This design comes from an exercise in tuning for small area on the open sky130 flow, not from production work. Where RTL was checked, it was by simulation tests only, not by an equivalence proof against the original. The series may have gaps, and a smaller design here may also do less where the tests do not look. For runs 7, 8, 10 and 12, only the layout was checked, not whether the RTL still works. No driver is modelled on the clock port, so clocking that relies on it looks cheaper here than on a real chip.

<file path="design/flow/design.v">
`timescale 1ns / 1ps
module canny_top #(
    parameter IMG_W = 256
)(
    input  wire        clk,
    input  wire        rst,
    input  wire [7:0]  pixel_in,
    output wire        out_valid,
    output wire [7:0]  pixel_out
);
    reg  [7:0] col;
    reg  [2:0] row;
    wire [10:0] cnt = {row, col};
    always @(posedge clk) begin
        if (rst) begin
            col <= 8'd0;
            row <= 3'd0;
        end else begin
            col <= col + 8'd1;
            if (col == 8'd255 && row != 3'd7)
                row <= row + 3'd1;
        end
    end
    reg [8*513-1:0] xc;
    always @(posedge clk)
        xc <= {xc[8*512-1:0], pixel_in};
    wire [7:0] x_bot = xc[7:0];
    wire [7:0] x_mid = xc[8*257-1 -: 8];
    wire [7:0] x_top = (cnt <= 11'd512) ? 8'd0 : xc[8*513-1 -: 8];
    wire [9:0]        a_new = {2'b0, x_top} + {1'b0, x_mid, 1'b0} + {2'b0, x_bot};
    wire [8:0] b_new = {1'b0, x_bot} - {1'b0, x_top};    
    reg [9:0]        a1, a2;
    reg [8:0]        b1, b2;
    always @(posedge clk) begin
        a1 <= a_new; a2 <= a1;
        b1 <= b_new; b2 <= b1;
    end
    wire [10:0] fx = {1'b0, a_new} - {1'b0, a2};
    wire [10:0] fy = {{2{b2[8]}}, b2} + {b1[8], b1, 1'b0} + {{2{b_new[8]}}, b_new};
    wire [9:0]  ax = fx[10] ? -fx[9:0] : fx[9:0];
    wire [9:0]  ay = fy[10] ? -fy[9:0] : fy[9:0];
    wire [10:0] mag = {1'b0, ax} + {1'b0, ay};
    wire        quad = fx[10] ^ fy[10];
    wire [9:0]  tan22 = (ax >> 2) + (ax >> 3) + (ax >> 5) + (ax >> 7);
    wire [10:0] tan67 = {1'b0, ax} + {1'b0, tan22};
    localparam [2:0] C_NONE = 3'd0,    
                     C_H    = 3'd1,    
                     C_D    = 3'd2,    
                     C_V    = 3'd3,    
                     C_W    = 3'd4;    
    wire [2:0] cls = (ay < tan22)             ? C_H :
                     ({1'b0, ay} < tan67)     ? (quad ? C_V : C_D) :
                                                C_W;
    wire valid_s = (cnt >= 11'd514) && (col >= 8'd2);
    reg [10:0] ms;       
    reg [2:0]  zc;       
    reg [2:0]  zc_d;
    always @(posedge clk) begin
        if (rst) begin
            ms <= 11'd0;
            zc <= C_NONE;
        end else if (valid_s) begin
            ms <= mag;
            zc <= cls;
        end
        zc_d <= zc;
    end
    reg [11*257-1:0] mc;
    always @(posedge clk)
        mc <= {mc[11*256-1:0], ms};
    wire [10:0] mc1   = mc[10:0];
    wire [10:0] mc255 = mc[11*255-1 -: 11];
    wire [10:0] mc256 = mc[11*256-1 -: 11];
    wire [10:0] mc257 = mc[11*257-1 -: 11];
    wire ge1   = ms >= mc1;      
    wire le1   = mc1 >= ms;      
    wire le255 = mc255 >= ms;    
    wire ge256 = ms >= mc256;    
    wire le256 = mc256 >= ms;    
    wire ge257 = ms >= mc257;    
    wire le257 = mc257 >= ms;    
    localparam [1:0] P_NONE = 2'd0, P_DL = 2'd1, P_D = 2'd2, P_DR = 2'd3;
    reg [3:0] st0;
    always @* begin
        case (zc_d)
            C_H:     st0 = {1'b1, ge1,   P_NONE};
            C_W:     st0 = {1'b1, 1'b1,  P_DL};
            C_V:     st0 = {1'b0, ge256, P_D};
            C_D:     st0 = {1'b0, ge257, P_DR};
            default: st0 = {1'b0, 1'b1,  P_NONE};
        endcase
    end
    reg [3:0]         st1;
    reg [3*256-1:0]   st;     
    wire       st1_alive = st1[2] & (~st1[3] | le1);
    wire [2:0] st255 = st[3*254-1 -: 3];
    wire [2:0] st256 = st[3*255-1 -: 3];
    wire [2:0] st257 = st[3*256-1 -: 3];
    wire st255_alive = st255[2] & ~(st255[1:0] == P_DL & ~le255);
    wire st256_alive = st256[2] & ~(st256[1:0] == P_D  & ~le256);
    wire st257_alive = st257[2] & ~(st257[1:0] == P_DR & ~le257);
    always @(posedge clk) begin
        st1 <= st0;
        st  <= {st256_alive, st256[1:0],
                st255_alive, st255[1:0],
                st[3*253-1:0],
                st1_alive, st1[1:0]};
    end
    wire       valid_n = (col != 8'd254) && (col != 8'd255);
    wire [7:0] clip257 = (mc257[10:8] != 3'd0) ? 8'hFF : mc257[7:0];
    wire [7:0] ns_new  = (valid_n && st257_alive) ? clip257 : 8'd0;
    reg [7:0] ns;
    always @(posedge clk)
        ns <= ns_new;
    reg [8*257-1:0] nc_a;       
    reg [8*255-1:0] nc_b;       
    always @(posedge clk) begin
        nc_a <= {nc_a[8*256-1:0], ns};
        nc_b <= {nc_b[8*254-1:0], nc_a[8*257-1 -: 8]};
    end
    wire [7:0] n_bot = (cnt >= 11'd768)  ? ns : 8'd0;
    wire [7:0] n_mid = (cnt >= 11'd1024) ? nc_a[8*256-1 -: 8] : 8'd0;
    wire [7:0] n_top = (cnt >= 11'd1280) ? nc_b[8*255-1 -: 8] : 8'd0;
    wire [7:0] din   = (cnt >= 11'd1024) ? nc_a[8*257-1 -: 8] : 8'd0;
    wire [9:0] s_new = {2'b0, n_top} + {2'b0, n_mid} + {2'b0, n_bot};
    reg  [9:0] s1, s2;
    always @(posedge clk) begin
        s1 <= s_new;
        s2 <= s1;
    end
    wire [11:0] sum9 = {2'b0, s_new} + {2'b0, s1} + {2'b0, s2};
    reg  [11:0] s_prev;
    wire [11:0] din9   = {din, 3'b000} + {4'b0, din} + 12'd8;
    wire        ge_mean = (s_prev <= din9);
    wire        is_strong  = (din >= 8'd155) && ge_mean;
    wire        is_weak    = (din >= 8'd130) && ge_mean;    
    wire valid_l = (col != 8'd252) && (col != 8'd253) && (cnt >= 11'd510);
    reg [259:0] hc;             
    reg [7:0]   hcol;
    reg         wrapped;
    reg         connected;
    reg         dout;
    wire r_col  = (col < 8'd252)  ? hc[257] : hc[259];
    wire r_col1 = (col == 8'd254) ? hc[258] : hc[256];
    wire e_new  = is_strong | (is_weak & connected);
    always @(posedge clk) begin
        hc <= {hc[258:0], e_new};
        if (valid_l)
            s_prev <= sum9;
        if (rst) begin
            hcol    <= 8'd0;
            wrapped <= 1'b0;
        end else if (valid_l) begin
            connected <= ((hcol != 8'd0) & dout) |
                         (wrapped & r_col) |
                         (wrapped & (hcol != 8'd255) & r_col1);
            dout <= e_new;
            hcol <= hcol + 8'd1;
            if (hcol == 8'd255)
                wrapped <= 1'b1;
        end
    end
    reg [5:0] od;
    reg       ov;
    always @(posedge clk) begin
        od <= {od[4:0], dout};
        if (rst)
            ov <= 1'b0;
        else
            ov <= (cnt >= 11'd514) && (col != 8'd2) && (col != 8'd3);
    end
    assign out_valid = ov;
    assign pixel_out = {8{od[5]}};
endmodule
</file>
<file path="design/flow/config.mk">
export PLATFORM = sky130hd
export DESIGN_NAME = canny_top
export DESIGN_NICKNAME = canny_top
export VERILOG_FILES = /design/flow/design.v
export SDC_FILE = /design/flow/constraint.sdc
export NUM_CORES = 8
export LEC_CHECK = 0
export CAP_MARGIN = 60
export CORE_MARGIN = 2
export CORE_UTILIZATION = 40
export SLEW_MARGIN = 60
</file>
<file path="design/flow/constraint.sdc">
create_clock -name core_clock -period 12.0 [get_ports {clk}]
set_input_delay 2.4000 -clock core_clock [delete_from_list [all_inputs] [get_ports {clk}]]
set_output_delay 2.4000 -clock core_clock [all_outputs]
set_load 0.01 [all_outputs]
</file>
<file path="design/flow/run.sh">
#!/bin/bash
# synth_recipe.tcl (not shown) runs the flow's synth.tcl, then flattens the netlist and writes it again
# the make line also repeats each setting of config.mk as NAME=value (left out here)
make -C /OpenROAD-flow-scripts/flow DESIGN_CONFIG=/design/flow/config.mk WORK_HOME=/design/flow/orfs CLKGATE_MAP_FILE= SYNTH_SCRIPT=/design/flow/synth_recipe.tcl finish
</file>
Figure 1. The metal 1 layer (run 1).
Drawn at 1 px/µm.
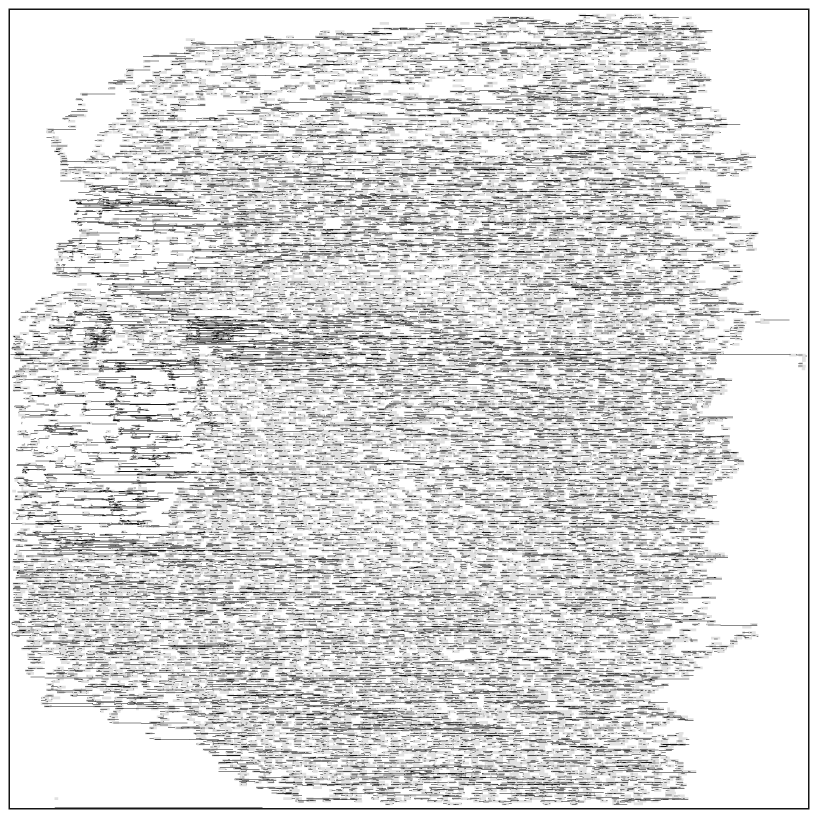
longest straight run = 208 µm
share of all routed wire = 56%
Post-Route WL: 263 mm
GRT met1 Usage: 0.129
vias post-DR: 85100

Figure 2. Signal wires on met2 (run 1).
Drawn at 1 px/µm.
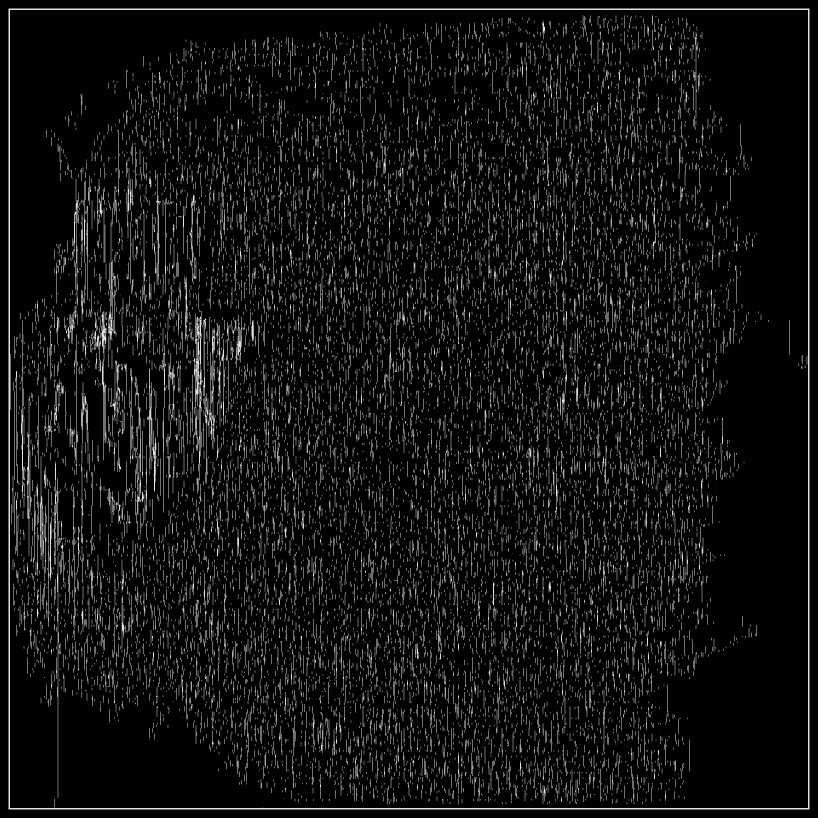
nets with wire on the layer = 12577
main direction = vertical
wire length on this layer = 89.0 mm
longest straight run = 242 µm
share of all routed wire = 34%
met2 Resource Use GR: 0.100

Figure 3. Signal wires on met3 (run 1).
Drawn at 1 px/µm.
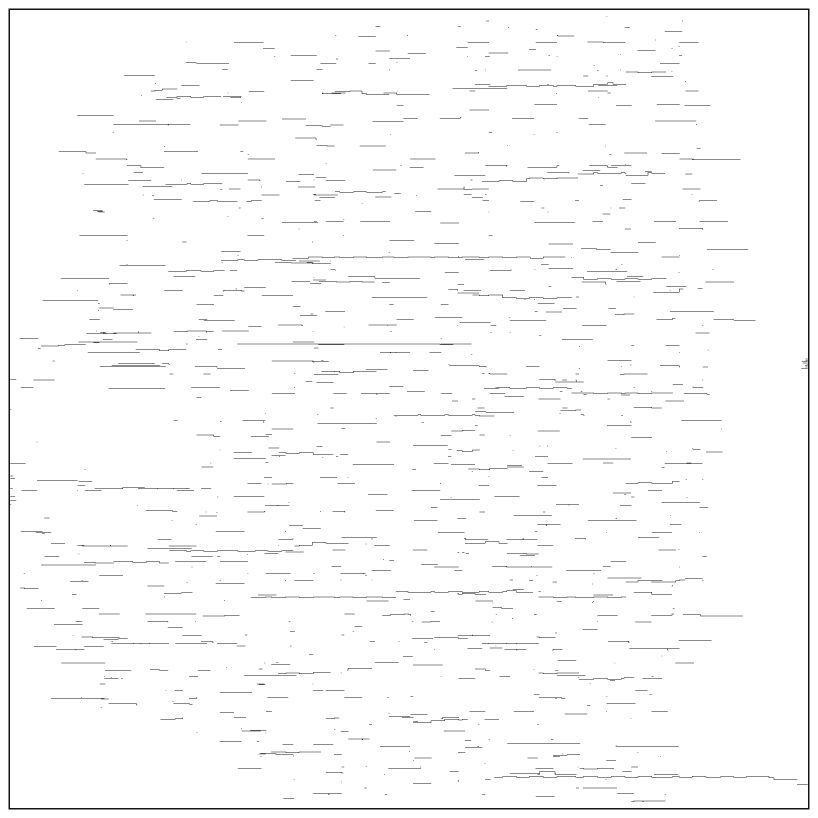
nets with wire on the layer = 238
share of all routed wire = 6.1%
longest straight run = 203 µm
main direction = horizontal
wire length on this layer = 15900 µm
met3 usage: 0.0340

==> run 1: through the flow <==
stage               hold slack [ns]   util  cells  instance area (µm²)
global route                  0.257  0.480  23600               301000
CTS                           0.244  0.480  23600               301000
floorplan                     0.310      -  13300               252000
global placement              0.310  0.418  21600               263000
finish                        0.244  0.480  23700               301000
detailed placement            0.312  0.419  21600               263000
==> run 1: registers in the layout (all words and copies together) (netlist names), 6 cells and up <==
name and flops:
s_prev 12, b2 9, st 768, s1 10, mc 2827, nc_b 2040
ms 11, nc_a 2056, a2 9, od 6, hc 260, xc 4104
col 8, a1 9, hcol 8, s2 10, b1 9, ns 8
==> run 1: kinds of logic after synthesis <==
group           count (synthesis)  synth area share
simple gates                  289           0.00554
flops                       12200             0.967
compound gates                256           0.00678
fa+ha+maj                     228            0.0126
mux                             6          0.000243
buf+inv                       214           0.00334
xor+xnor                      116           0.00412
==> impl_metrics.tcl, run 1 <==
set metrics [dict create \
    vias_per_cell 3.60 \
    r2r-start "col[1]$_SDFF_PP0_" \
    seq_share 0.810 \
    worstPathMaxFanout 11 \
    ys_seq_area_frac 0.967 \
    multi_input_comb_cells 895 \
    rrSetupSlack_ns 1.77 \
    crit_path_end "zc[0]$_SDFFE_PP0P_" \
    cp_common_cell "ha_1" \
    ys_top_cells_by_area "dfxtp_1, ha_1, fa_1" \
    synth_top_area_frac 0.966 \
    tap_cells 8350 \
    post-dp-hpwl_mm 119 \
    wl_met1_mm 148 \
    hold_path.class "reg2reg" \
    syn_avg_cell_area_um2 19.0 \
    rr_worst_depth 45 \
    cp_slowest_stage_delay_ns 0.54 \
    synthArstFlopShare 0 \
    postRouteAntennaNets 0 \
    fin_worst_skew_ns 0.0803 \
    crit_required_ns 13.06 \
    cts_tree "yes" \
    grt_max_degree 38 \
    dp_slack_ns 1.67 \
    post_cts_buffers 0 \
    synth_ff_type "dfxtp_1" \
    drc 0 \
    final_common_cell "dfxtp_1" \
    antenna_found_initial 7 \
    min_from "xc[92]$_DFF_P_" \
    portBuffers 18 \
    grt_pass1_wl_mm 442 \
    setup.worst_path.class "reg2reg" \
    fin_tns_setup_ns 0 \
    drive_above_1_share 0.118 \
    cts.clk_slew.worst_paths_ns 0.06 \
    final_cell_mix "dfxtp_1, clkbuf_16, clkbuf_1, clkbuf_8, inv_1" \
    gp_congestion 0.684 \
    outcome "timing/DRC/antenna clean" \
    end_kind "register" \
    die_h_um 798 \
    die_w_um 798 \
    htree_num_levels 7 \
    yosysWarnings 1 \
    finalWorstSetupSlack_ns 1.77 \
    grt_pass1_vias 86400 \
    n_antenna_cell 12 \
    multi_input_area_share 0.0247 \
    largest_class "sequential cells" \
    die_area_mm2 0.637 \
    core-area_mm2 0.628 \
    routed.top_layer "met4" \
    clockBufferCount 1658 \
    ys_ff_latch 12200 \
    relSlewSlack 0.627 \
    global_route.peak_usage_layer "met1" \
    holdPathStages 0 \
    wl_per_cell_um 11.1 \
    grt_use_total 0.0853 \
    first_iter_violations 3128 \
    nFlopsAndLatches 12200 \
    finalNetCount 14700 \
    wl_met3_mm 15.9 \
    initial_core_util 0.402 \
    clock-root-buffer "clkbuf_16" \
    yosysTopAreaCell "dfxtp_1" \
    rsz0062_at_grt "no" \
    io_pins 19 \
    synth_common_cells "dfxtp_1, inv_1, ha_1, nor2_1, a21oi_1" \
    regArea_mm2 0.244 \
    slew_violations 0 \
    crit_cells 45 \
    cts.sinks 12200 \
    min_to "xc[100]$_DFF_P_" \
    crit_start "col[1]$_SDFF_PP0_" \
    num-nonclk-buffers 31 \
    multi_input_area_mm2 0.00743 \
    clk_latency_ns 1.15 \
    area_growth_pct 19.4 \
    synth_most_common_cell "dfxtp_1" \
    yosysUniqueCellTypes 75 \
    syn_area_mm2 0.252 \
    synth_edf_count 14 \
    period_share 0.853 \
    critPathTopFamily "adder cells" \
    worstMarginPinSlew_ns 0.554 \
    startpoint_type "register" \
    fp-row-count 291 \
    hold_violations 0 \
    synth_cells 13300 \
    cts_resized 0 \
    num-nonclk-inverters 190 \
    syn-num-nets 13500 \
    critPathSlowestCell "dfxtp_1" \
    worstPathArrival_ns 11.30 \
    period_needed_ns 10.23 \
    clk_share 0.127 \
    drt_first_pass_iters 4 \
    fmax_mhz 97.7 \
    n_fill_cell 51900 \
]
## Run 2: what changed since run 1
--- a/design/flow/design.v
+++ b/design/flow/design.v
@@ -25,6 +25,6 @@
     always @(posedge clk)
-        xc <= {xc[8*512-1:0], pixel_in};
+        xc <= {xc[8*512-1:0], rst ? 8'd0 : pixel_in};    
     wire [7:0] x_bot = xc[7:0];
     wire [7:0] x_mid = xc[8*257-1 -: 8];
-    wire [7:0] x_top = (cnt <= 11'd512) ? 8'd0 : xc[8*513-1 -: 8];
+    wire [7:0] x_top = xc[8*513-1 -: 8];
     wire [9:0]        a_new = {2'b0, x_top} + {1'b0, x_mid, 1'b0} + {2'b0, x_bot};
@@ -45,8 +45,7 @@
     wire [10:0] tan67 = {1'b0, ax} + {1'b0, tan22};
-    localparam [2:0] C_NONE = 3'd0,    
-                     C_H    = 3'd1,    
-                     C_D    = 3'd2,    
-                     C_V    = 3'd3,    
-                     C_W    = 3'd4;    
-    wire [2:0] cls = (ay < tan22)             ? C_H :
+    localparam [1:0] C_H    = 2'd0,    
+                     C_D    = 2'd1,    
+                     C_V    = 2'd2,    
+                     C_W    = 2'd3;    
+    wire [1:0] cls = (ay < tan22)             ? C_H :
                      ({1'b0, ay} < tan67)     ? (quad ? C_V : C_D) :
@@ -55,12 +54,11 @@
     reg [10:0] ms;       
-    reg [2:0]  zc;       
-    reg [2:0]  zc_d;
+    reg [1:0]  zc;       
+    reg [1:0]  zc_d;
     always @(posedge clk) begin
-        if (rst) begin
+        if (rst)
             ms <= 11'd0;
-            zc <= C_NONE;
-        end else if (valid_s) begin
+        else if (valid_s)
             ms <= mag;
+        if (valid_s)
             zc <= cls;
-        end
         zc_d <= zc;
@@ -84,3 +82,5 @@
     always @* begin
-        case (zc_d)
+        if (cnt == 11'd515)
+            st0 = {1'b0, 1'b1, P_NONE};
+        else case (zc_d)
             C_H:     st0 = {1'b1, ge1,   P_NONE};
@@ -88,4 +88,3 @@
             C_V:     st0 = {1'b0, ge256, P_D};
-            C_D:     st0 = {1'b0, ge257, P_DR};
-            default: st0 = {1'b0, 1'b1,  P_NONE};
+            default: st0 = {1'b0, ge257, P_DR};
         endcase
@@ -108,8 +107,5 @@
     end
-    wire       valid_n = (col != 8'd254) && (col != 8'd255);
+    wire       valid_n = (col != 8'd254) && (col != 8'd255) && (cnt >= 11'd772);
     wire [7:0] clip257 = (mc257[10:8] != 3'd0) ? 8'hFF : mc257[7:0];
     wire [7:0] ns_new  = (valid_n && st257_alive) ? clip257 : 8'd0;
-    reg [7:0] ns;
-    always @(posedge clk)
-        ns <= ns_new;
     reg [8*257-1:0] nc_a;       
@@ -117,9 +113,9 @@
     always @(posedge clk) begin
-        nc_a <= {nc_a[8*256-1:0], ns};
+        nc_a <= {nc_a[8*256-1:0], ns_new};
         nc_b <= {nc_b[8*254-1:0], nc_a[8*257-1 -: 8]};
     end
-    wire [7:0] n_bot = (cnt >= 11'd768)  ? ns : 8'd0;
-    wire [7:0] n_mid = (cnt >= 11'd1024) ? nc_a[8*256-1 -: 8] : 8'd0;
-    wire [7:0] n_top = (cnt >= 11'd1280) ? nc_b[8*255-1 -: 8] : 8'd0;
-    wire [7:0] din   = (cnt >= 11'd1024) ? nc_a[8*257-1 -: 8] : 8'd0;
+    wire [7:0] n_bot = ns_new;
+    wire [7:0] n_mid = nc_a[8*256-1 -: 8];
+    wire [7:0] n_top = nc_b[8*255-1 -: 8];
+    wire [7:0] din   = nc_a[8*257-1 -: 8];
     wire [9:0] s_new = {2'b0, n_top} + {2'b0, n_mid} + {2'b0, n_bot};
@@ -136,3 +132,3 @@
     wire        is_weak    = (din >= 8'd130) && ge_mean;    
-    wire valid_l = (col != 8'd252) && (col != 8'd253) && (cnt >= 11'd510);
+    wire valid_l = (col != 8'd251) && (col != 8'd252) && (cnt >= 11'd509);
     reg [259:0] hc;             
@@ -142,4 +138,4 @@
     reg         dout;
-    wire r_col  = (col < 8'd252)  ? hc[257] : hc[259];
-    wire r_col1 = (col == 8'd254) ? hc[258] : hc[256];
+    wire r_col  = (col == 8'd253 || col == 8'd254) ? hc[259] : hc[257];
+    wire r_col1 = (col == 8'd253) ? hc[258] : hc[256];
     wire e_new  = is_strong | (is_weak & connected);
@@ -162,6 +158,6 @@
     end
-    reg [5:0] od;
+    reg [6:0] od;
     reg       ov;
     always @(posedge clk) begin
-        od <= {od[4:0], dout};
+        od <= {od[5:0], dout};
         if (rst)
@@ -172,3 +168,3 @@
     assign out_valid = ov;
-    assign pixel_out = {8{od[5]}};
+    assign pixel_out = {8{od[6]}};
 endmodule
--- a/design/flow/config.mk
+++ b/design/flow/config.mk
@@ -10,2 +10,4 @@
 export CORE_UTILIZATION = 40
+export CTS_CLUSTER_DIAMETER = 80
+export CTS_CLUSTER_SIZE = 30
 export SLEW_MARGIN = 60
Figure 4. The metal 1 layer (run 2).
Drawn at 1 px/µm.
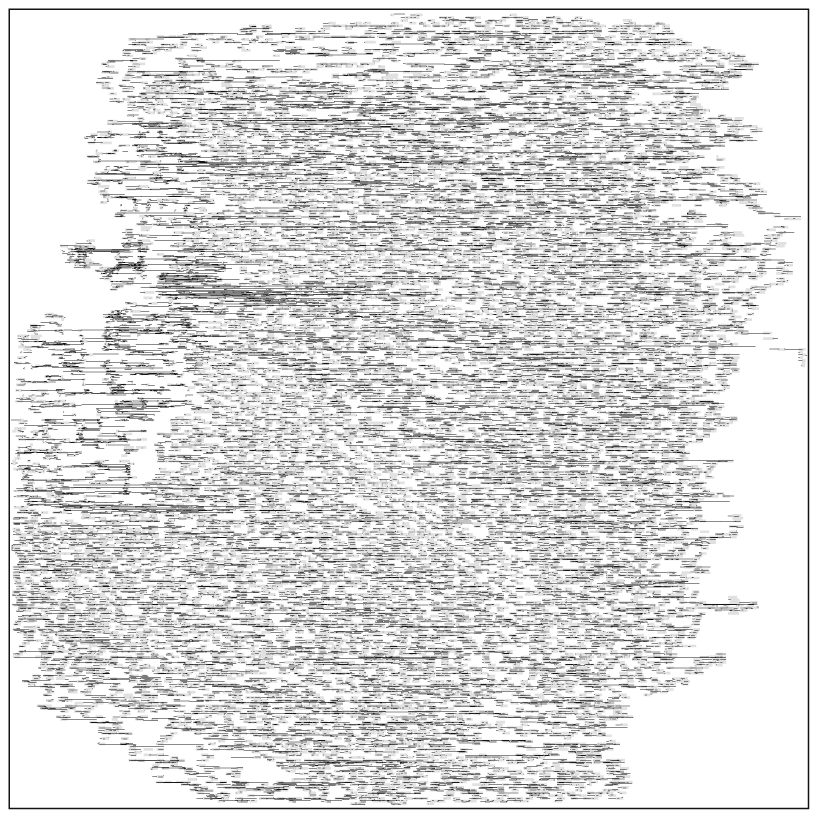
share of all routed wire = 59%
wire length on this layer = 145 mm
main direction = horizontal
nets with wire on the layer = 13893
vias post-DR: 79500
GRT met1 Usage: 0.126
Post-Route WL: 244 mm

Figure 5. Signal wires on met2 (run 2).
Drawn at 1 px/µm.
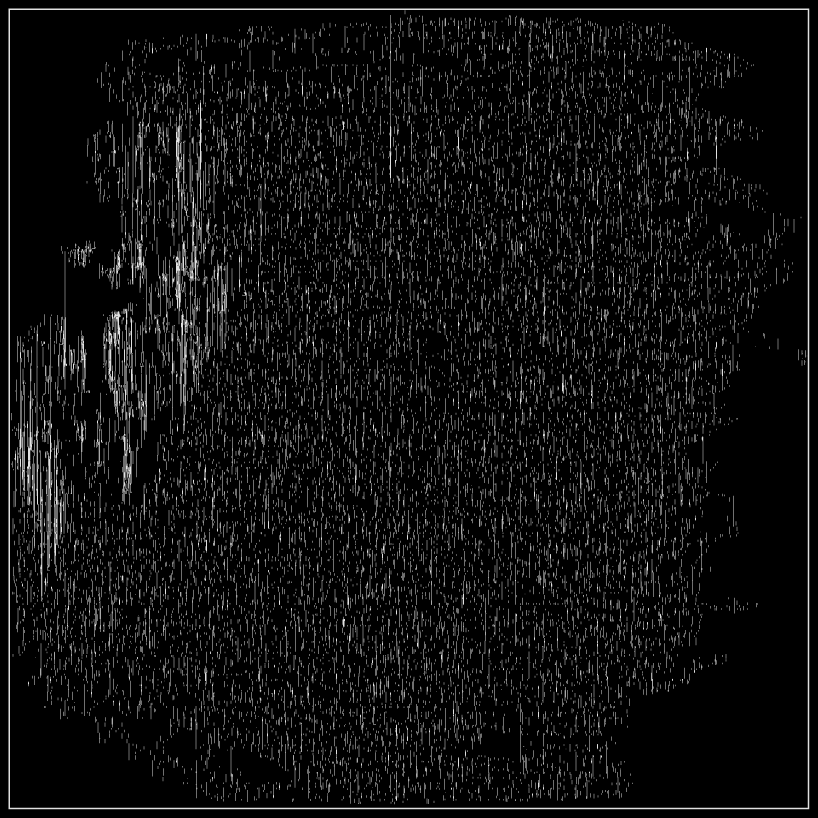
nets with wire on the layer = 11870
longest straight run = 165 µm
main direction = vertical
met2 Resource Use GR: 0.0943

Figure 6. Signal wires on met3 (run 2).
Drawn at 1 px/µm.
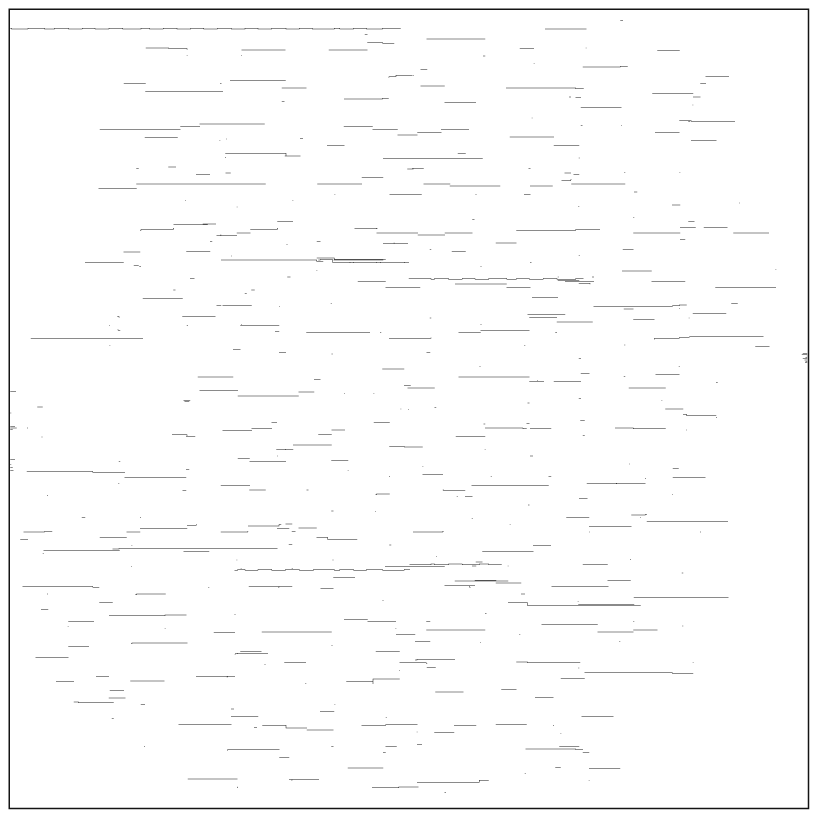
main direction = horizontal
wire length on this layer = 10200 µm
longest straight run = 158 µm
share of all routed wire = 4.2%
met3 usage: 0.0173

Figure 7. Met4 routing (run 2).
Drawn at 1 px/µm.
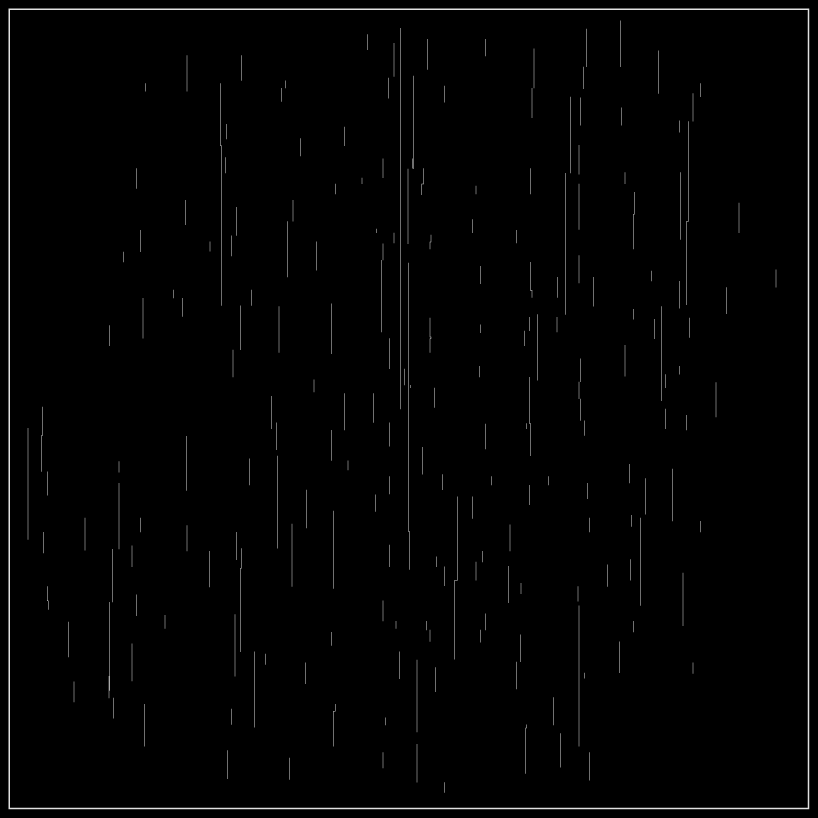
main direction = vertical
nets with wire on the layer = 40

==> impl_metrics.tcl, run 2 <==
set metrics [dict create \
    outcome "timing/DRC/antenna clean" \
    wl_per_cell_um 11.0 \
    initial_core_util 0.401 \
    vias_per_cell 3.58 \
    worstPathArrival_ns 10.32 \
    cts.clk_slew.worst_paths_ns 0.10 \
    period_needed_ns 9.47 \
    post-dp-hpwl_mm 120 \
    placed_area_mm2 0.263 \
    min_to "xc[1578]$_DFF_P_" \
    postRouteAntennaNets 0 \
    die_h_um 798 \
    hold_violations 0 \
    gp_congestion 0.702 \
    synth_top_area_frac 0.965 \
    grt_pass1_wl_mm 405 \
    period_share 0.789 \
    synthAdderAreaFrac 0.0128 \
    yosysTopAreaCell "dfxtp_1" \
    n_antenna_cell 5 \
    synth_compound_area_frac 0.00698 \
    worstPathMaxFanout 9 \
    seq_share 0.882 \
    synth_most_common_cell "dfxtp_1" \
    synth_cells 13300 \
    io_pins 19 \
    crit_required_ns 12.85 \
    largest_class "sequential cells" \
    rsz0062_at_grt "no" \
    yosysUniqueCellTypes 80 \
    nFlopsAndLatches 12200 \
    cts_tree "yes" \
    multi_input_area_mm2 0.00749 \
    final_cell_mix "dfxtp_1, clkbuf_16, inv_1, ha_1, nor2_1" \
    multi_input_comb_cells 861 \
    fmax_mhz 106 \
    worstMarginPinSlew_ns 0.554 \
    final_common_cell "dfxtp_1" \
    muxShareOfSynthArea 0.000288 \
    r2r-start "xc[1]$_SDFF_PP0_" \
    setup.worst_path.class "reg2reg" \
    critPathTopFamily "compound AO/OA/AOI/OAI gates" \
    fp-row-count 291 \
    stdcell_count 22200 \
    num-nonclk-inverters 199 \
    yosys.area_share.simple 0.00495 \
    slew_violations 0 \
    dpl.cell_count 21600 \
    end_kind "register" \
    clk_latency_ns 1.05 \
    synth_common_cells "dfxtp_1, inv_1, ha_1, nor2_1" \
    ys_top_cells_by_area "dfxtp_1, ha_1, fa_1" \
    syn_area_mm2 0.252 \
    num-nonclk-buffers 24 \
    grt_use_total 0.0758 \
    cp_common_cell "a21oi_1" \
    rrSetupSlack_ns 2.53 \
    synth_xor_area_frac 0.00410 \
    die_area_mm2 0.637 \
    finalNetCount 14000 \
    die_w_um 798 \
    rr_worst_depth 44 \
    dp_slack_ns 2.41 \
    clockBufferCount 491 \
    yosysWarnings 1 \
    cp_slowest_stage_delay_ns 0.53 \
    synth_top_family_by_area "adder cells" \
]
-- run 2: cell count changes after synthesis, moves of 7 or more --
cell      previous run  this run
a21oi_1             78        68
and2_1              22         2
nor2_1              84        76
dfxtp_1          12167     12156
nand2_1             73        48
nor2b_1             17        26
nand2b_1            19        12
xor2_1              43        35
inv_1              189       198
-- run 2: metal layers --
layer  wire (µm)  vias up  track usage
met5           0        -            0
met3       10200      511       0.0173
met1      145000    36900        0.126
met2       81800      641       0.0943
li1            -    41500            -
met4        7260        0       0.0240
-- run 2: how the worst max path moves through the flow --
stage,cells after the start,start,end,slack (ns)
floorplan,41,xc[1]$_SDFF_PP0_,zc[0]$_SDFFCE_PN0P_,3.76
global placement,42,xc[1]$_SDFF_PP0_,zc[0]$_SDFFCE_PN0P_,1.85
detailed placement,44,xc[1]$_SDFF_PP0_,zc[0]$_SDFFCE_PN0P_,2.41
CTS,44,xc[1]$_SDFF_PP0_,zc[0]$_SDFFCE_PN0P_,2.40
global route,44,xc[1]$_SDFF_PP0_,zc[0]$_SDFFCE_PN0P_,1.81
finish,44,xc[1]$_SDFF_PP0_,zc[0]$_SDFFCE_PN0P_,2.53
## Run 3: what changed since run 2
--- a/design/flow/config.mk
+++ b/design/flow/config.mk
@@ -7,5 +7,6 @@
 export LEC_CHECK = 0
+export ABC_AREA = 1
 export CAP_MARGIN = 60
 export CORE_MARGIN = 2
-export CORE_UTILIZATION = 40
+export CORE_UTILIZATION = 75
 export CTS_CLUSTER_DIAMETER = 80
==> impl_metrics.tcl, run 3 <==
set metrics [dict create \
    outcome "aborted with a tool error" \
    haltStage "detailed placement" \
    toolErrorMsg "[ERROR DPL-0033] detailed placement checks failed during check placement." \
    ys_seq_area_frac 0.966 \
    portBuffers 18 \
    ys_top_cells_by_area "dfxtp_1, ha_1, inv_1" \
    syn-num-nets 13700 \
    initial_core_util 0.755 \
    die_h_um 584 \
    synth_common_cells "dfxtp_1, inv_1, nand2_1, ha_1, a21oi_1" \
    synth_top_area_frac 0.964 \
    yosysTopAreaCell "dfxtp_1" \
    die_w_um 584 \
    synth_cells 13500 \
    syn_avg_cell_area_um2 18.7 \
    synth_ff_type "dfxtp_1" \
    ys_ff_latch 12200 \
    synth_most_common_cell "dfxtp_1" \
    synthArstFlopShare 0 \
    synth_edf_count 16 \
    syn_area_mm2 0.252 \
    gp_congestion 0.750 \
    yosysUniqueCellTypes 55 \
    io_pins 19 \
    post-dp-hpwl_mm 272 \
    fp-row-count 212 \
    yosysWarnings 1 \
]
[run 3: how the worst max path moves through the flow]
| stage | slack [ns] | from | cells after the start | to |
|---|---|---|---|---|
| after floorplan | 4.60 | xc[1]$_SDFF_PP0_ | 47 | zc[1]$_SDFFCE_PN0P_ |
| after global placement | 2.38 | xc[1]$_SDFF_PP0_ | 44 | zc[1]$_SDFFCE_PN0P_ |
[run 3: cell families after synthesis]
family / share of synthesized area
compound gates: 0.00533
xor+xnor: 0.00263
fa+ha+maj: 0.0124
buf+inv: 0.00524
flops: 0.966
simple gates: 0.00809
[run 3: per-stage QoR]
stage                   worst slack, ns  instance area, µm²  hold WS [ns]  std cells
after floorplan                    4.60              252000         0.310      13500
after global placement             2.38              258000         0.309      17900
## Run 4: what changed since run 3
--- a/design/flow/config.mk
+++ b/design/flow/config.mk
@@ -10,3 +10,3 @@
 export CORE_MARGIN = 2
-export CORE_UTILIZATION = 75
+export CORE_UTILIZATION = 70
 export CTS_CLUSTER_DIAMETER = 80
==> impl_metrics.tcl, run 4 <==
set metrics [dict create \
    gp_congestion 0.735 \
    toolErrorMsg "[ERROR DPL-0033] detailed placement checks failed during check placement." \
    yosysWarnings 1 \
    die_h_um 604 \
    syn_area_mm2 0.252 \
    fp-row-count 220 \
    synthArstFlopShare 0 \
    synth_most_common_cell "dfxtp_1" \
    haltStage "detailed placement" \
    yosysUniqueCellTypes 55 \
    ys_top_cells_by_area "dfxtp_1, ha_1, inv_1" \
    syn_avg_cell_area_um2 18.7 \
    synth_top_area_frac 0.964 \
    die_w_um 604 \
    synth_edf_count 16 \
    synth_common_cells "dfxtp_1, inv_1, nand2_1, ha_1, a21oi_1" \
    io_pins 19 \
    outcome "aborted with a tool error" \
    synth_ff_type "dfxtp_1" \
    synth_cells 13500 \
    initial_core_util 0.703 \
    portBuffers 18 \
    ys_seq_area_frac 0.966 \
    post-dp-hpwl_mm 183 \
    yosysTopAreaCell "dfxtp_1" \
    ys_ff_latch 12200 \
    syn-num-nets 13700 \
]
==> run 4: cell counts after synthesis <==
Identical to the previous run, type by type.
==> run 4: metrics by stage <==
| stage | area [µm²] | setup slack, ns | cells | hold slack (ns) |
|---|---|---|---|---|
| 2_1_floorplan | 252000 | 4.60 | 13500 | 0.310 |
| 3_3_place_gp | 258000 | 2.35 | 18300 | 0.309 |
==> run 4: worst max-delay path by stage <==
stage / start / endpoint / slack (ns) / cells past startpoint
floorplan: xc[1]$_SDFF_PP0_ / zc[1]$_SDFFCE_PN0P_ / 4.60 / 47
global placement: xc[1]$_SDFF_PP0_ / zc[1]$_SDFFCE_PN0P_ / 2.35 / 44
==> run 4: cells by family after synthesis <==
family                   after synthesis  share of synthesized area
adder cells (fa/ha/maj)              224                     0.0124
buffers and inverters                334                    0.00524
flip-flops                         12200                      0.966
XOR/XNOR                              72                    0.00263
AO/OA/AOI/OAI                        235                    0.00533
AND/OR/NAND/NOR                      450                    0.00809
## Run 5: what changed since run 4
--- a/design/flow/config.mk
+++ b/design/flow/config.mk
@@ -10,3 +10,3 @@
 export CORE_MARGIN = 2
-export CORE_UTILIZATION = 70
+export CORE_UTILIZATION = 65
 export CTS_CLUSTER_DIAMETER = 80
Figure 8. Signal wires on met2 (run 5).
Drawn at 1 px/µm.
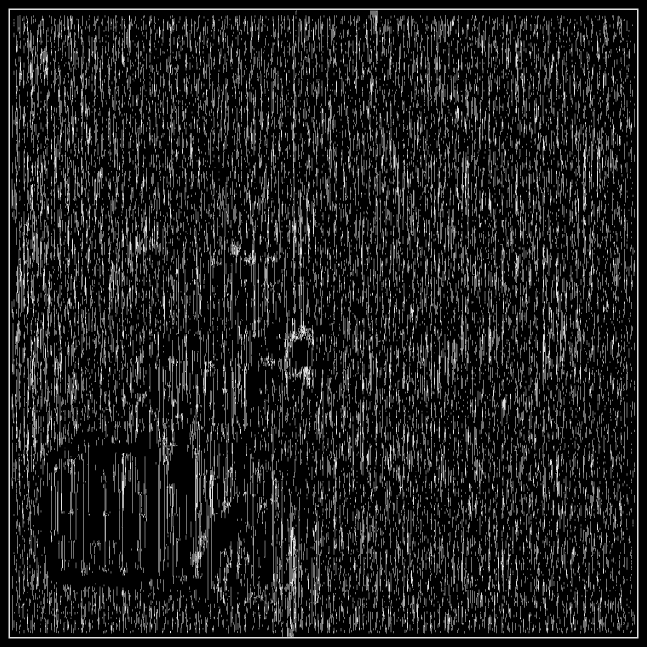
nets with wire on the layer = 12495
main direction = vertical
longest straight run = 128 µm
wire length on this layer = 113 mm
share of all routed wire = 40%
met2 Resource Use GR: 0.207
Post-Route WL: 279 mm
vias post-DR: 80500

Figure 9. Track usage over the die (run 5).
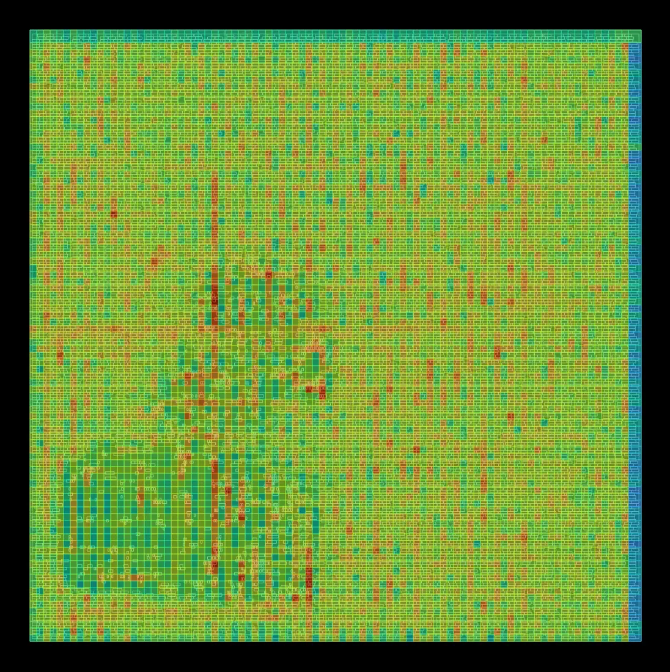
DR WL/cell: 14.5 µm
met3 usage: 0.0206

Figure 10. The whole layout, all layers (run 5).
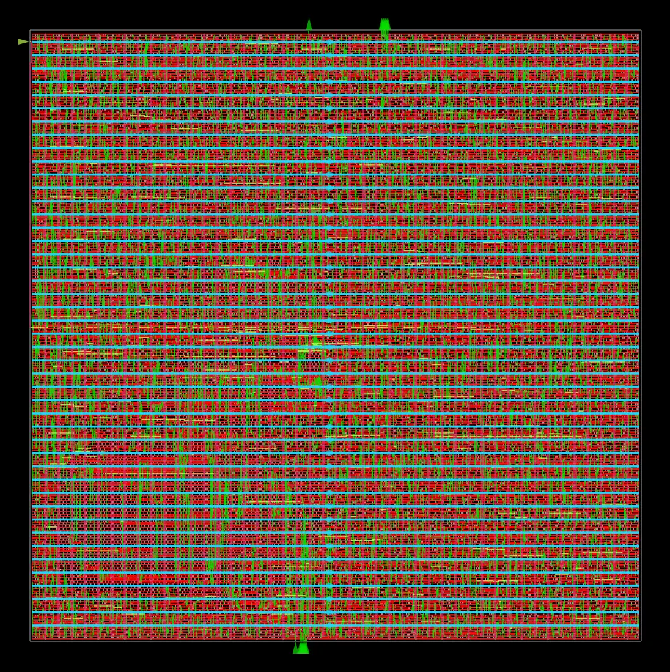
die height: 627 µm
Non-Filler Instances: 19200
die area: 0.393 mm²
IO Count: 19
fin area: 0.271 mm²

Figure 11. Met4 routing (run 5).
Drawn at 1 px/µm.
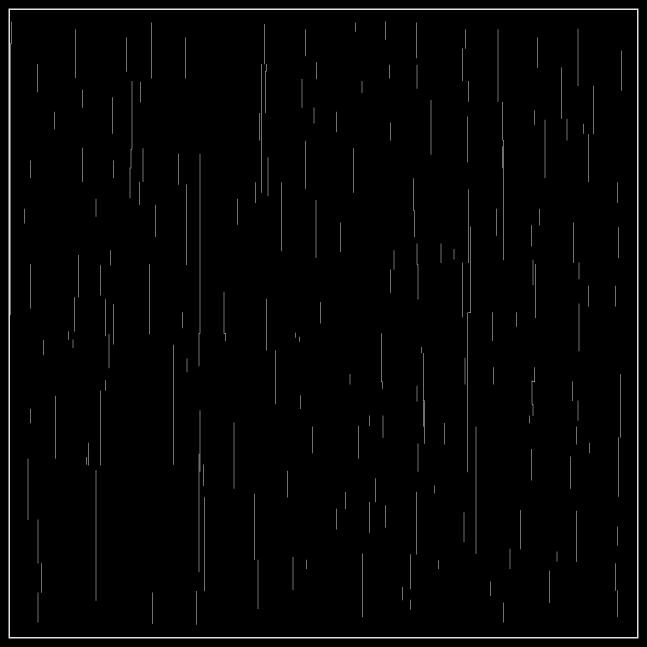
share of all routed wire = 2.5%
main direction = vertical
wire length on this layer = 7030 µm

==> impl_metrics.tcl, run 5 <==
set metrics [dict create \
    first_iter_violations 3762 \
    crit_cells 45 \
    n_antenna_cell 3 \
    synth_common_cells "dfxtp_1, inv_1, nand2_1, ha_1, a21oi_1" \
    cts.sinks 12200 \
    reg.largest.list "xc: 4104 flops, mc: 2827 flops, nc_a: 2056 flops" \
    antenna_found_initial 15 \
    critPathSlowestCell "fa_1" \
    rrSetupSlack_ns 3.30 \
    placed_area_mm2 0.259 \
    postRouteAntennaNets 0 \
    grt_use_total 0.142 \
    tap_cells 5175 \
    rr_worst_depth 45 \
    finalNetCount 14200 \
    min_to "nc_b[1907]$_DFF_P_" \
    fmax_mhz 115 \
    regArea_mm2 0.244 \
    yosysWarnings 1 \
    clk_share 0.0445 \
    drc 0 \
    syn-num-nets 13700 \
    cts_resized 0 \
    final_common_cell "dfxtp_1" \
    hold_violations 0 \
    worstPathMaxFanout 15 \
    largest_reg_flops 4104 \
    final_cell_mix "dfxtp_1, clkbuf_16, inv_1, nand2_1, ha_1" \
    worstMarginPinSlew_ns 0.528 \
    grt_pass1_wl_mm 451 \
    hold_path.class "reg2reg" \
    final_util 0.702 \
    ys_seq_area_frac 0.966 \
    syn_area_mm2 0.252 \
    ys_ff_latch 12200 \
    syn_avg_cell_area_um2 18.7 \
    nFlopsAndLatches 12200 \
    slew_violations 0 \
    crit_required_ns 12.71 \
    fin_worst_skew_ns 0.0874 \
    n_fill_cell 23100 \
    gp_congestion 0.731 \
    multi_input_comb_cells 981 \
    r2r-start "xc[1]$_SDFF_PP0_" \
    grt_max_degree 32 \
    period_share 0.725 \
    portBuffers 18 \
    critPathTopFamily "adder cells" \
    finalWorstSetupSlack_ns 3.30 \
    vias_per_cell 4.20 \
    grt_pass1_vias 83700 \
    outcome "timing/DRC/antenna clean" \
    synth_most_common_cell "dfxtp_1" \
    clockBufferCount 462 \
    min_from "nc_b[1899]$_DFF_P_" \
    htree_num_levels 5 \
    multi_input_area_share 0.0268 \
    crit_start "xc[1]$_SDFF_PP0_" \
]
run 5: cell counts after synthesis:
Identical to the previous run, type by type.
run 5: per-layer routing:
metal	up-vias	track usage	wire length (µm)
li1	41900	-	-
met1	37500	0.223	151000
met2	644	0.207	113000
met3	481	0.0206	7970
met4	0	0.0389	7030
met5	-	0	0
run 5: cells by family (layout without fill, tap and decap cells):
kind of cell               after synthesis  after routing  synth area share
AOI/OAI and AO/OA                      235            235           0.00533
and+or+nand+nor                        450            450           0.00809
other                                    0              3                 0
buffers and inverters                  334            837           0.00524
DFF                                  12200          12200             0.966
xor gates and xnor gates                72             72           0.00263
adders and majority gates              224            224            0.0124
run 5: worst max path at each step:
stage                           to  slack, ns
6_report       zc[1]$_SDFFCE_PN0P_       3.30
5_1_grt        zc[1]$_SDFFCE_PN0P_       2.28
4_1_cts        zc[1]$_SDFFCE_PN0P_       3.03
3_5_place_dp   zc[1]$_SDFFCE_PN0P_       3.10
3_3_place_gp   zc[1]$_SDFFCE_PN0P_       2.23
2_1_floorplan  zc[1]$_SDFFCE_PN0P_       4.60
## Run 6: what changed since run 5
--- a/design/flow/config.mk
+++ b/design/flow/config.mk
@@ -10,3 +10,3 @@
 export CORE_MARGIN = 2
-export CORE_UTILIZATION = 65
+export CORE_UTILIZATION = 55
 export CTS_CLUSTER_DIAMETER = 80
Figure 12. Signal wires on met2 (run 6).
Drawn at 1 px/µm.
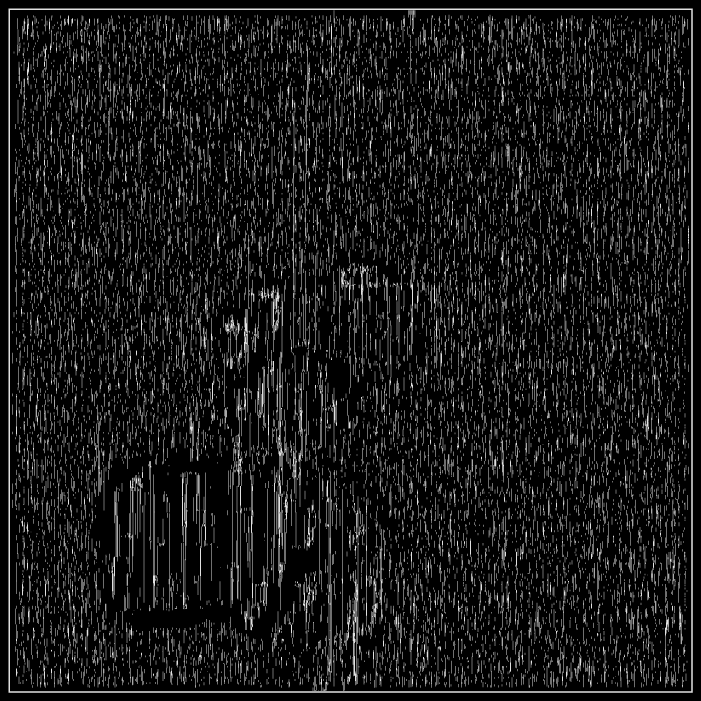
share of all routed wire = 37%
longest straight run = 194 µm
wire length on this layer = 96.1 mm
main direction = vertical
nets with wire on the layer = 12390
vias post-DR: 80700
Post-Route WL: 262 mm
met2 Resource Use GR: 0.151

Figure 13. The whole layout, all layers (run 6).
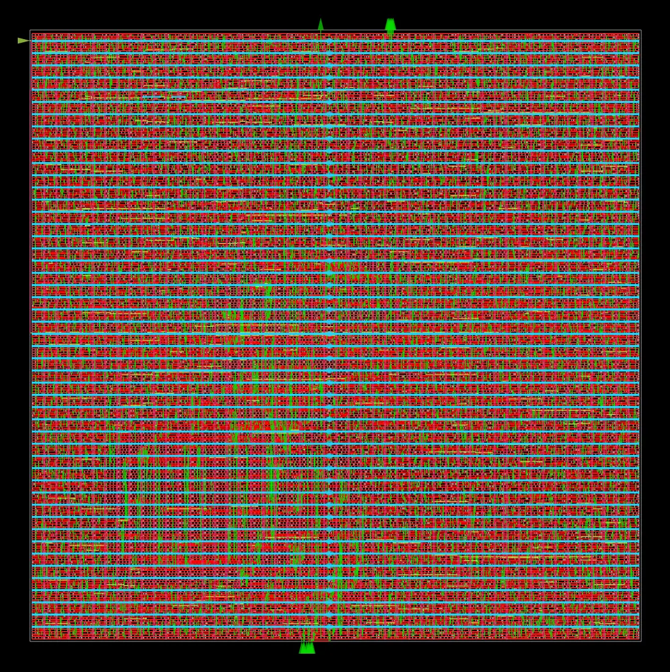
final core utilization: 0.597
Non-Filler Instances: 20100
fin area: 0.273 mm²
die height: 681 µm
die width: 681 µm

Figure 14. The metal 1 layer (run 6).
Drawn at 1 px/µm.
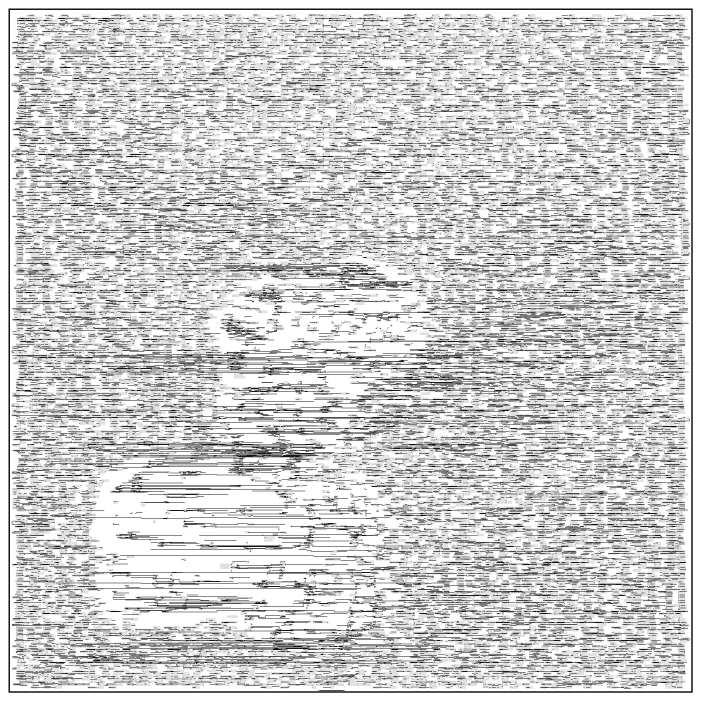
longest straight run = 193 µm
nets with wire on the layer = 14119
share of all routed wire = 57%
main direction = horizontal
wire length on this layer = 150 mm
GRT met1 Usage: 0.184

Figure 15. Met4 routing (run 6).
Drawn at 1 px/µm.
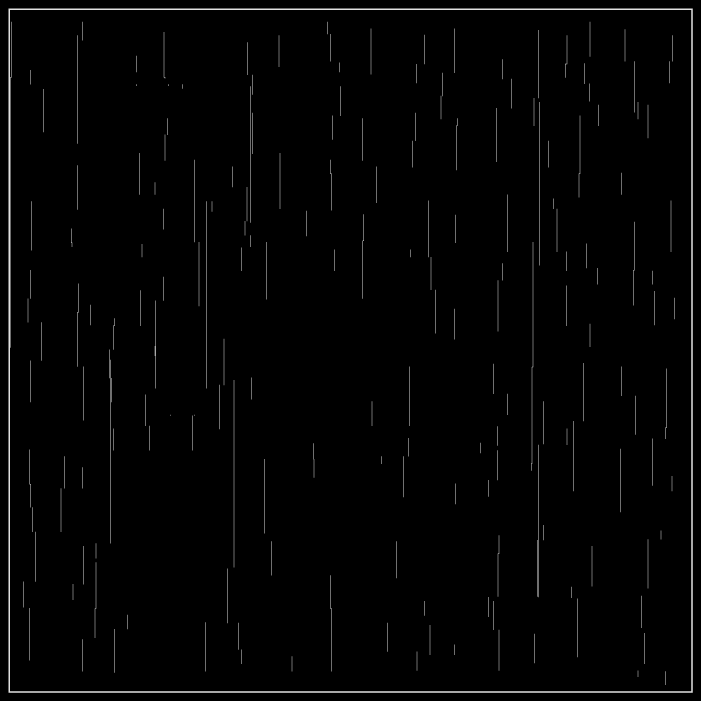
nets with wire on the layer = 38
longest straight run = 270 µm
main direction = vertical
share of all routed wire = 2.9%

==> impl_metrics.tcl, run 6 <==
set metrics [dict create \
    outcome "timing/DRC/antenna clean" \
    area_growth_pct 8.01 \
    grt_max_degree 32 \
    hold_violations 0 \
    period_share 0.726 \
    largest_reg_flops 4104 \
    r2r-start "xc[1]$_SDFF_PP0_" \
    synth_ff_type "dfxtp_1" \
    synth_common_cells "dfxtp_1, inv_1, nand2_1, ha_1, a21oi_1" \
    synth_top_area_frac 0.964 \
    nFlopsAndLatches 12200 \
    seq_share 0.895 \
    fp-row-count 248 \
    post-dp-hpwl_mm 138 \
    clk_latency_ns 0.99 \
    min_to "xc[107]$_DFF_P_" \
    die_area_mm2 0.464 \
    htree_num_levels 5 \
    yosysTopAreaCell "dfxtp_1" \
    io_pins 19 \
    regArea_mm2 0.244 \
    antenna_found_initial 17 \
    worstPathMaxFanout 15 \
    fin_tns_setup_ns 0 \
    wl_per_cell_um 13.0 \
    first_iter_violations 3406 \
    finalNetCount 14200 \
    syn_area_mm2 0.252 \
    cts_resized 0 \
    core-area_mm2 0.456 \
    yosysWarnings 1 \
    multi_input_area_mm2 0.00726 \
    ys_ff_latch 12200 \
    period_needed_ns 8.71 \
    crit_path_end "zc[1]$_SDFFCE_PN0P_" \
    syn_avg_cell_area_um2 18.7 \
    hold-worst-slack_ns 0.297 \
    num-nonclk-inverters 317 \
    end_kind "register" \
    multi_input_area_share 0.0266 \
    fmax_mhz 115 \
    hold_path.class "reg2reg" \
    n_fill_cell 33000 \
    synth_cells 13500 \
    relSlewSlack 0.626 \
    grt_pass1_vias 82100 \
    initial_core_util 0.553 \
    crit_start "xc[1]$_SDFF_PP0_" \
    setup.worst_path.class "reg2reg" \
    synth_most_common_cell "dfxtp_1" \
    drt_first_pass_iters 5 \
    cts.sinks 12200 \
    n_antenna_cell 15 \
    cp_common_cell "nand2_1" \
    regMostFlops "xc" \
    largest_class "sequential cells" \
    synth_edf_count 16 \
    final_common_cell "dfxtp_1" \
    worstPathArrival_ns 9.46 \
    syn-num-nets 13700 \
    drive_above_1_share 0.0418 \
    ys_seq_area_frac 0.966 \
    num-nonclk-buffers 27 \
    synthArstFlopShare 0 \
    post_cts_buffers 0 \
]
[run 6: stage by stage]
stage / std cells / setup slack (ns) / cell area [µm²]
floorplan: 13500 / 4.60 / 252000
detailed placement: 19600 / 3.04 / 260000
global route: 20100 / 2.32 / 273000
global placement: 19600 / 2.71 / 260000
CTS: 20100 / 2.99 / 273000
finish: 20100 / 3.29 / 273000
[run 6: critical path, delay by kind of cell (launching register included)]
kind | cells | cell delay (ns)
buf+inv | 6 | 0.80
flops | 1 | 0.42
fa+ha+maj | 10 | 3.38
xor+xnor | 4 | 0.78
compound gates | 10 | 1.68
simple gates | 15 | 1.40
[run 6: kinds of logic after synthesis]
| kind of cell | after synthesis | synth area share |
|---|---|---|
| DFF | 12200 | 0.966 |
| xor gates and xnor gates | 72 | 0.00263 |
| adders and majority gates | 224 | 0.0124 |
| AOI/OAI and AO/OA | 235 | 0.00533 |
| and+or+nand+nor | 450 | 0.00809 |
| buffers and inverters | 334 | 0.00524 |
[run 6: per-layer routing]
metal / track usage / wire (µm) / vias to the layer above
met5: 0 / 32 / -
met4: 0.0347 / 7650 / 4
met3: 0.0182 / 8070 / 508
met2: 0.151 / 96100 / 604
met1: 0.184 / 150000 / 37600
li1: - / - / 42000
## Run 7: what changed since run 6
--- a/design/flow/design.v
+++ b/design/flow/design.v
@@ -15,3 +15,3 @@
         if (rst) begin
-            col <= 8'd0;
+            col <= 8'd1;
             row <= 3'd0;
@@ -23,8 +23,8 @@
     end
-    reg [8*513-1:0] xc;
+    reg [8*512-1:0] xc;
     always @(posedge clk)
-        xc <= {xc[8*512-1:0], rst ? 8'd0 : pixel_in};    
-    wire [7:0] x_bot = xc[7:0];
-    wire [7:0] x_mid = xc[8*257-1 -: 8];
-    wire [7:0] x_top = xc[8*513-1 -: 8];
+        xc <= {xc[8*511-1:0], rst ? 8'd0 : pixel_in};    
+    wire [7:0] x_bot = pixel_in;
+    wire [7:0] x_mid = xc[8*256-1 -: 8];
+    wire [7:0] x_top = xc[8*512-1 -: 8];
     wire [9:0]        a_new = {2'b0, x_top} + {1'b0, x_mid, 1'b0} + {2'b0, x_bot};
@@ -44,3 +44,3 @@
     wire [9:0]  tan22 = (ax >> 2) + (ax >> 3) + (ax >> 5) + (ax >> 7);
-    wire [10:0] tan67 = {1'b0, ax} + {1'b0, tan22};
+    wire [10:0] d22   = {1'b0, ay} - {1'b0, tan22};    
     localparam [1:0] C_H    = 2'd0,    
@@ -49,4 +49,4 @@
                      C_W    = 2'd3;    
-    wire [1:0] cls = (ay < tan22)             ? C_H :
-                     ({1'b0, ay} < tan67)     ? (quad ? C_V : C_D) :
+    wire [1:0] cls = d22[10]                  ? C_H :
+                     (d22[9:0] < ax)          ? (quad ? C_V : C_D) :
                                                 C_W;
@@ -127,5 +127,6 @@
     wire [11:0] sum9 = {2'b0, s_new} + {2'b0, s1} + {2'b0, s2};
-    reg  [11:0] s_prev;
-    wire [11:0] din9   = {din, 3'b000} + {4'b0, din} + 12'd8;
-    wire        ge_mean = (s_prev <= din9);
+    wire [7:0]  din_nx  = (col == 8'd250) ? nc_a[8*254-1 -: 8] : n_mid;
+    wire [11:0] din9_nx = {1'b0, din_nx, 3'b000} + {4'b0, din_nx} + 12'd8;
+    wire        ge_nx   = (sum9 <= din9_nx);
+    reg         ge_mean;
     wire        is_strong  = (din >= 8'd155) && ge_mean;
@@ -144,3 +145,3 @@
         if (valid_l)
-            s_prev <= sum9;
+            ge_mean <= ge_nx;
         if (rst) begin
@@ -158,6 +159,6 @@
     end
-    reg [6:0] od;
+    reg [7:0] od;
     reg       ov;
     always @(posedge clk) begin
-        od <= {od[5:0], dout};
+        od <= {od[6:0], dout};
         if (rst)
@@ -165,6 +166,6 @@
         else
-            ov <= (cnt >= 11'd514) && (col != 8'd2) && (col != 8'd3);
+            ov <= (cnt >= 11'd515) && (col != 8'd3) && (col != 8'd4);
     end
     assign out_valid = ov;
-    assign pixel_out = {8{od[6]}};
+    assign pixel_out = {8{od[7]}};
 endmodule
==> design/flow/flow/run.sh (new file) <==
#!/bin/bash
# Standard layout (standard.sh), with clock tree synthesis told not to
# add dummy balancing loads and to cluster up to 32 flip-flops per leaf buffer.
set -euo pipefail
export CTS_ARGS="-sink_clustering_enable -repair_clock_nets -dont_use_dummy_load -sink_clustering_size 32 -sink_clustering_max_diameter 80"
bash standard.sh > standard.log 2>&1
==> design/flow/standard.sh (new file) <==
#!/bin/bash
# synth_recipe.tcl (not shown) runs the flow's synth.tcl, then flattens the netlist and writes it again
# the make line also repeats each setting of config.mk as NAME=value (left out here)
make -C /OpenROAD-flow-scripts/flow DESIGN_CONFIG=/design/flow/config.mk WORK_HOME=/design/flow/orfs CLKGATE_MAP_FILE= SYNTH_SCRIPT=/design/flow/synth_recipe.tcl "${@:-finish}"
--- a/design/flow/config.mk
+++ b/design/flow/config.mk
@@ -10,5 +10,3 @@
 export CORE_MARGIN = 2
-export CORE_UTILIZATION = 55
-export CTS_CLUSTER_DIAMETER = 80
-export CTS_CLUSTER_SIZE = 30
+export CORE_UTILIZATION = 65
 export SLEW_MARGIN = 60
removed: design/flow/run.sh
Figure 16. The metal 1 layer (run 7).
Drawn at 1 px/µm.
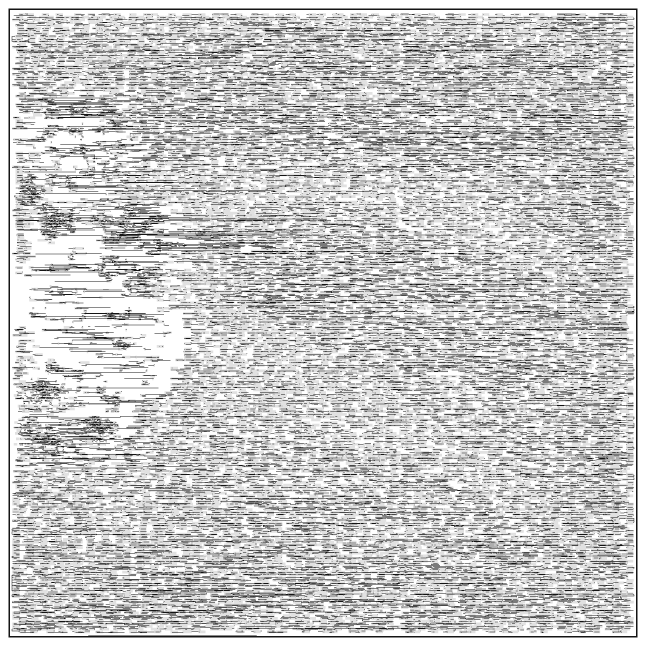
share of all routed wire = 57%
main direction = horizontal
longest straight run = 168 µm
Post-Route WL: 259 mm
GRT met1 Usage: 0.216
vias post-DR: 79000

Figure 17. The whole layout, all layers (run 7).
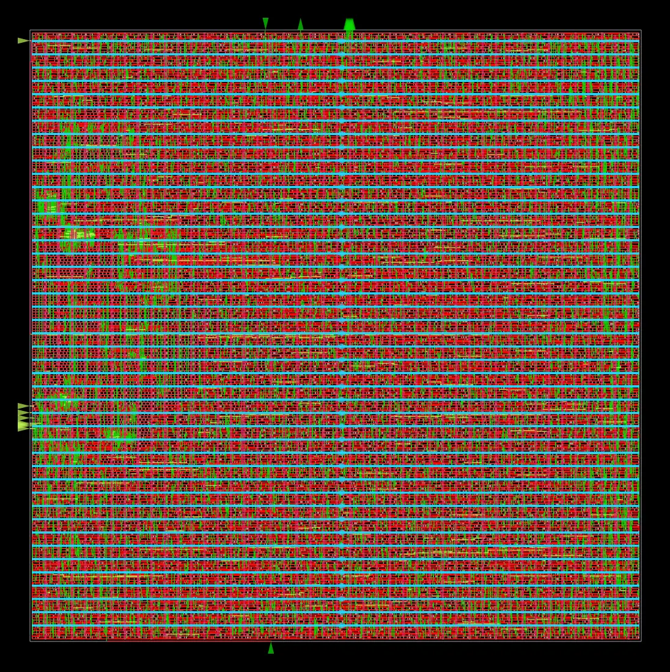
Non-Filler Instances: 19000
die height: 626 µm
die area: 0.392 mm²

Figure 18. Signal wires on met2 (run 7).
Drawn at 1 px/µm.
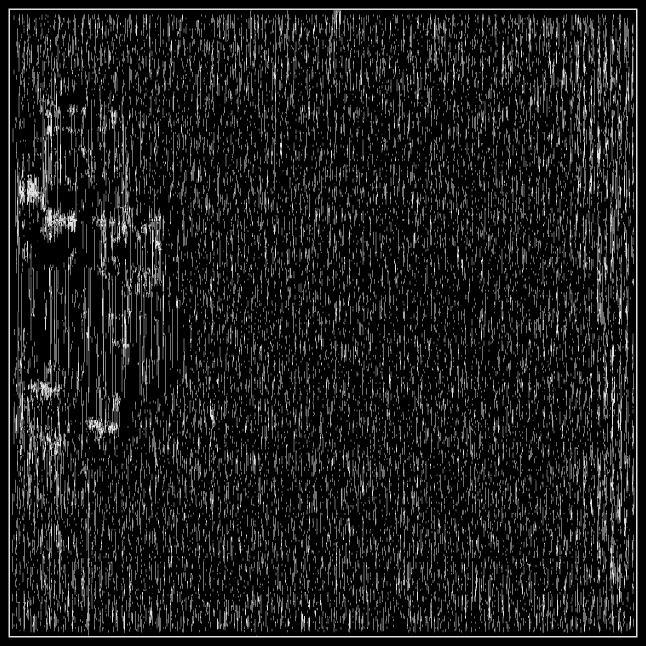
main direction = vertical
share of all routed wire = 38%
nets with wire on the layer = 12089
met2 Resource Use GR: 0.182

Figure 19. Signal wires on met3 (run 7).
Drawn at 1 px/µm.
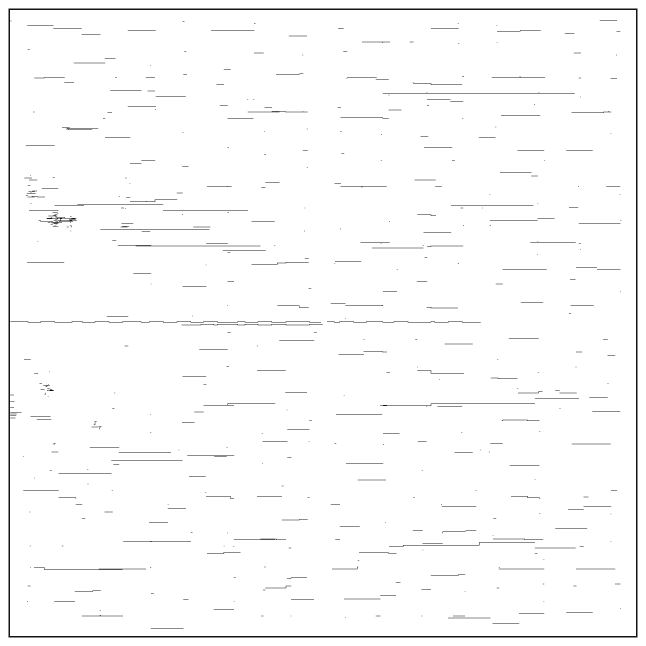
longest straight run = 192 µm
nets with wire on the layer = 116
main direction = horizontal
wire length on this layer = 7340 µm
share of all routed wire = 2.8%
met3 usage: 0.0183

==> impl_metrics.tcl, run 7 <==
set metrics [dict create \
    synth_cells 13400 \
    synth_xor_area_frac 0.00236 \
    grt_pass1_wl_mm 426 \
    multi_input_area_mm2 0.00684 \
    ys_ff_latch 12200 \
    clk_latency_ns 0.92 \
    clockBufferCount 422 \
    yosysWarnings 1 \
    synth_edf_count 5 \
    post_cts_buffers 0 \
    muxShareOfSynthArea 0.0000896 \
    cp_common_cell "inv_1" \
    regMostFlops "xc" \
    drc 0 \
    antenna_found_initial 3 \
    postRouteAntennaNets 0 \
    portBuffers 18 \
    worstPathArrival_ns 11.03 \
    rrSetupSlack_ns 3.26 \
    finalNetCount 14100 \
    htree_num_levels 5 \
    final_common_cell "dfxtp_1" \
    wl_met3_mm 7.34 \
    grt_pass1_vias 80100 \
    vias_per_cell 4.15 \
    cp_slowest_stage_delay_ns 0.52 \
    num-nonclk-inverters 326 \
    cts_resized 0 \
    wl_met2_mm 97.7 \
    largest_reg_flops 4096 \
    outcome "timing/DRC/antenna clean" \
    syn_avg_cell_area_um2 18.8 \
    n_fill_cell 23900 \
    num-nonclk-buffers 25 \
    tap_cells 5175 \
    drive_above_1_share 0.0337 \
    fin_tns_setup_ns 0 \
    routed.top_layer "met4" \
    nFlopsAndLatches 12200 \
    synthArstFlopShare 0 \
    cts.sinks 12200 \
    gp_congestion 0.773 \
    startpoint_type "input pin" \
    synth_top_family_by_area "adder cells" \
    grt_max_degree 33 \
    setup.worst_path.class "in2reg" \
    rsz0062_at_grt "no" \
    multi_input_area_share 0.0255 \
    end_kind "register" \
    largest_class "sequential cells" \
    fin_worst_skew_ns 0.0930 \
    drt_first_pass_iters 5 \
    synth_most_common_cell "dfxtp_1" \
    syn_area_mm2 0.251 \
    period_needed_ns 10.42 \
    worstMarginPinSlew_ns 0.611 \
    cts_tree "yes" \
]
==> run 7: path summary, 6_finish.rpt <==
kind                    startpoint                  end  depth (start not counted)
setup / recovery       pixel_in[1]  zc[0]$_SDFFCE_PN0P_                         45
hold / removal     xc[231]$_DFF_P_      xc[239]$_DFF_P_                          0
setup reg to reg  xc[2040]$_DFF_P_  zc[0]$_SDFFCE_PN0P_                         44
hold reg to reg    xc[231]$_DFF_P_      xc[239]$_DFF_P_                          0
==> run 7: metrics by stage <==
step	util	cell area, µm²	cells	setup slack, ns
global placement	0.670	258000	18600	0.400
detailed placement	0.670	258000	18600	0.585
global route	0.697	269000	19000	0.926
floorplan	-	251000	13400	2.59
finish	0.697	269000	19000	1.58
CTS	0.697	269000	19000	1.56
==> run 7: worst max-delay path, delay by kind of cell <==
family	cells	cell delay, ns
AO/OA/AOI/OAI	13	2.24
XOR/XNOR	2	0.44
adder cells (fa/ha/maj)	9	3.42
buffers and inverters	9	1.14
AND/OR/NAND/NOR	12	1.35
## Run 8: what changed since run 7
==> design/flow/flow/run.sh (replaced) <==
#!/bin/bash
# Standard layout (standard.sh), with clock tree synthesis told not to
# add dummy balancing loads and to cluster up to 30 flip-flops per leaf buffer.
set -euo pipefail
export CTS_ARGS="-sink_clustering_enable -repair_clock_nets -dont_use_dummy_load -sink_clustering_size 30 -sink_clustering_max_diameter 80"
bash standard.sh > standard.log 2>&1
Figure 20. The metal 1 layer (run 8).
Drawn at 1 px/µm.
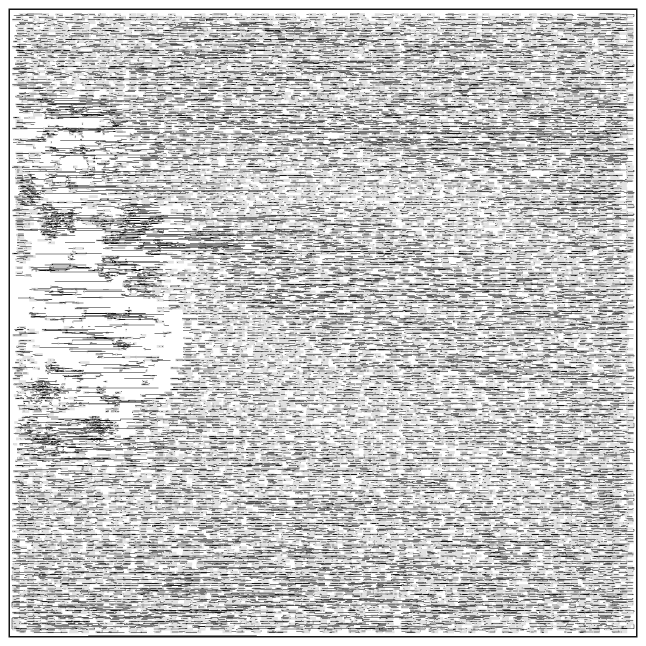
wire length on this layer = 147 mm
main direction = horizontal
share of all routed wire = 56%
GRT met1 Usage: 0.217
Post-Route WL: 260 mm

Figure 21. Track usage over the die (run 8).
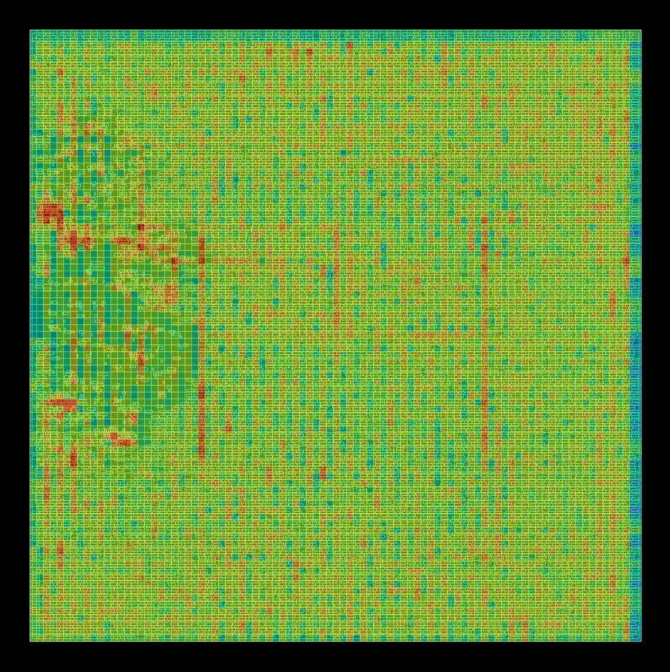
met2 Resource Use GR: 0.183
Total GRT Usage: 0.133
final core utilization: 0.699
grt peak-use layer: met1

Figure 22. Signal wires on met2 (run 8).
Drawn at 1 px/µm.
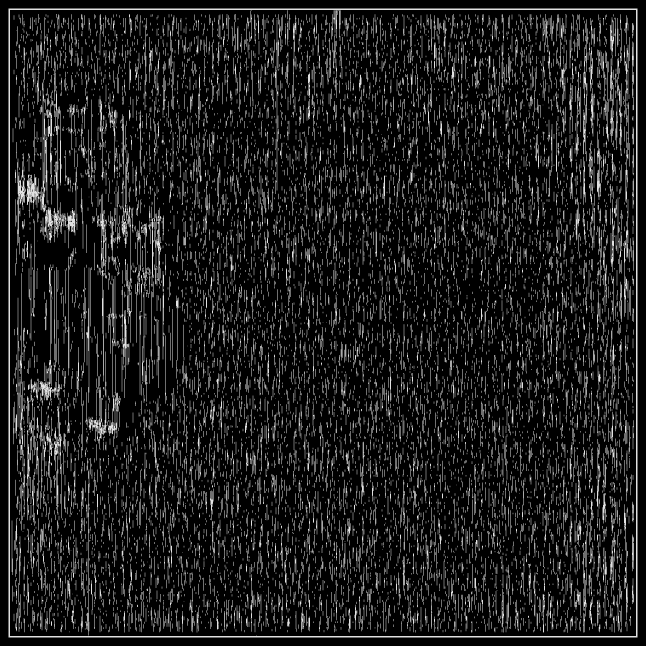
longest straight run = 152 µm
share of all routed wire = 38%
wire length on this layer = 98.1 mm
vias post-DR: 79200

Figure 23. Met4 routing (run 8).
Drawn at 1 px/µm.
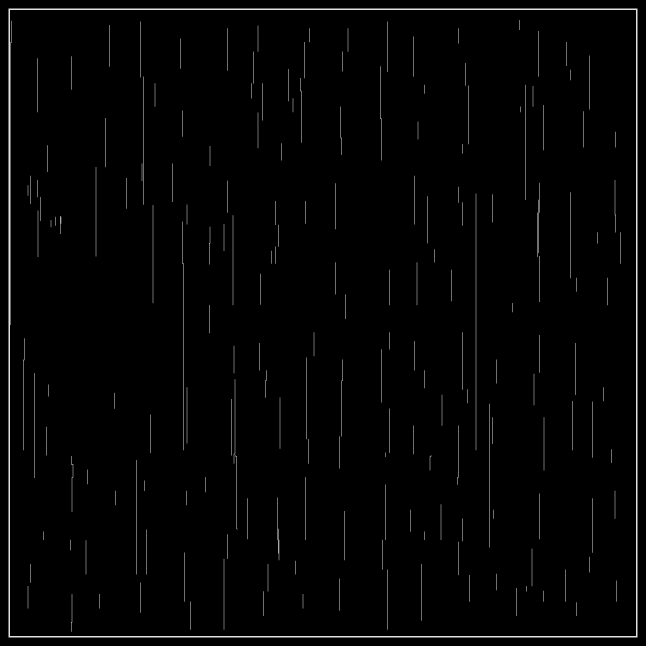
main direction = vertical
nets with wire on the layer = 49

==> impl_metrics.tcl, run 8 <==
set metrics [dict create \
    io_pins 19 \
    final_common_cell "dfxtp_1" \
    portBuffers 18 \
    die_area_mm2 0.392 \
    end_kind "register" \
    htree_num_levels 5 \
    vias_per_cell 4.16 \
    antenna_found_initial 4 \
    ys_top_cells_by_area "dfxtp_1, ha_1, inv_1" \
    ys_seq_area_frac 0.968 \
    synth_cells 13400 \
    cp_slowest_stage_delay_ns 0.52 \
    finalNetCount 14100 \
    post-dp-hpwl_mm 126 \
    grt_max_degree 31 \
    outcome "timing/DRC/antenna clean" \
    startpoint_type "input pin" \
    synthArstFlopShare 0 \
    synth_ff_type "dfxtp_1" \
    cts_tree "yes" \
    min_from "nc_a[2034]$_DFF_P_" \
    crit_path_end "zc[0]$_SDFFCE_PN0P_" \
    fin_worst_skew_ns 0.0786 \
    initial_core_util 0.653 \
    dp_slack_ns 0.585 \
    ys_ff_latch 12200 \
    drive_above_1_share 0.0355 \
    layout.cell_area.non_filler_mm2 0.269 \
    stdcell_count 19000 \
    fp-row-count 228 \
    relSlewSlack 0.612 \
    crit_start "pixel_in[1]" \
    r2r-end "zc[0]$_SDFFCE_PN0P_" \
    worstPathMaxFanout 9 \
    wl_per_cell_um 13.7 \
    fin_tns_setup_ns 0 \
    cts.sinks 12200 \
    rsz0062_at_grt "no" \
    reg.largest.list "xc: 4096 flops, mc: 2827 flops, nc_a: 2056 flops" \
    grt_pass1_wl_mm 429 \
    clk_latency_ns 0.94 \
    regMostFlops "xc" \
    syn_area_mm2 0.251 \
    fmax_mhz 96.5 \
    synth_top_area_frac 0.967 \
    synth_most_common_cell "dfxtp_1" \
    syn_avg_cell_area_um2 18.8 \
    min_to "nc_a[2042]$_DFF_P_" \
    placed_area_mm2 0.258 \
    gp_congestion 0.773 \
    cts.clk_slew.worst_paths_ns 0.10 \
    grt_pass1_vias 80700 \
    hold-worst-slack_ns 0.262 \
    largest_reg_flops 4096 \
    dpl.cell_count 18600 \
    area_growth_pct 7.10 \
    setup.worst_path.class "in2reg" \
    r2r-start "xc[2040]$_DFF_P_" \
    syn-num-nets 13600 \
    hold_path.class "reg2reg" \
    period_needed_ns 10.37 \
    clock-root-buffer "clkbuf_16" \
    cp_common_cell "inv_1" \
    synth_common_cells "dfxtp_1, inv_1, nand2_1, ha_1, a21oi_1" \
    path_buf_inv 9 \
    postRouteAntennaNets 0 \
    core-area_mm2 0.385 \
    critPathTopFamily "adder cells" \
    hold_violations 0 \
    yosysUniqueCellTypes 49 \
    die_w_um 626 \
    final_cell_mix "dfxtp_1, clkbuf_16, inv_1, nand2_1, ha_1" \
    rrSetupSlack_ns 3.30 \
    cts_resized 0 \
    yosysWarnings 1 \
    synth_edf_count 5 \
]
==> run 8: cell count changes in the layout (fill, tap and decap cells not counted), sizes merged <==
cell	change
clkbuf	+26
diode	-1
==> run 8: metal layers <==
metal,share of wire,global-route usage
met5,0,0
met4,0.029,0.0407
met3,0.029,0.0195
met2,0.38,0.183
met1,0.57,0.217
==> run 8: cell families (layout without fill, tap and decap cells) <==
| logic type | after synthesis | count (layout) | synth area share |
|---|---|---|---|
| adder cells (fa/ha/maj) | 224 | 224 | 0.0128 |
| flip-flops | 12200 | 12200 | 0.968 |
| AO/OA/AOI/OAI | 226 | 226 | 0.00504 |
| multiplexers | 2 | 2 | 0.0000895 |
| buffers and inverters | 342 | 799 | 0.00525 |
| AND/OR/NAND/NOR | 389 | 389 | 0.00674 |
| XOR/XNOR | 63 | 63 | 0.00236 |
| other | 0 | 1 | 0 |
==> run 8: cell type report <==
type	count	area [µm²]
timing repair buffer	25	233
multi-input combinational	904	6840
tap	5175	6470
sequential	12200	243000
fill	23800	116000
inverter	326	1230
clock buffer	448	11200
antenna	1	2.50
## Run 9: what changed since run 8
--- a/design/flow/design.v
+++ b/design/flow/design.v
@@ -32,7 +32,9 @@
     reg [9:0]        a1, a2;
-    reg [8:0]        b1, b2;
+    reg [8:1]        b1h, b2h;
     always @(posedge clk) begin
         a1 <= a_new; a2 <= a1;
-        b1 <= b_new; b2 <= b1;
+        b1h <= b_new[8:1]; b2h <= b1h;
     end
+    wire [8:0] b1 = {b1h, a1[0]};
+    wire [8:0] b2 = {b2h, a2[0]};
     wire [10:0] fx = {1'b0, a_new} - {1'b0, a2};
@@ -41,3 +43,4 @@
     wire [9:0]  ay = fy[10] ? -fy[9:0] : fy[9:0];
-    wire [10:0] mag = {1'b0, ax} + {1'b0, ay};
+    wire [10:0] mag = {1'b0, ax} + {1'b0, ay};    
+    wire [9:0]  mh  = mag[10:1];
     wire        quad = fx[10] ^ fy[10];
@@ -53,3 +56,3 @@
     wire valid_s = (cnt >= 11'd514) && (col >= 8'd2);
-    reg [10:0] ms;       
+    reg [9:0]  ms;       
     reg [1:0]  zc;       
@@ -58,5 +61,5 @@
         if (rst)
-            ms <= 11'd0;
+            ms <= 10'd0;
         else if (valid_s)
-            ms <= mag;
+            ms <= mh;
         if (valid_s)
@@ -65,9 +68,9 @@
     end
-    reg [11*257-1:0] mc;
+    reg [10*257-1:0] mc;
     always @(posedge clk)
-        mc <= {mc[11*256-1:0], ms};
-    wire [10:0] mc1   = mc[10:0];
-    wire [10:0] mc255 = mc[11*255-1 -: 11];
-    wire [10:0] mc256 = mc[11*256-1 -: 11];
-    wire [10:0] mc257 = mc[11*257-1 -: 11];
+        mc <= {mc[10*256-1:0], ms};
+    wire [9:0] mc1   = mc[9:0];
+    wire [9:0] mc255 = mc[10*255-1 -: 10];
+    wire [9:0] mc256 = mc[10*256-1 -: 10];
+    wire [9:0] mc257 = mc[10*257-1 -: 10];
     wire ge1   = ms >= mc1;      
@@ -108,3 +111,3 @@
     wire       valid_n = (col != 8'd254) && (col != 8'd255) && (cnt >= 11'd772);
-    wire [7:0] clip257 = (mc257[10:8] != 3'd0) ? 8'hFF : mc257[7:0];
+    wire [7:0] clip257 = (mc257[9:7] != 3'd0) ? 8'hFF : {mc257[6:0], 1'b0};
     wire [7:0] ns_new  = (valid_n && st257_alive) ? clip257 : 8'd0;
==> design/flow/flow/run.sh (replaced) <==
#!/bin/bash
# Standard layout (standard.sh), with clock tree synthesis told not to
# add dummy balancing loads and to cluster up to 32 flip-flops per leaf buffer.
set -euo pipefail
export CTS_ARGS="-sink_clustering_enable -repair_clock_nets -dont_use_dummy_load -sink_clustering_size 32 -sink_clustering_max_diameter 80"
bash standard.sh > standard.log 2>&1
Figure 24. Track usage over the die (run 9).
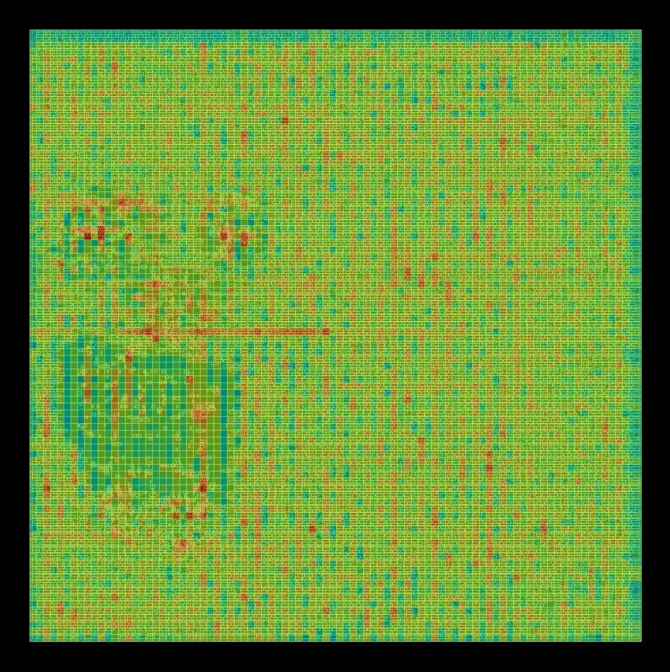
Total GRT Usage: 0.132
met2 Resource Use GR: 0.181
DR WL/cell: 13.6 µm

Figure 25. The metal 1 layer (run 9).
Drawn at 1 px/µm.
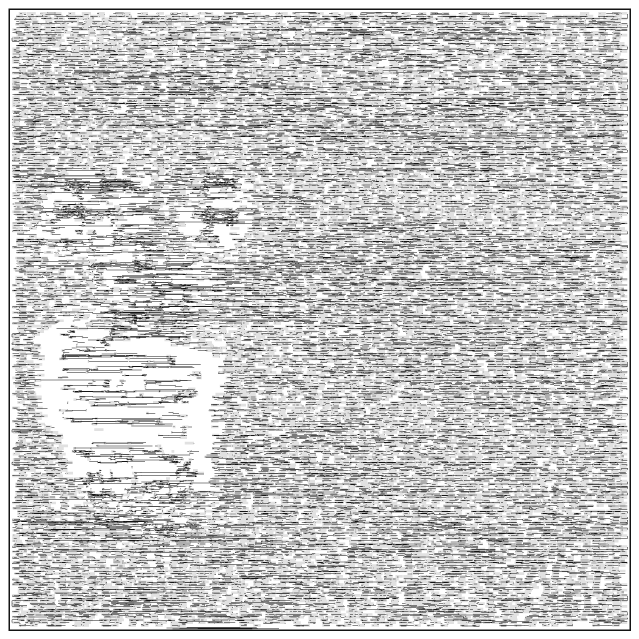
main direction = horizontal
share of all routed wire = 57%
nets with wire on the layer = 13700
wire length on this layer = 144 mm
longest straight run = 112 µm
Post-Route WL: 253 mm
GRT met1 Usage: 0.215
vias post-DR: 77300

Figure 26. Signal wires on met3 (run 9).
Drawn at 1 px/µm.
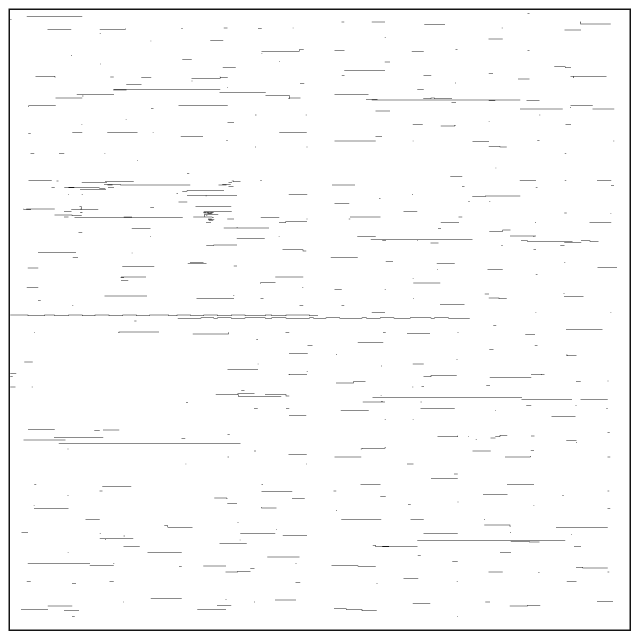
wire length on this layer = 7000 µm
main direction = horizontal
share of all routed wire = 2.8%
met3 usage: 0.0182

Figure 27. Met4 routing (run 9).
Drawn at 1 px/µm.
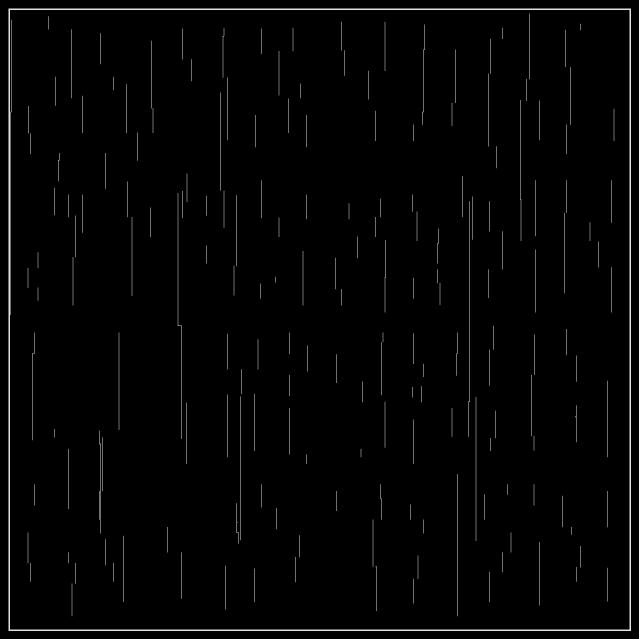
nets with wire on the layer = 42
share of all routed wire = 2.9%
wire length on this layer = 7380 µm
longest straight run = 203 µm

==> impl_metrics.tcl, run 9 <==
set metrics [dict create \
    outcome "timing/DRC/antenna clean" \
    muxShareOfSynthArea 0.0000457 \
    initial_core_util 0.651 \
    fp-row-count 226 \
    grt_pass1_vias 79200 \
    postRouteAntennaNets 0 \
    clock-root-buffer "clkbuf_16" \
    hold_violations 0 \
    synthAdderAreaFrac 0.0127 \
    synth_ff_type "dfxtp_1" \
    portBuffers 18 \
    relSlewSlack 0.661 \
    yosysTopAreaCell "dfxtp_1" \
    yosysUniqueCellTypes 53 \
    post-dp-hpwl_mm 128 \
    slew_violations 0 \
    finalNetCount 13800 \
    path_buf_inv 8 \
    period_share 0.846 \
    grt_pass1_wl_mm 416 \
    routed.top_layer "met4" \
    core-area_mm2 0.378 \
    post_cts_buffers 0 \
    startpoint_type "input pin" \
    worstPathMaxFanout 4 \
    rsz0062_at_grt "no" \
    global_route.peak_usage_layer "met1" \
    fin_worst_skew_ns 0.103 \
    ys_seq_area_frac 0.967 \
    synth_top_area_frac 0.967 \
    wl_met3_mm 7.00 \
    synthArstFlopShare 0 \
    cts_tree "yes" \
    ys_top_cells_by_area "dfxtp_1, ha_1, inv_1" \
    end_kind "register" \
    htree_num_levels 5 \
    synth_edf_count 5 \
    critPathSlowestCell "fa_1" \
    cp_slowest_stage_delay_ns 0.57 \
    cp_common_cell "nand2_1" \
    placed_area_mm2 0.253 \
    rr_worst_depth 43 \
    die_h_um 619 \
    min_from "mc[96]$_DFF_P_" \
    syn_avg_cell_area_um2 18.8 \
    vias_per_cell 4.16 \
    cts.sinks 11900 \
    io_pins 19 \
    first_iter_violations 3552 \
    yosys.area_share.simple 0.00720 \
    grt_max_degree 33 \
    n_fill_cell 23500 \
    syn-num-nets 13300 \
    rrSetupSlack_ns 3.52 \
    drc 0 \
    die_area_mm2 0.384 \
    crit_required_ns 12.67 \
    synth_compound_area_frac 0.00497 \
    synth_xor_area_frac 0.00245 \
    stdcell_count 18600 \
    final_cell_mix "dfxtp_1, clkbuf_16, inv_1, nand2_1, ha_1" \
    period_needed_ns 10.15 \
    critPathTopFamily "adder cells" \
    r2r-end "zc[0]$_SDFFCE_PN0P_" \
    r2r-start "xc[2040]$_DFF_P_" \
    setup.worst_path.class "in2reg" \
    cts.clk_slew.worst_paths_ns 0.10 \
    die_w_um 619 \
    hold_path.class "reg2reg" \
]
-- run 9: worst max path at each step --
stage | start | cells past startpoint | slack, ns | endpoint
6_report | pixel_in[1] | 44 | 1.85 | zc[0]$_SDFFCE_PN0P_
4_1_cts | pixel_in[1] | 38 | 1.75 | zc[0]$_SDFFCE_PN0P_
2_1_floorplan | pixel_in[1] | 43 | 2.20 | zc[0]$_SDFFCE_PN0P_
3_5_place_dp | pixel_in[1] | 38 | 0.79 | zc[0]$_SDFFCE_PN0P_
3_3_place_gp | pixel_in[1] | 44 | 0.72 | zc[0]$_SDFFCE_PN0P_
5_1_grt | pixel_in[1] | 38 | 1.22 | zc[0]$_SDFFCE_PN0P_
-- run 9: layout make-up --
class / count / area, µm² / area share
diodes: 1 / 2.50 / 0.00000951
repair buffers: 34 / 304 / 0.00116
well taps: 5016 / 6280 / 0.0239
inverters: 318 / 1200 / 0.00455
multi-input cells: 891 / 6770 / 0.0257
flip-flops and latches: 11900 / 238000 / 0.905
clock buffers: 414 / 10400 / 0.0394
## Run 10: what changed since run 9
--- a/design/flow/design.v
+++ b/design/flow/design.v
@@ -10,2 +10,15 @@
 );
+    function [11:0] rca;
+        input [11:0] a, b;
+        input        cin;
+        integer i;
+        reg c;
+        begin
+            c = cin;
+            for (i = 0; i < 12; i = i + 1) begin
+                rca[i] = a[i] ^ b[i] ^ c;
+                c = (a[i] & b[i]) | (a[i] & c) | (b[i] & c);
+            end
+        end
+    endfunction
     reg  [7:0] col;
@@ -29,4 +42,7 @@
     wire [7:0] x_top = xc[8*512-1 -: 8];
-    wire [9:0]        a_new = {2'b0, x_top} + {1'b0, x_mid, 1'b0} + {2'b0, x_bot};
-    wire [8:0] b_new = {1'b0, x_bot} - {1'b0, x_top};    
+    wire [11:0] tb_w  = rca({4'b0, x_top}, {4'b0, x_bot}, 1'b0);
+    wire [11:0] an_w  = rca(tb_w, {3'b0, x_mid, 1'b0}, 1'b0);
+    wire [9:0]  a_new = an_w[9:0];
+    wire [11:0] bn_w  = rca({4'b0, x_bot}, ~{4'b0, x_top}, 1'b1);
+    wire [8:0]  b_new = bn_w[8:0];    
     reg [9:0]        a1, a2;
@@ -39,7 +55,11 @@
     wire [8:0] b2 = {b2h, a2[0]};
-    wire [10:0] fx = {1'b0, a_new} - {1'b0, a2};
-    wire [10:0] fy = {{2{b2[8]}}, b2} + {b1[8], b1, 1'b0} + {{2{b_new[8]}}, b_new};
+    wire [11:0] fx_w = rca({2'b0, a_new}, ~{2'b0, a2}, 1'b1);
+    wire [10:0] fx = fx_w[10:0];
+    wire [11:0] fy_1 = rca({{3{b2[8]}}, b2}, {{3{b_new[8]}}, b_new}, 1'b0);
+    wire [11:0] fy_w = rca(fy_1, {{2{b1[8]}}, b1, 1'b0}, 1'b0);
+    wire [10:0] fy = fy_w[10:0];
     wire [9:0]  ax = fx[10] ? -fx[9:0] : fx[9:0];
     wire [9:0]  ay = fy[10] ? -fy[9:0] : fy[9:0];
-    wire [10:0] mag = {1'b0, ax} + {1'b0, ay};    
+    wire [11:0] mag_w = rca({2'b0, ax}, {2'b0, ay}, 1'b0);
+    wire [10:0] mag = mag_w[10:0];    
     wire [9:0]  mh  = mag[10:1];
@@ -123,3 +143,5 @@
     wire [7:0] din   = nc_a[8*257-1 -: 8];
-    wire [9:0] s_new = {2'b0, n_top} + {2'b0, n_mid} + {2'b0, n_bot};
+    wire [11:0] s_1 = rca({4'b0, n_top}, {4'b0, n_mid}, 1'b0);
+    wire [11:0] s_w = rca(s_1, {4'b0, n_bot}, 1'b0);
+    wire [9:0] s_new = s_w[9:0];
     reg  [9:0] s1, s2;
@@ -129,5 +151,6 @@
     end
-    wire [11:0] sum9 = {2'b0, s_new} + {2'b0, s1} + {2'b0, s2};
+    wire [11:0] sum_1 = rca({2'b0, s_new}, {2'b0, s1}, 1'b0);
+    wire [11:0] sum9 = rca(sum_1, {2'b0, s2}, 1'b0);
     wire [7:0]  din_nx  = (col == 8'd250) ? nc_a[8*254-1 -: 8] : n_mid;
-    wire [11:0] din9_nx = {1'b0, din_nx, 3'b000} + {4'b0, din_nx} + 12'd8;
+    wire [11:0] din9_nx = rca({1'b0, din_nx, 3'b000}, {4'b0, din_nx}, 1'b0) + 12'd8;
     wire        ge_nx   = (sum9 <= din9_nx);
Figure 28. Met4 routing (run 10).
Drawn at 1 px/µm.
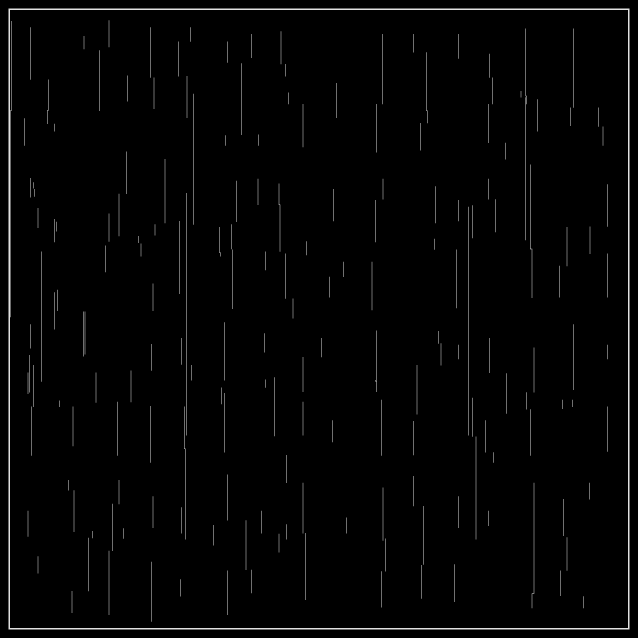
longest straight run = 242 µm
share of all routed wire = 3.1%
wire length on this layer = 7210 µm
Post-Route WL: 236 mm
vias post-DR: 75500

Figure 29. Track usage over the die (run 10).
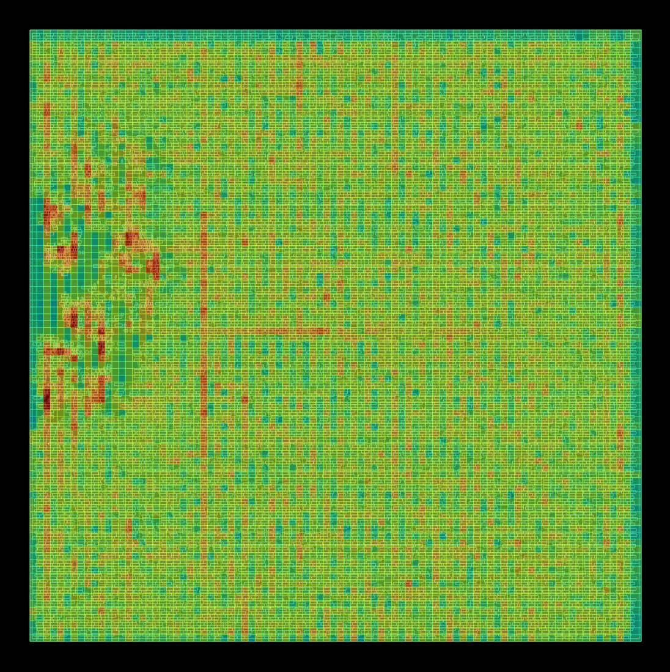
DR WL/cell: 12.9 µm
GRT met1 Usage: 0.208

Figure 30. Signal wires on met2 (run 10).
Drawn at 1 px/µm.
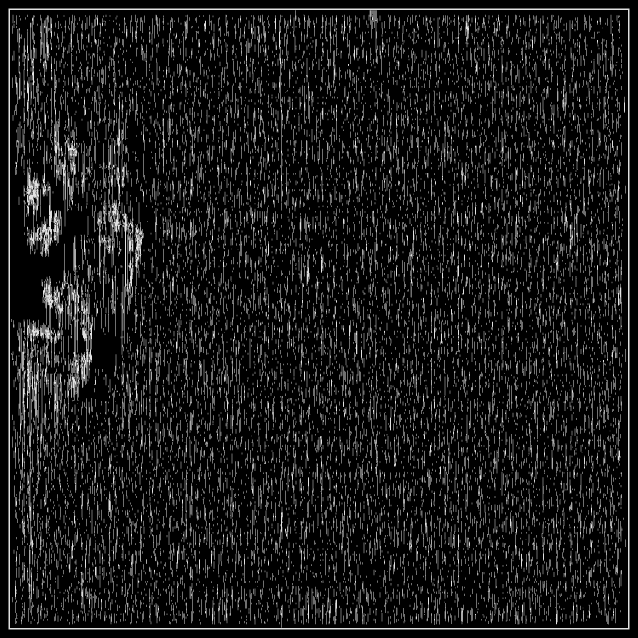
share of all routed wire = 36%
wire length on this layer = 84.4 mm
nets with wire on the layer = 11561
met2 Resource Use GR: 0.160

Figure 31. Signal wires on met3 (run 10).
Drawn at 1 px/µm.
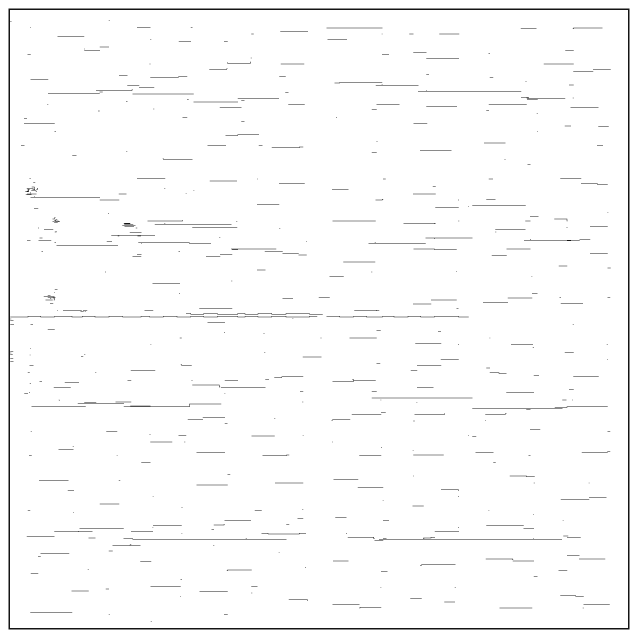
main direction = horizontal
longest straight run = 183 µm
wire length on this layer = 7030 µm
met3 usage: 0.0191

==> impl_metrics.tcl, run 10 <==
set metrics [dict create \
    cts.sinks 11900 \
    cp_slowest_stage_delay_ns 0.56 \
    grt_use_total 0.123 \
    clk_share 0.0393 \
    die_w_um 618 \
    path_buf_inv 8 \
    drc 0 \
    holdPathStages 0 \
    n_fill_cell 23700 \
    worstPathMaxFanout 7 \
    wl_met1_mm 137 \
    synthAdderAreaFrac 0.0144 \
    outcome "timing/DRC/antenna clean" \
    multi_input_area_share 0.0229 \
    largest_reg_flops 4096 \
    regMostFlops "xc" \
    core-area_mm2 0.376 \
    dpl.cell_count 17900 \
    hold-worst-slack_ns 0.246 \
    synthArstFlopShare 0 \
    yosysWarnings 1 \
    min_to "nc_a[2040]$_DFF_P_" \
    regArea_mm2 0.238 \
    tap_cells 4994 \
    seq_share 0.909 \
    synth_compound_area_frac 0.00265 \
    clockBufferCount 412 \
    num-nonclk-inverters 212 \
    worstPathArrival_ns 12.19 \
    setup.worst_path.class "in2reg" \
    yosysTopAreaCell "dfxtp_1" \
    syn_area_mm2 0.245 \
    num-nonclk-buffers 55 \
    synth_top_area_frac 0.971 \
    ys_seq_area_frac 0.972 \
    vias_per_cell 4.13 \
    crit_required_ns 12.63 \
    hold_violations 0 \
    initial_core_util 0.653 \
    dp_slack_ns -0.519 \
    startpoint_type "input pin" \
    min_from "nc_a[2032]$_DFF_P_" \
    drive_above_1_share 0.0373 \
    clk_latency_ns 0.96 \
    postRouteAntennaNets 0 \
    portBuffers 18 \
    cts.clk_slew.worst_paths_ns 0.11 \
    critPathTopFamily "adder cells" \
    multi_input_comb_cells 702 \
    largest_class "sequential cells" \
    wl_met3_mm 7.03 \
    synth_xor_area_frac 0.00125 \
    first_iter_violations 3689 \
    rrSetupSlack_ns 2.05 \
    fmax_mhz 86.5 \
    finalWorstSetupSlack_ns 0.437 \
    yosysUniqueCellTypes 42 \
    rr_worst_depth 37 \
    io_pins 19 \
    syn_avg_cell_area_um2 19.1 \
    synth_common_cells "dfxtp_1, inv_1, nand2_1, fa_1, ha_1" \
    final_common_cell "dfxtp_1" \
    fin_worst_skew_ns 0.0954 \
    ys_top_cells_by_area "dfxtp_1, fa_1, ha_1" \
    grt_max_degree 33 \
    die_h_um 618 \
    final_cell_mix "dfxtp_1, clkbuf_16, inv_1, nand2_1, fa_1" \
    slew_violations 0 \
    critPathSlowestCell "fa_1" \
    global_route.peak_usage_layer "met1" \
    drt_first_pass_iters 5 \
    n_antenna_cell 1 \
    synth_top_family_by_area "adder cells" \
]
run 10: how the worst max path moves through the flow:
stage | start | end | slack, ns | depth (start not counted)
6_report | pixel_in[0] | zc[0]$_SDFFCE_PN0P_ | 0.44 | 38
5_1_grt | pixel_in[0] | zc[0]$_SDFFCE_PN0P_ | 0.01 | 38
4_1_cts | pixel_in[0] | zc[0]$_SDFFCE_PN0P_ | 0.47 | 39
3_5_place_dp | pixel_in[0] | zc[0]$_SDFFCE_PN0P_ | -0.52 | 39
3_3_place_gp | pixel_in[0] | zc[0]$_SDFFCE_PN0P_ | -0.50 | 39
2_1_floorplan | pixel_in[0] | ms[8]$_SDFFE_PP0P_ | 0.78 | 35
run 10: metrics by stage:
stage / setup TNS (ns) / instance area [µm²]
3_5_place_dp: -1.42 / 252000
3_3_place_gp: -1.55 / 252000
6_report: 0 / 262000
4_1_cts: 0 / 262000
2_1_floorplan: 0 / 245000
5_1_grt: 0 / 262000
## Run 11: what changed since run 10
--- a/design/flow/design.v
+++ b/design/flow/design.v
@@ -164,3 +164,3 @@
     reg         connected;
-    reg         dout;
+    wire dout = (col == 8'd253) ? hc[2] : hc[0];
     wire r_col  = (col == 8'd253 || col == 8'd254) ? hc[259] : hc[257];
@@ -179,3 +179,2 @@
                          (wrapped & (hcol != 8'd255) & r_col1);
-            dout <= e_new;
             hcol <= hcol + 8'd1;
@@ -185,13 +184,4 @@
     end
-    reg [7:0] od;
-    reg       ov;
-    always @(posedge clk) begin
-        od <= {od[6:0], dout};
-        if (rst)
-            ov <= 1'b0;
-        else
-            ov <= (cnt >= 11'd515) && (col != 8'd3) && (col != 8'd4);
-    end
-    assign out_valid = ov;
-    assign pixel_out = {8{od[7]}};
+    assign out_valid = (cnt >= 11'd516) && (col != 8'd4) && (col != 8'd5);
+    assign pixel_out = {8{hc[8]}};
 endmodule
Figure 32. Met4 routing (run 11).
Drawn at 1 px/µm.
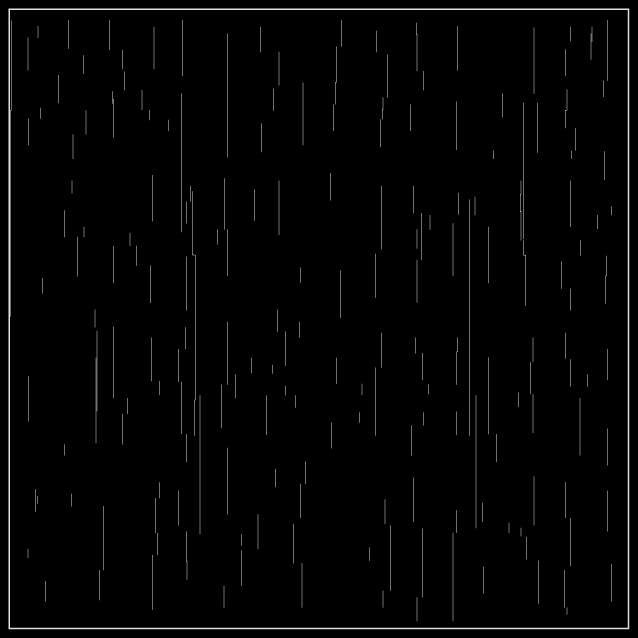
longest straight run = 236 µm
nets with wire on the layer = 47
vias post-DR: 76600
Post-Route WL: 248 mm

Figure 33. Track usage over the die (run 11).
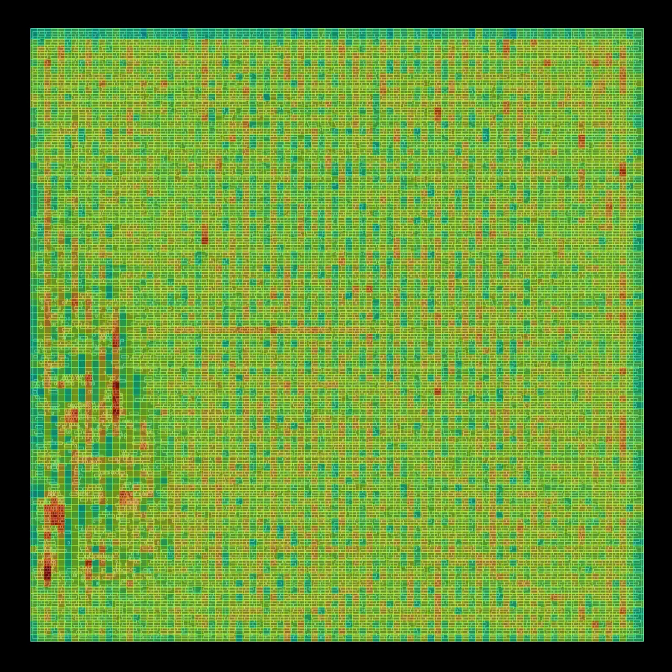
met3 usage: 0.0189
final core utilization: 0.698

Figure 34. The metal 1 layer (run 11).
Drawn at 1 px/µm.
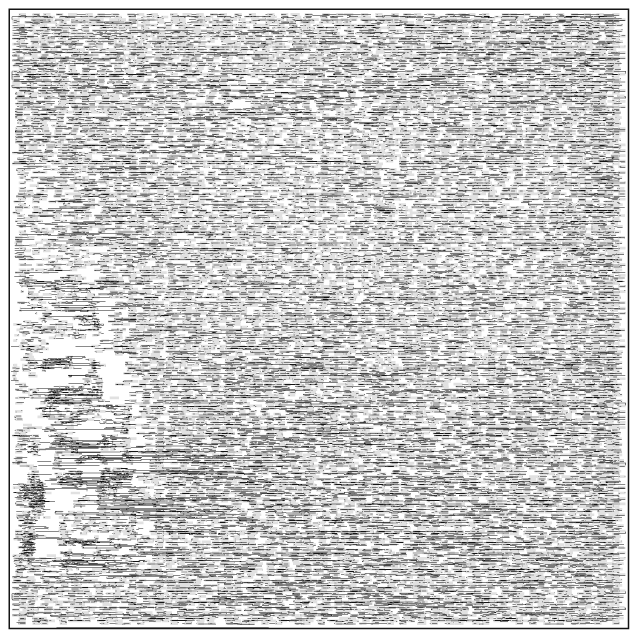
longest straight run = 212 µm
main direction = horizontal
nets with wire on the layer = 13417
wire length on this layer = 136 mm
share of all routed wire = 55%
GRT met1 Usage: 0.208

Figure 35. Signal wires on met2 (run 11).
Drawn at 1 px/µm.
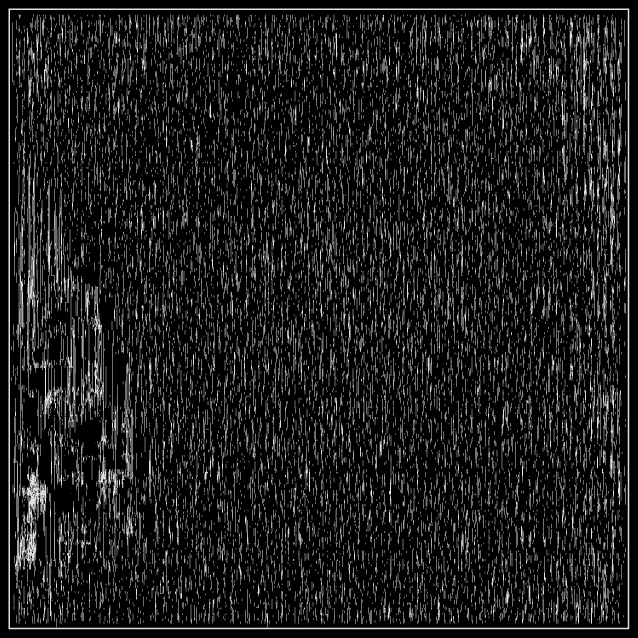
main direction = vertical
share of all routed wire = 39%
nets with wire on the layer = 12049
longest straight run = 183 µm
met2 Resource Use GR: 0.184

==> impl_metrics.tcl, run 11 <==
set metrics [dict create \
    outcome "timing/DRC/antenna clean" \
    synth_common_cells "dfxtp_1, inv_1, nand2_1, fa_1, ha_1" \
    portBuffers 18 \
    synth_cells 12800 \
    hold-worst-slack_ns 0.275 \
    finalWorstSetupSlack_ns 0.471 \
    fmax_mhz 86.7 \
    gp_congestion 0.764 \
    grt_use_total 0.130 \
    r2r-end "zc[0]$_SDFFCE_PN0P_" \
    largest_class "sequential cells" \
    clock-root-buffer "clkbuf_16" \
    fin_worst_skew_ns 0.0851 \
    setup.worst_path.class "in2reg" \
    ys_ff_latch 11900 \
    buffer_area_frac 0.00189 \
    ys_seq_area_frac 0.972 \
    cts.clk_slew.worst_paths_ns 0.11 \
    dp_slack_ns -0.502 \
    reg.largest.list "xc: 4096 flops, mc: 2570 flops, nc_a: 2056 flops" \
    clk_latency_ns 0.96 \
    multi_input_comb_cells 685 \
    ys_top_cells_by_area "dfxtp_1, fa_1, ha_1" \
    crit_required_ns 12.62 \
    n_fill_cell 23500 \
    grt_pass1_vias 78800 \
    core-area_mm2 0.375 \
    worstPathMaxFanout 5 \
    cts_tree "yes" \
    period_needed_ns 11.53 \
    seq_share 0.909 \
    holdPathStages 0 \
    synth_top_family_by_area "adder cells" \
    worstMarginPinSlew_ns 0.477 \
    clk_share 0.0395 \
    post_cts_buffers 0 \
    critPathSlowestCell "fa_1" \
    rrSetupSlack_ns 2.16 \
    hold_path.class "reg2reg" \
    drt_first_pass_iters 4 \
    num-nonclk-inverters 220 \
    tap_cells 4994 \
    area_growth_pct 6.96 \
    synth_edf_count 4 \
    cts.sinks 11900 \
    syn_area_mm2 0.245 \
    initial_core_util 0.652 \
    final_cell_mix "dfxtp_1, clkbuf_16, inv_1, nand2_1, fa_1" \
    fin_tns_setup_ns 0 \
    htree_num_levels 5 \
    grt_pass1_wl_mm 412 \
    largest_reg_flops 4096 \
    layout.cell_area.non_filler_mm2 0.262 \
    startpoint_type "input pin" \
    num-nonclk-buffers 60 \
    min_from "nc_a[5]$_DFF_P_" \
    drc 0 \
    end_kind "register" \
    cp_common_cell "fa_1" \
    drive_above_1_share 0.0361 \
    postRouteAntennaNets 0 \
    cp_slowest_stage_delay_ns 0.55 \
    die_w_um 618 \
    min_to "nc_a[13]$_DFF_P_" \
    final_common_cell "dfxtp_1" \
    dpl.cell_count 17800 \
    synth_top_area_frac 0.972 \
    path_buf_inv 7 \
    yosys.area_share.simple 0.00552 \
    nFlopsAndLatches 11900 \
    yosysWarnings 1 \
    yosysUniqueCellTypes 37 \
    worstPathArrival_ns 12.15 \
    synthArstFlopShare 0 \
    syn-num-nets 13000 \
    critPathTopFamily "adder cells" \
    r2r-start "xc[4088]$_DFF_P_" \
    rr_worst_depth 36 \
]
run 11: changes by cell type in the layout (fill, tap and decap cells not counted), moves of 4 or more:
cell	change
diode_2	+5
a21oi_1	+4
nand2_2	-8
nand3_1	-4
dfxtp_1	-8
buf_4	+6
o21ai_1	-8
nor2_1	-10
inv_1	+19
inv_2	-8
nand2_1	-7
o21ai_0	+16
run 11: how the worst max path moves through the flow:
stage | depth (start not counted) | start | to | slack, ns
after floorplan | 36 | pixel_in[0] | ms[8]$_SDFFE_PP0P_ | 0.68
after global routing | 38 | pixel_in[0] | zc[0]$_SDFFCE_PN0P_ | 0.03
final | 37 | pixel_in[0] | zc[0]$_SDFFCE_PN0P_ | 0.47
after global placement | 39 | pixel_in[0] | zc[0]$_SDFFCE_PN0P_ | -0.57
after detailed placement | 39 | pixel_in[0] | zc[0]$_SDFFCE_PN0P_ | -0.50
after CTS | 39 | pixel_in[0] | zc[0]$_SDFFCE_PN0P_ | 0.49
run 11: metal layers:
layer	wire length [µm]	vias to the layer above	part of all wire	global-route usage
met4	7290	0	0.029	0.0409
met3	7100	499	0.029	0.0189
met5	0	-	0	0
met2	96700	600	0.39	0.184
met1	136000	35800	0.55	0.208
li1	-	39700	-	-
## Run 12: what changed since run 11
--- a/design/flow/design.v
+++ b/design/flow/design.v
@@ -42,7 +42,4 @@
     wire [7:0] x_top = xc[8*512-1 -: 8];
-    wire [11:0] tb_w  = rca({4'b0, x_top}, {4'b0, x_bot}, 1'b0);
-    wire [11:0] an_w  = rca(tb_w, {3'b0, x_mid, 1'b0}, 1'b0);
-    wire [9:0]  a_new = an_w[9:0];
-    wire [11:0] bn_w  = rca({4'b0, x_bot}, ~{4'b0, x_top}, 1'b1);
-    wire [8:0]  b_new = bn_w[8:0];    
+    wire [9:0]  a_new = {2'b0, x_top} + {1'b0, x_mid, 1'b0} + {2'b0, x_bot};
+    wire [8:0]  b_new = {1'b0, x_bot} - {1'b0, x_top};    
     reg [9:0]        a1, a2;
Figure 36. Signal wires on met3 (run 12).
Drawn at 1 px/µm.
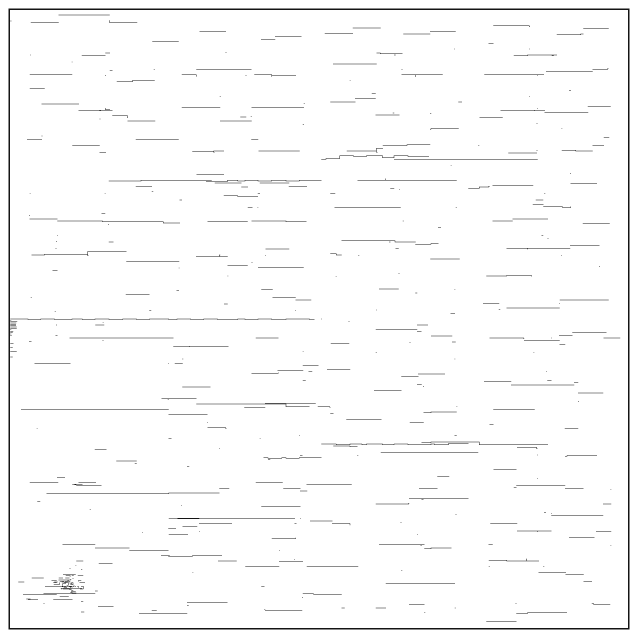
share of all routed wire = 3.3%
longest straight run = 147 µm
main direction = horizontal
nets with wire on the layer = 113
Post-Route WL: 260 mm
vias post-DR: 77000
met3 usage: 0.0232

Figure 37. The metal 1 layer (run 12).
Drawn at 1 px/µm.
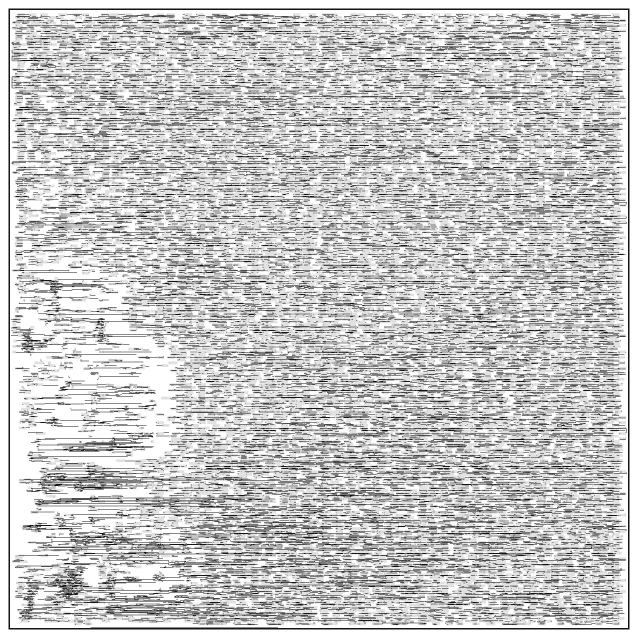
longest straight run = 187 µm
share of all routed wire = 54%
nets with wire on the layer = 13497
main direction = horizontal
GRT met1 Usage: 0.214

Figure 38. Track usage over the die (run 12).
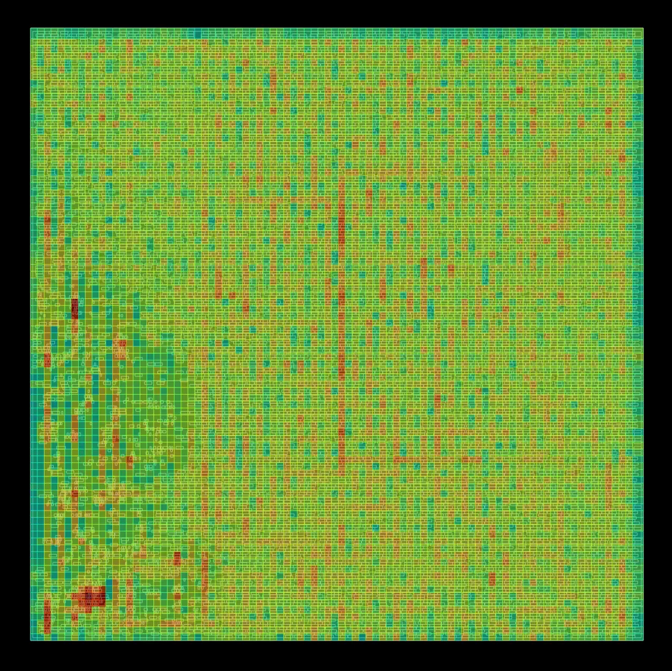
final core utilization: 0.699
Total GRT Usage: 0.136
met2 Resource Use GR: 0.196
DR WL/cell: 14.2 µm

Figure 39. The whole layout, all layers (run 12).
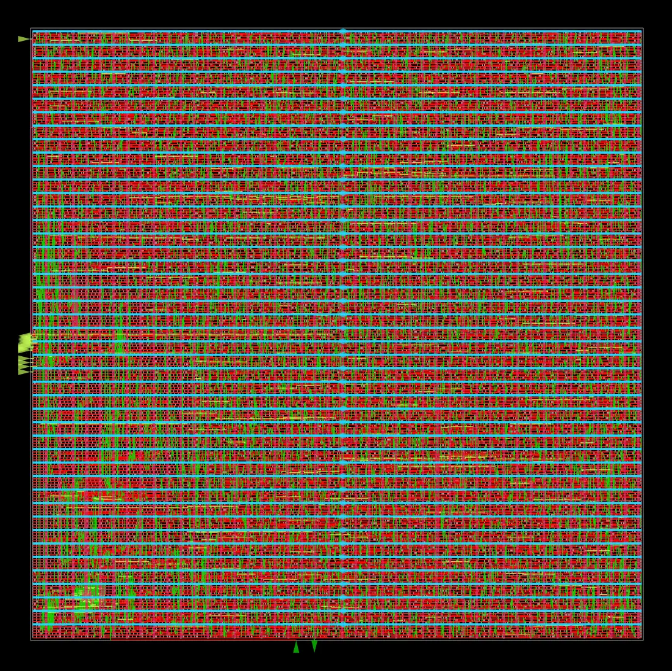
die height: 618 µm
die area: 0.382 mm²
Rows: 225
fin area: 0.262 mm²

==> impl_metrics.tcl, run 12 <==
set metrics [dict create \
    outcome "timing/DRC/antenna clean" \
    worstMarginPinSlew_ns 0.538 \
    tap_cells 4994 \
    crit_start "pixel_in[0]" \
    worstPathMaxFanout 4 \
    ys_ff_latch 11900 \
    cp_slowest_stage_delay_ns 0.51 \
    vias_per_cell 4.19 \
    r2r-end "ms[8]$_SDFFE_PP0P_" \
    regArea_mm2 0.238 \
    syn_avg_cell_area_um2 19.0 \
    path_buf_inv 4 \
    multi_input_area_share 0.0236 \
    fin_worst_skew_ns 0.139 \
    core-area_mm2 0.376 \
    critPathTopFamily "adder cells" \
    synthArstFlopShare 0 \
    synth_common_cells "dfxtp_1, inv_1, nand2_1, ha_1, nor2_1" \
    slew_violations 0 \
    initial_core_util 0.653 \
    stdcell_count 18400 \
    synth_top_area_frac 0.971 \
    n_antenna_cell 8 \
    largest_class "sequential cells" \
    yosysWarnings 1 \
    cts_tree "yes" \
    ys_top_cells_by_area "dfxtp_1, fa_1, ha_1" \
    syn_area_mm2 0.245 \
    final_cell_mix "dfxtp_1, clkbuf_16, inv_1, nand2_1, ha_1" \
    wl_met3_mm 8.53 \
    hold-worst-slack_ns 0.263 \
    finalSetupViolations 0 \
    worstPathArrival_ns 12.40 \
    placed_area_mm2 0.252 \
    relSlewSlack 0.639 \
    htree_num_levels 5 \
    synth_cells 12900 \
    crit_cells 32 \
    syn-num-nets 13100 \
    gp_congestion 0.766 \
    startpoint_type "input pin" \
    period_needed_ns 11.55 \
    setup.worst_path.class "in2reg" \
    yosysTopAreaCell "dfxtp_1" \
    post_cts_buffers 0 \
    fmax_mhz 86.6 \
    cts.clk_slew.worst_paths_ns 0.11 \
    grt_pass1_vias 79700 \
    cts.sinks 11900 \
    portBuffers 18 \
    num-nonclk-buffers 81 \
    min_to "mc[2401]$_DFF_P_" \
    end_kind "register" \
    rr_worst_depth 30 \
    clk_latency_ns 0.95 \
    clockBufferCount 417 \
    io_pins 19 \
    largest_reg_flops 4096 \
    yosysUniqueCellTypes 45 \
    r2r-start "xc[4088]$_DFF_P_" \
    dp_slack_ns -0.629 \
    regMostFlops "xc" \
    finalWorstSetupSlack_ns 0.451 \
    reg.largest.list "xc: 4096 flops, mc: 2570 flops, nc_a: 2056 flops" \
    num-nonclk-inverters 208 \
    buffer_area_frac 0.00249 \
    die_w_um 618 \
    rrSetupSlack_ns 2.26 \
    hold_violations 0 \
    first_iter_violations 3572 \
    drive_above_1_share 0.0375 \
    post-dp-hpwl_mm 134 \
    n_fill_cell 23100 \
    ys_seq_area_frac 0.971 \
    synth_most_common_cell "dfxtp_1" \
    antenna_found_initial 7 \
    fin_tns_setup_ns 0 \
    hold_path.class "reg2reg" \
    finalNetCount 13600 \
    wl_met2_mm 104 \
    clk_share 0.0398 \
    clock-root-buffer "clkbuf_16" \
    drc 0 \
    numCtsBuffers 417 \
    drt_first_pass_iters 5 \
    synth_edf_count 4 \
    holdPathStages 0 \
    synth_ff_type "dfxtp_1" \
    postRouteAntennaNets 0 \
    cts_resized 0 \
    cp_common_cell "fa_1" \
    multi_input_comb_cells 760 \
    nFlopsAndLatches 11900 \
]
-- run 12: changes by cell type after synthesis, moves of 7 or more --
cell     previous run  this run
nand2_1           141       158
o21ai_0            35        42
nor2_1             87       105
inv_1             217       205
ha_1              107       121
a31oi_1             2         9
fa_1              109        97
-- run 12: worst register-to-register path, delay by kind of cell, from the launching register on --
kind | cells | cell delay [ns]
flops | 1 | 0.32
buf+inv | 2 | 0.16
fa+ha+maj | 21 | 8.48
compound gates | 1 | 0.17
simple gates | 6 | 0.60
-- run 12: logic make-up after synthesis --
kind of cell	Yosys count	share of synthesized area
AND/OR/NAND/NOR	357	0.00634
XOR/XNOR	45	0.00161
AO/OA/AOI/OAI	139	0.00314
buffers and inverters	221	0.00357
adder cells (fa/ha/maj)	218	0.0141
multiplexers	1	0.0000460
flip-flops	11900	0.971

[afterwards: timing with drivers on the ports]
No port has a modelled driver above. Below, the same layouts with a new extraction and two added sets of constraints.
Step 1, drivers: a clkbuf_16 drives clk and a buf_2 each remaining input, both assumed.
Step 2 moves the port delays by t, midway between the first and last clock arrival at a register: inputs arrive t later, outputs are due t later. That takes back most of the time a late clock gives input paths.
Three values: ideal ports, drivers, drivers and shift; two values: the first two.
run | t, ns | setup slack, ns | worst setup path after step 2 | clock arrival spread, ns | worst slew at a driven data input, ns
run 1 | 1.250 | 1.768 / 1.768 / 1.768 | register to register | 0.096 / 0.096 | 0.11
run 2 | 1.141 | 2.527 / 2.527 / 2.527 | register to register | 0.074 / 0.074 | 0.03
run 5 | 1.062 | 3.300 / 3.300 / 3.300 | register to register | 0.102 / 0.103 | 0.04
run 6 | 1.072 | 3.289 / 3.289 / 3.289 | register to register | 0.082 / 0.082 | 0.05
run 7 | 0.997 | 1.582 / 1.640 / 0.643 | input to register | 0.143 / 0.143 | 0.20
run 8 | 1.020 | 1.635 / 1.690 / 0.670 | input to register | 0.138 / 0.137 | 0.19
run 9 | 1.016 | 1.847 / 1.864 / 0.848 | input to register | 0.152 / 0.152 | 0.15
run 10 | 1.016 | 0.437 / 0.504 / -0.513 | input to register | 0.128 / 0.127 | 0.04
run 11 | 1.011 | 0.471 / 0.530 / -0.482 | input to register | 0.115 / 0.115 | 0.11
run 12 | 1.001 | 0.451 / 0.524 / -0.477 | input to register | 0.183 / 0.183 | 0.12
Met with ideal ports but missed after step 2: setup timing in run 10, run 11 and run 12. The setup slack of run 9, which loses most, moves by +0.017 ns with the drivers and by -0.999 ns with both steps.
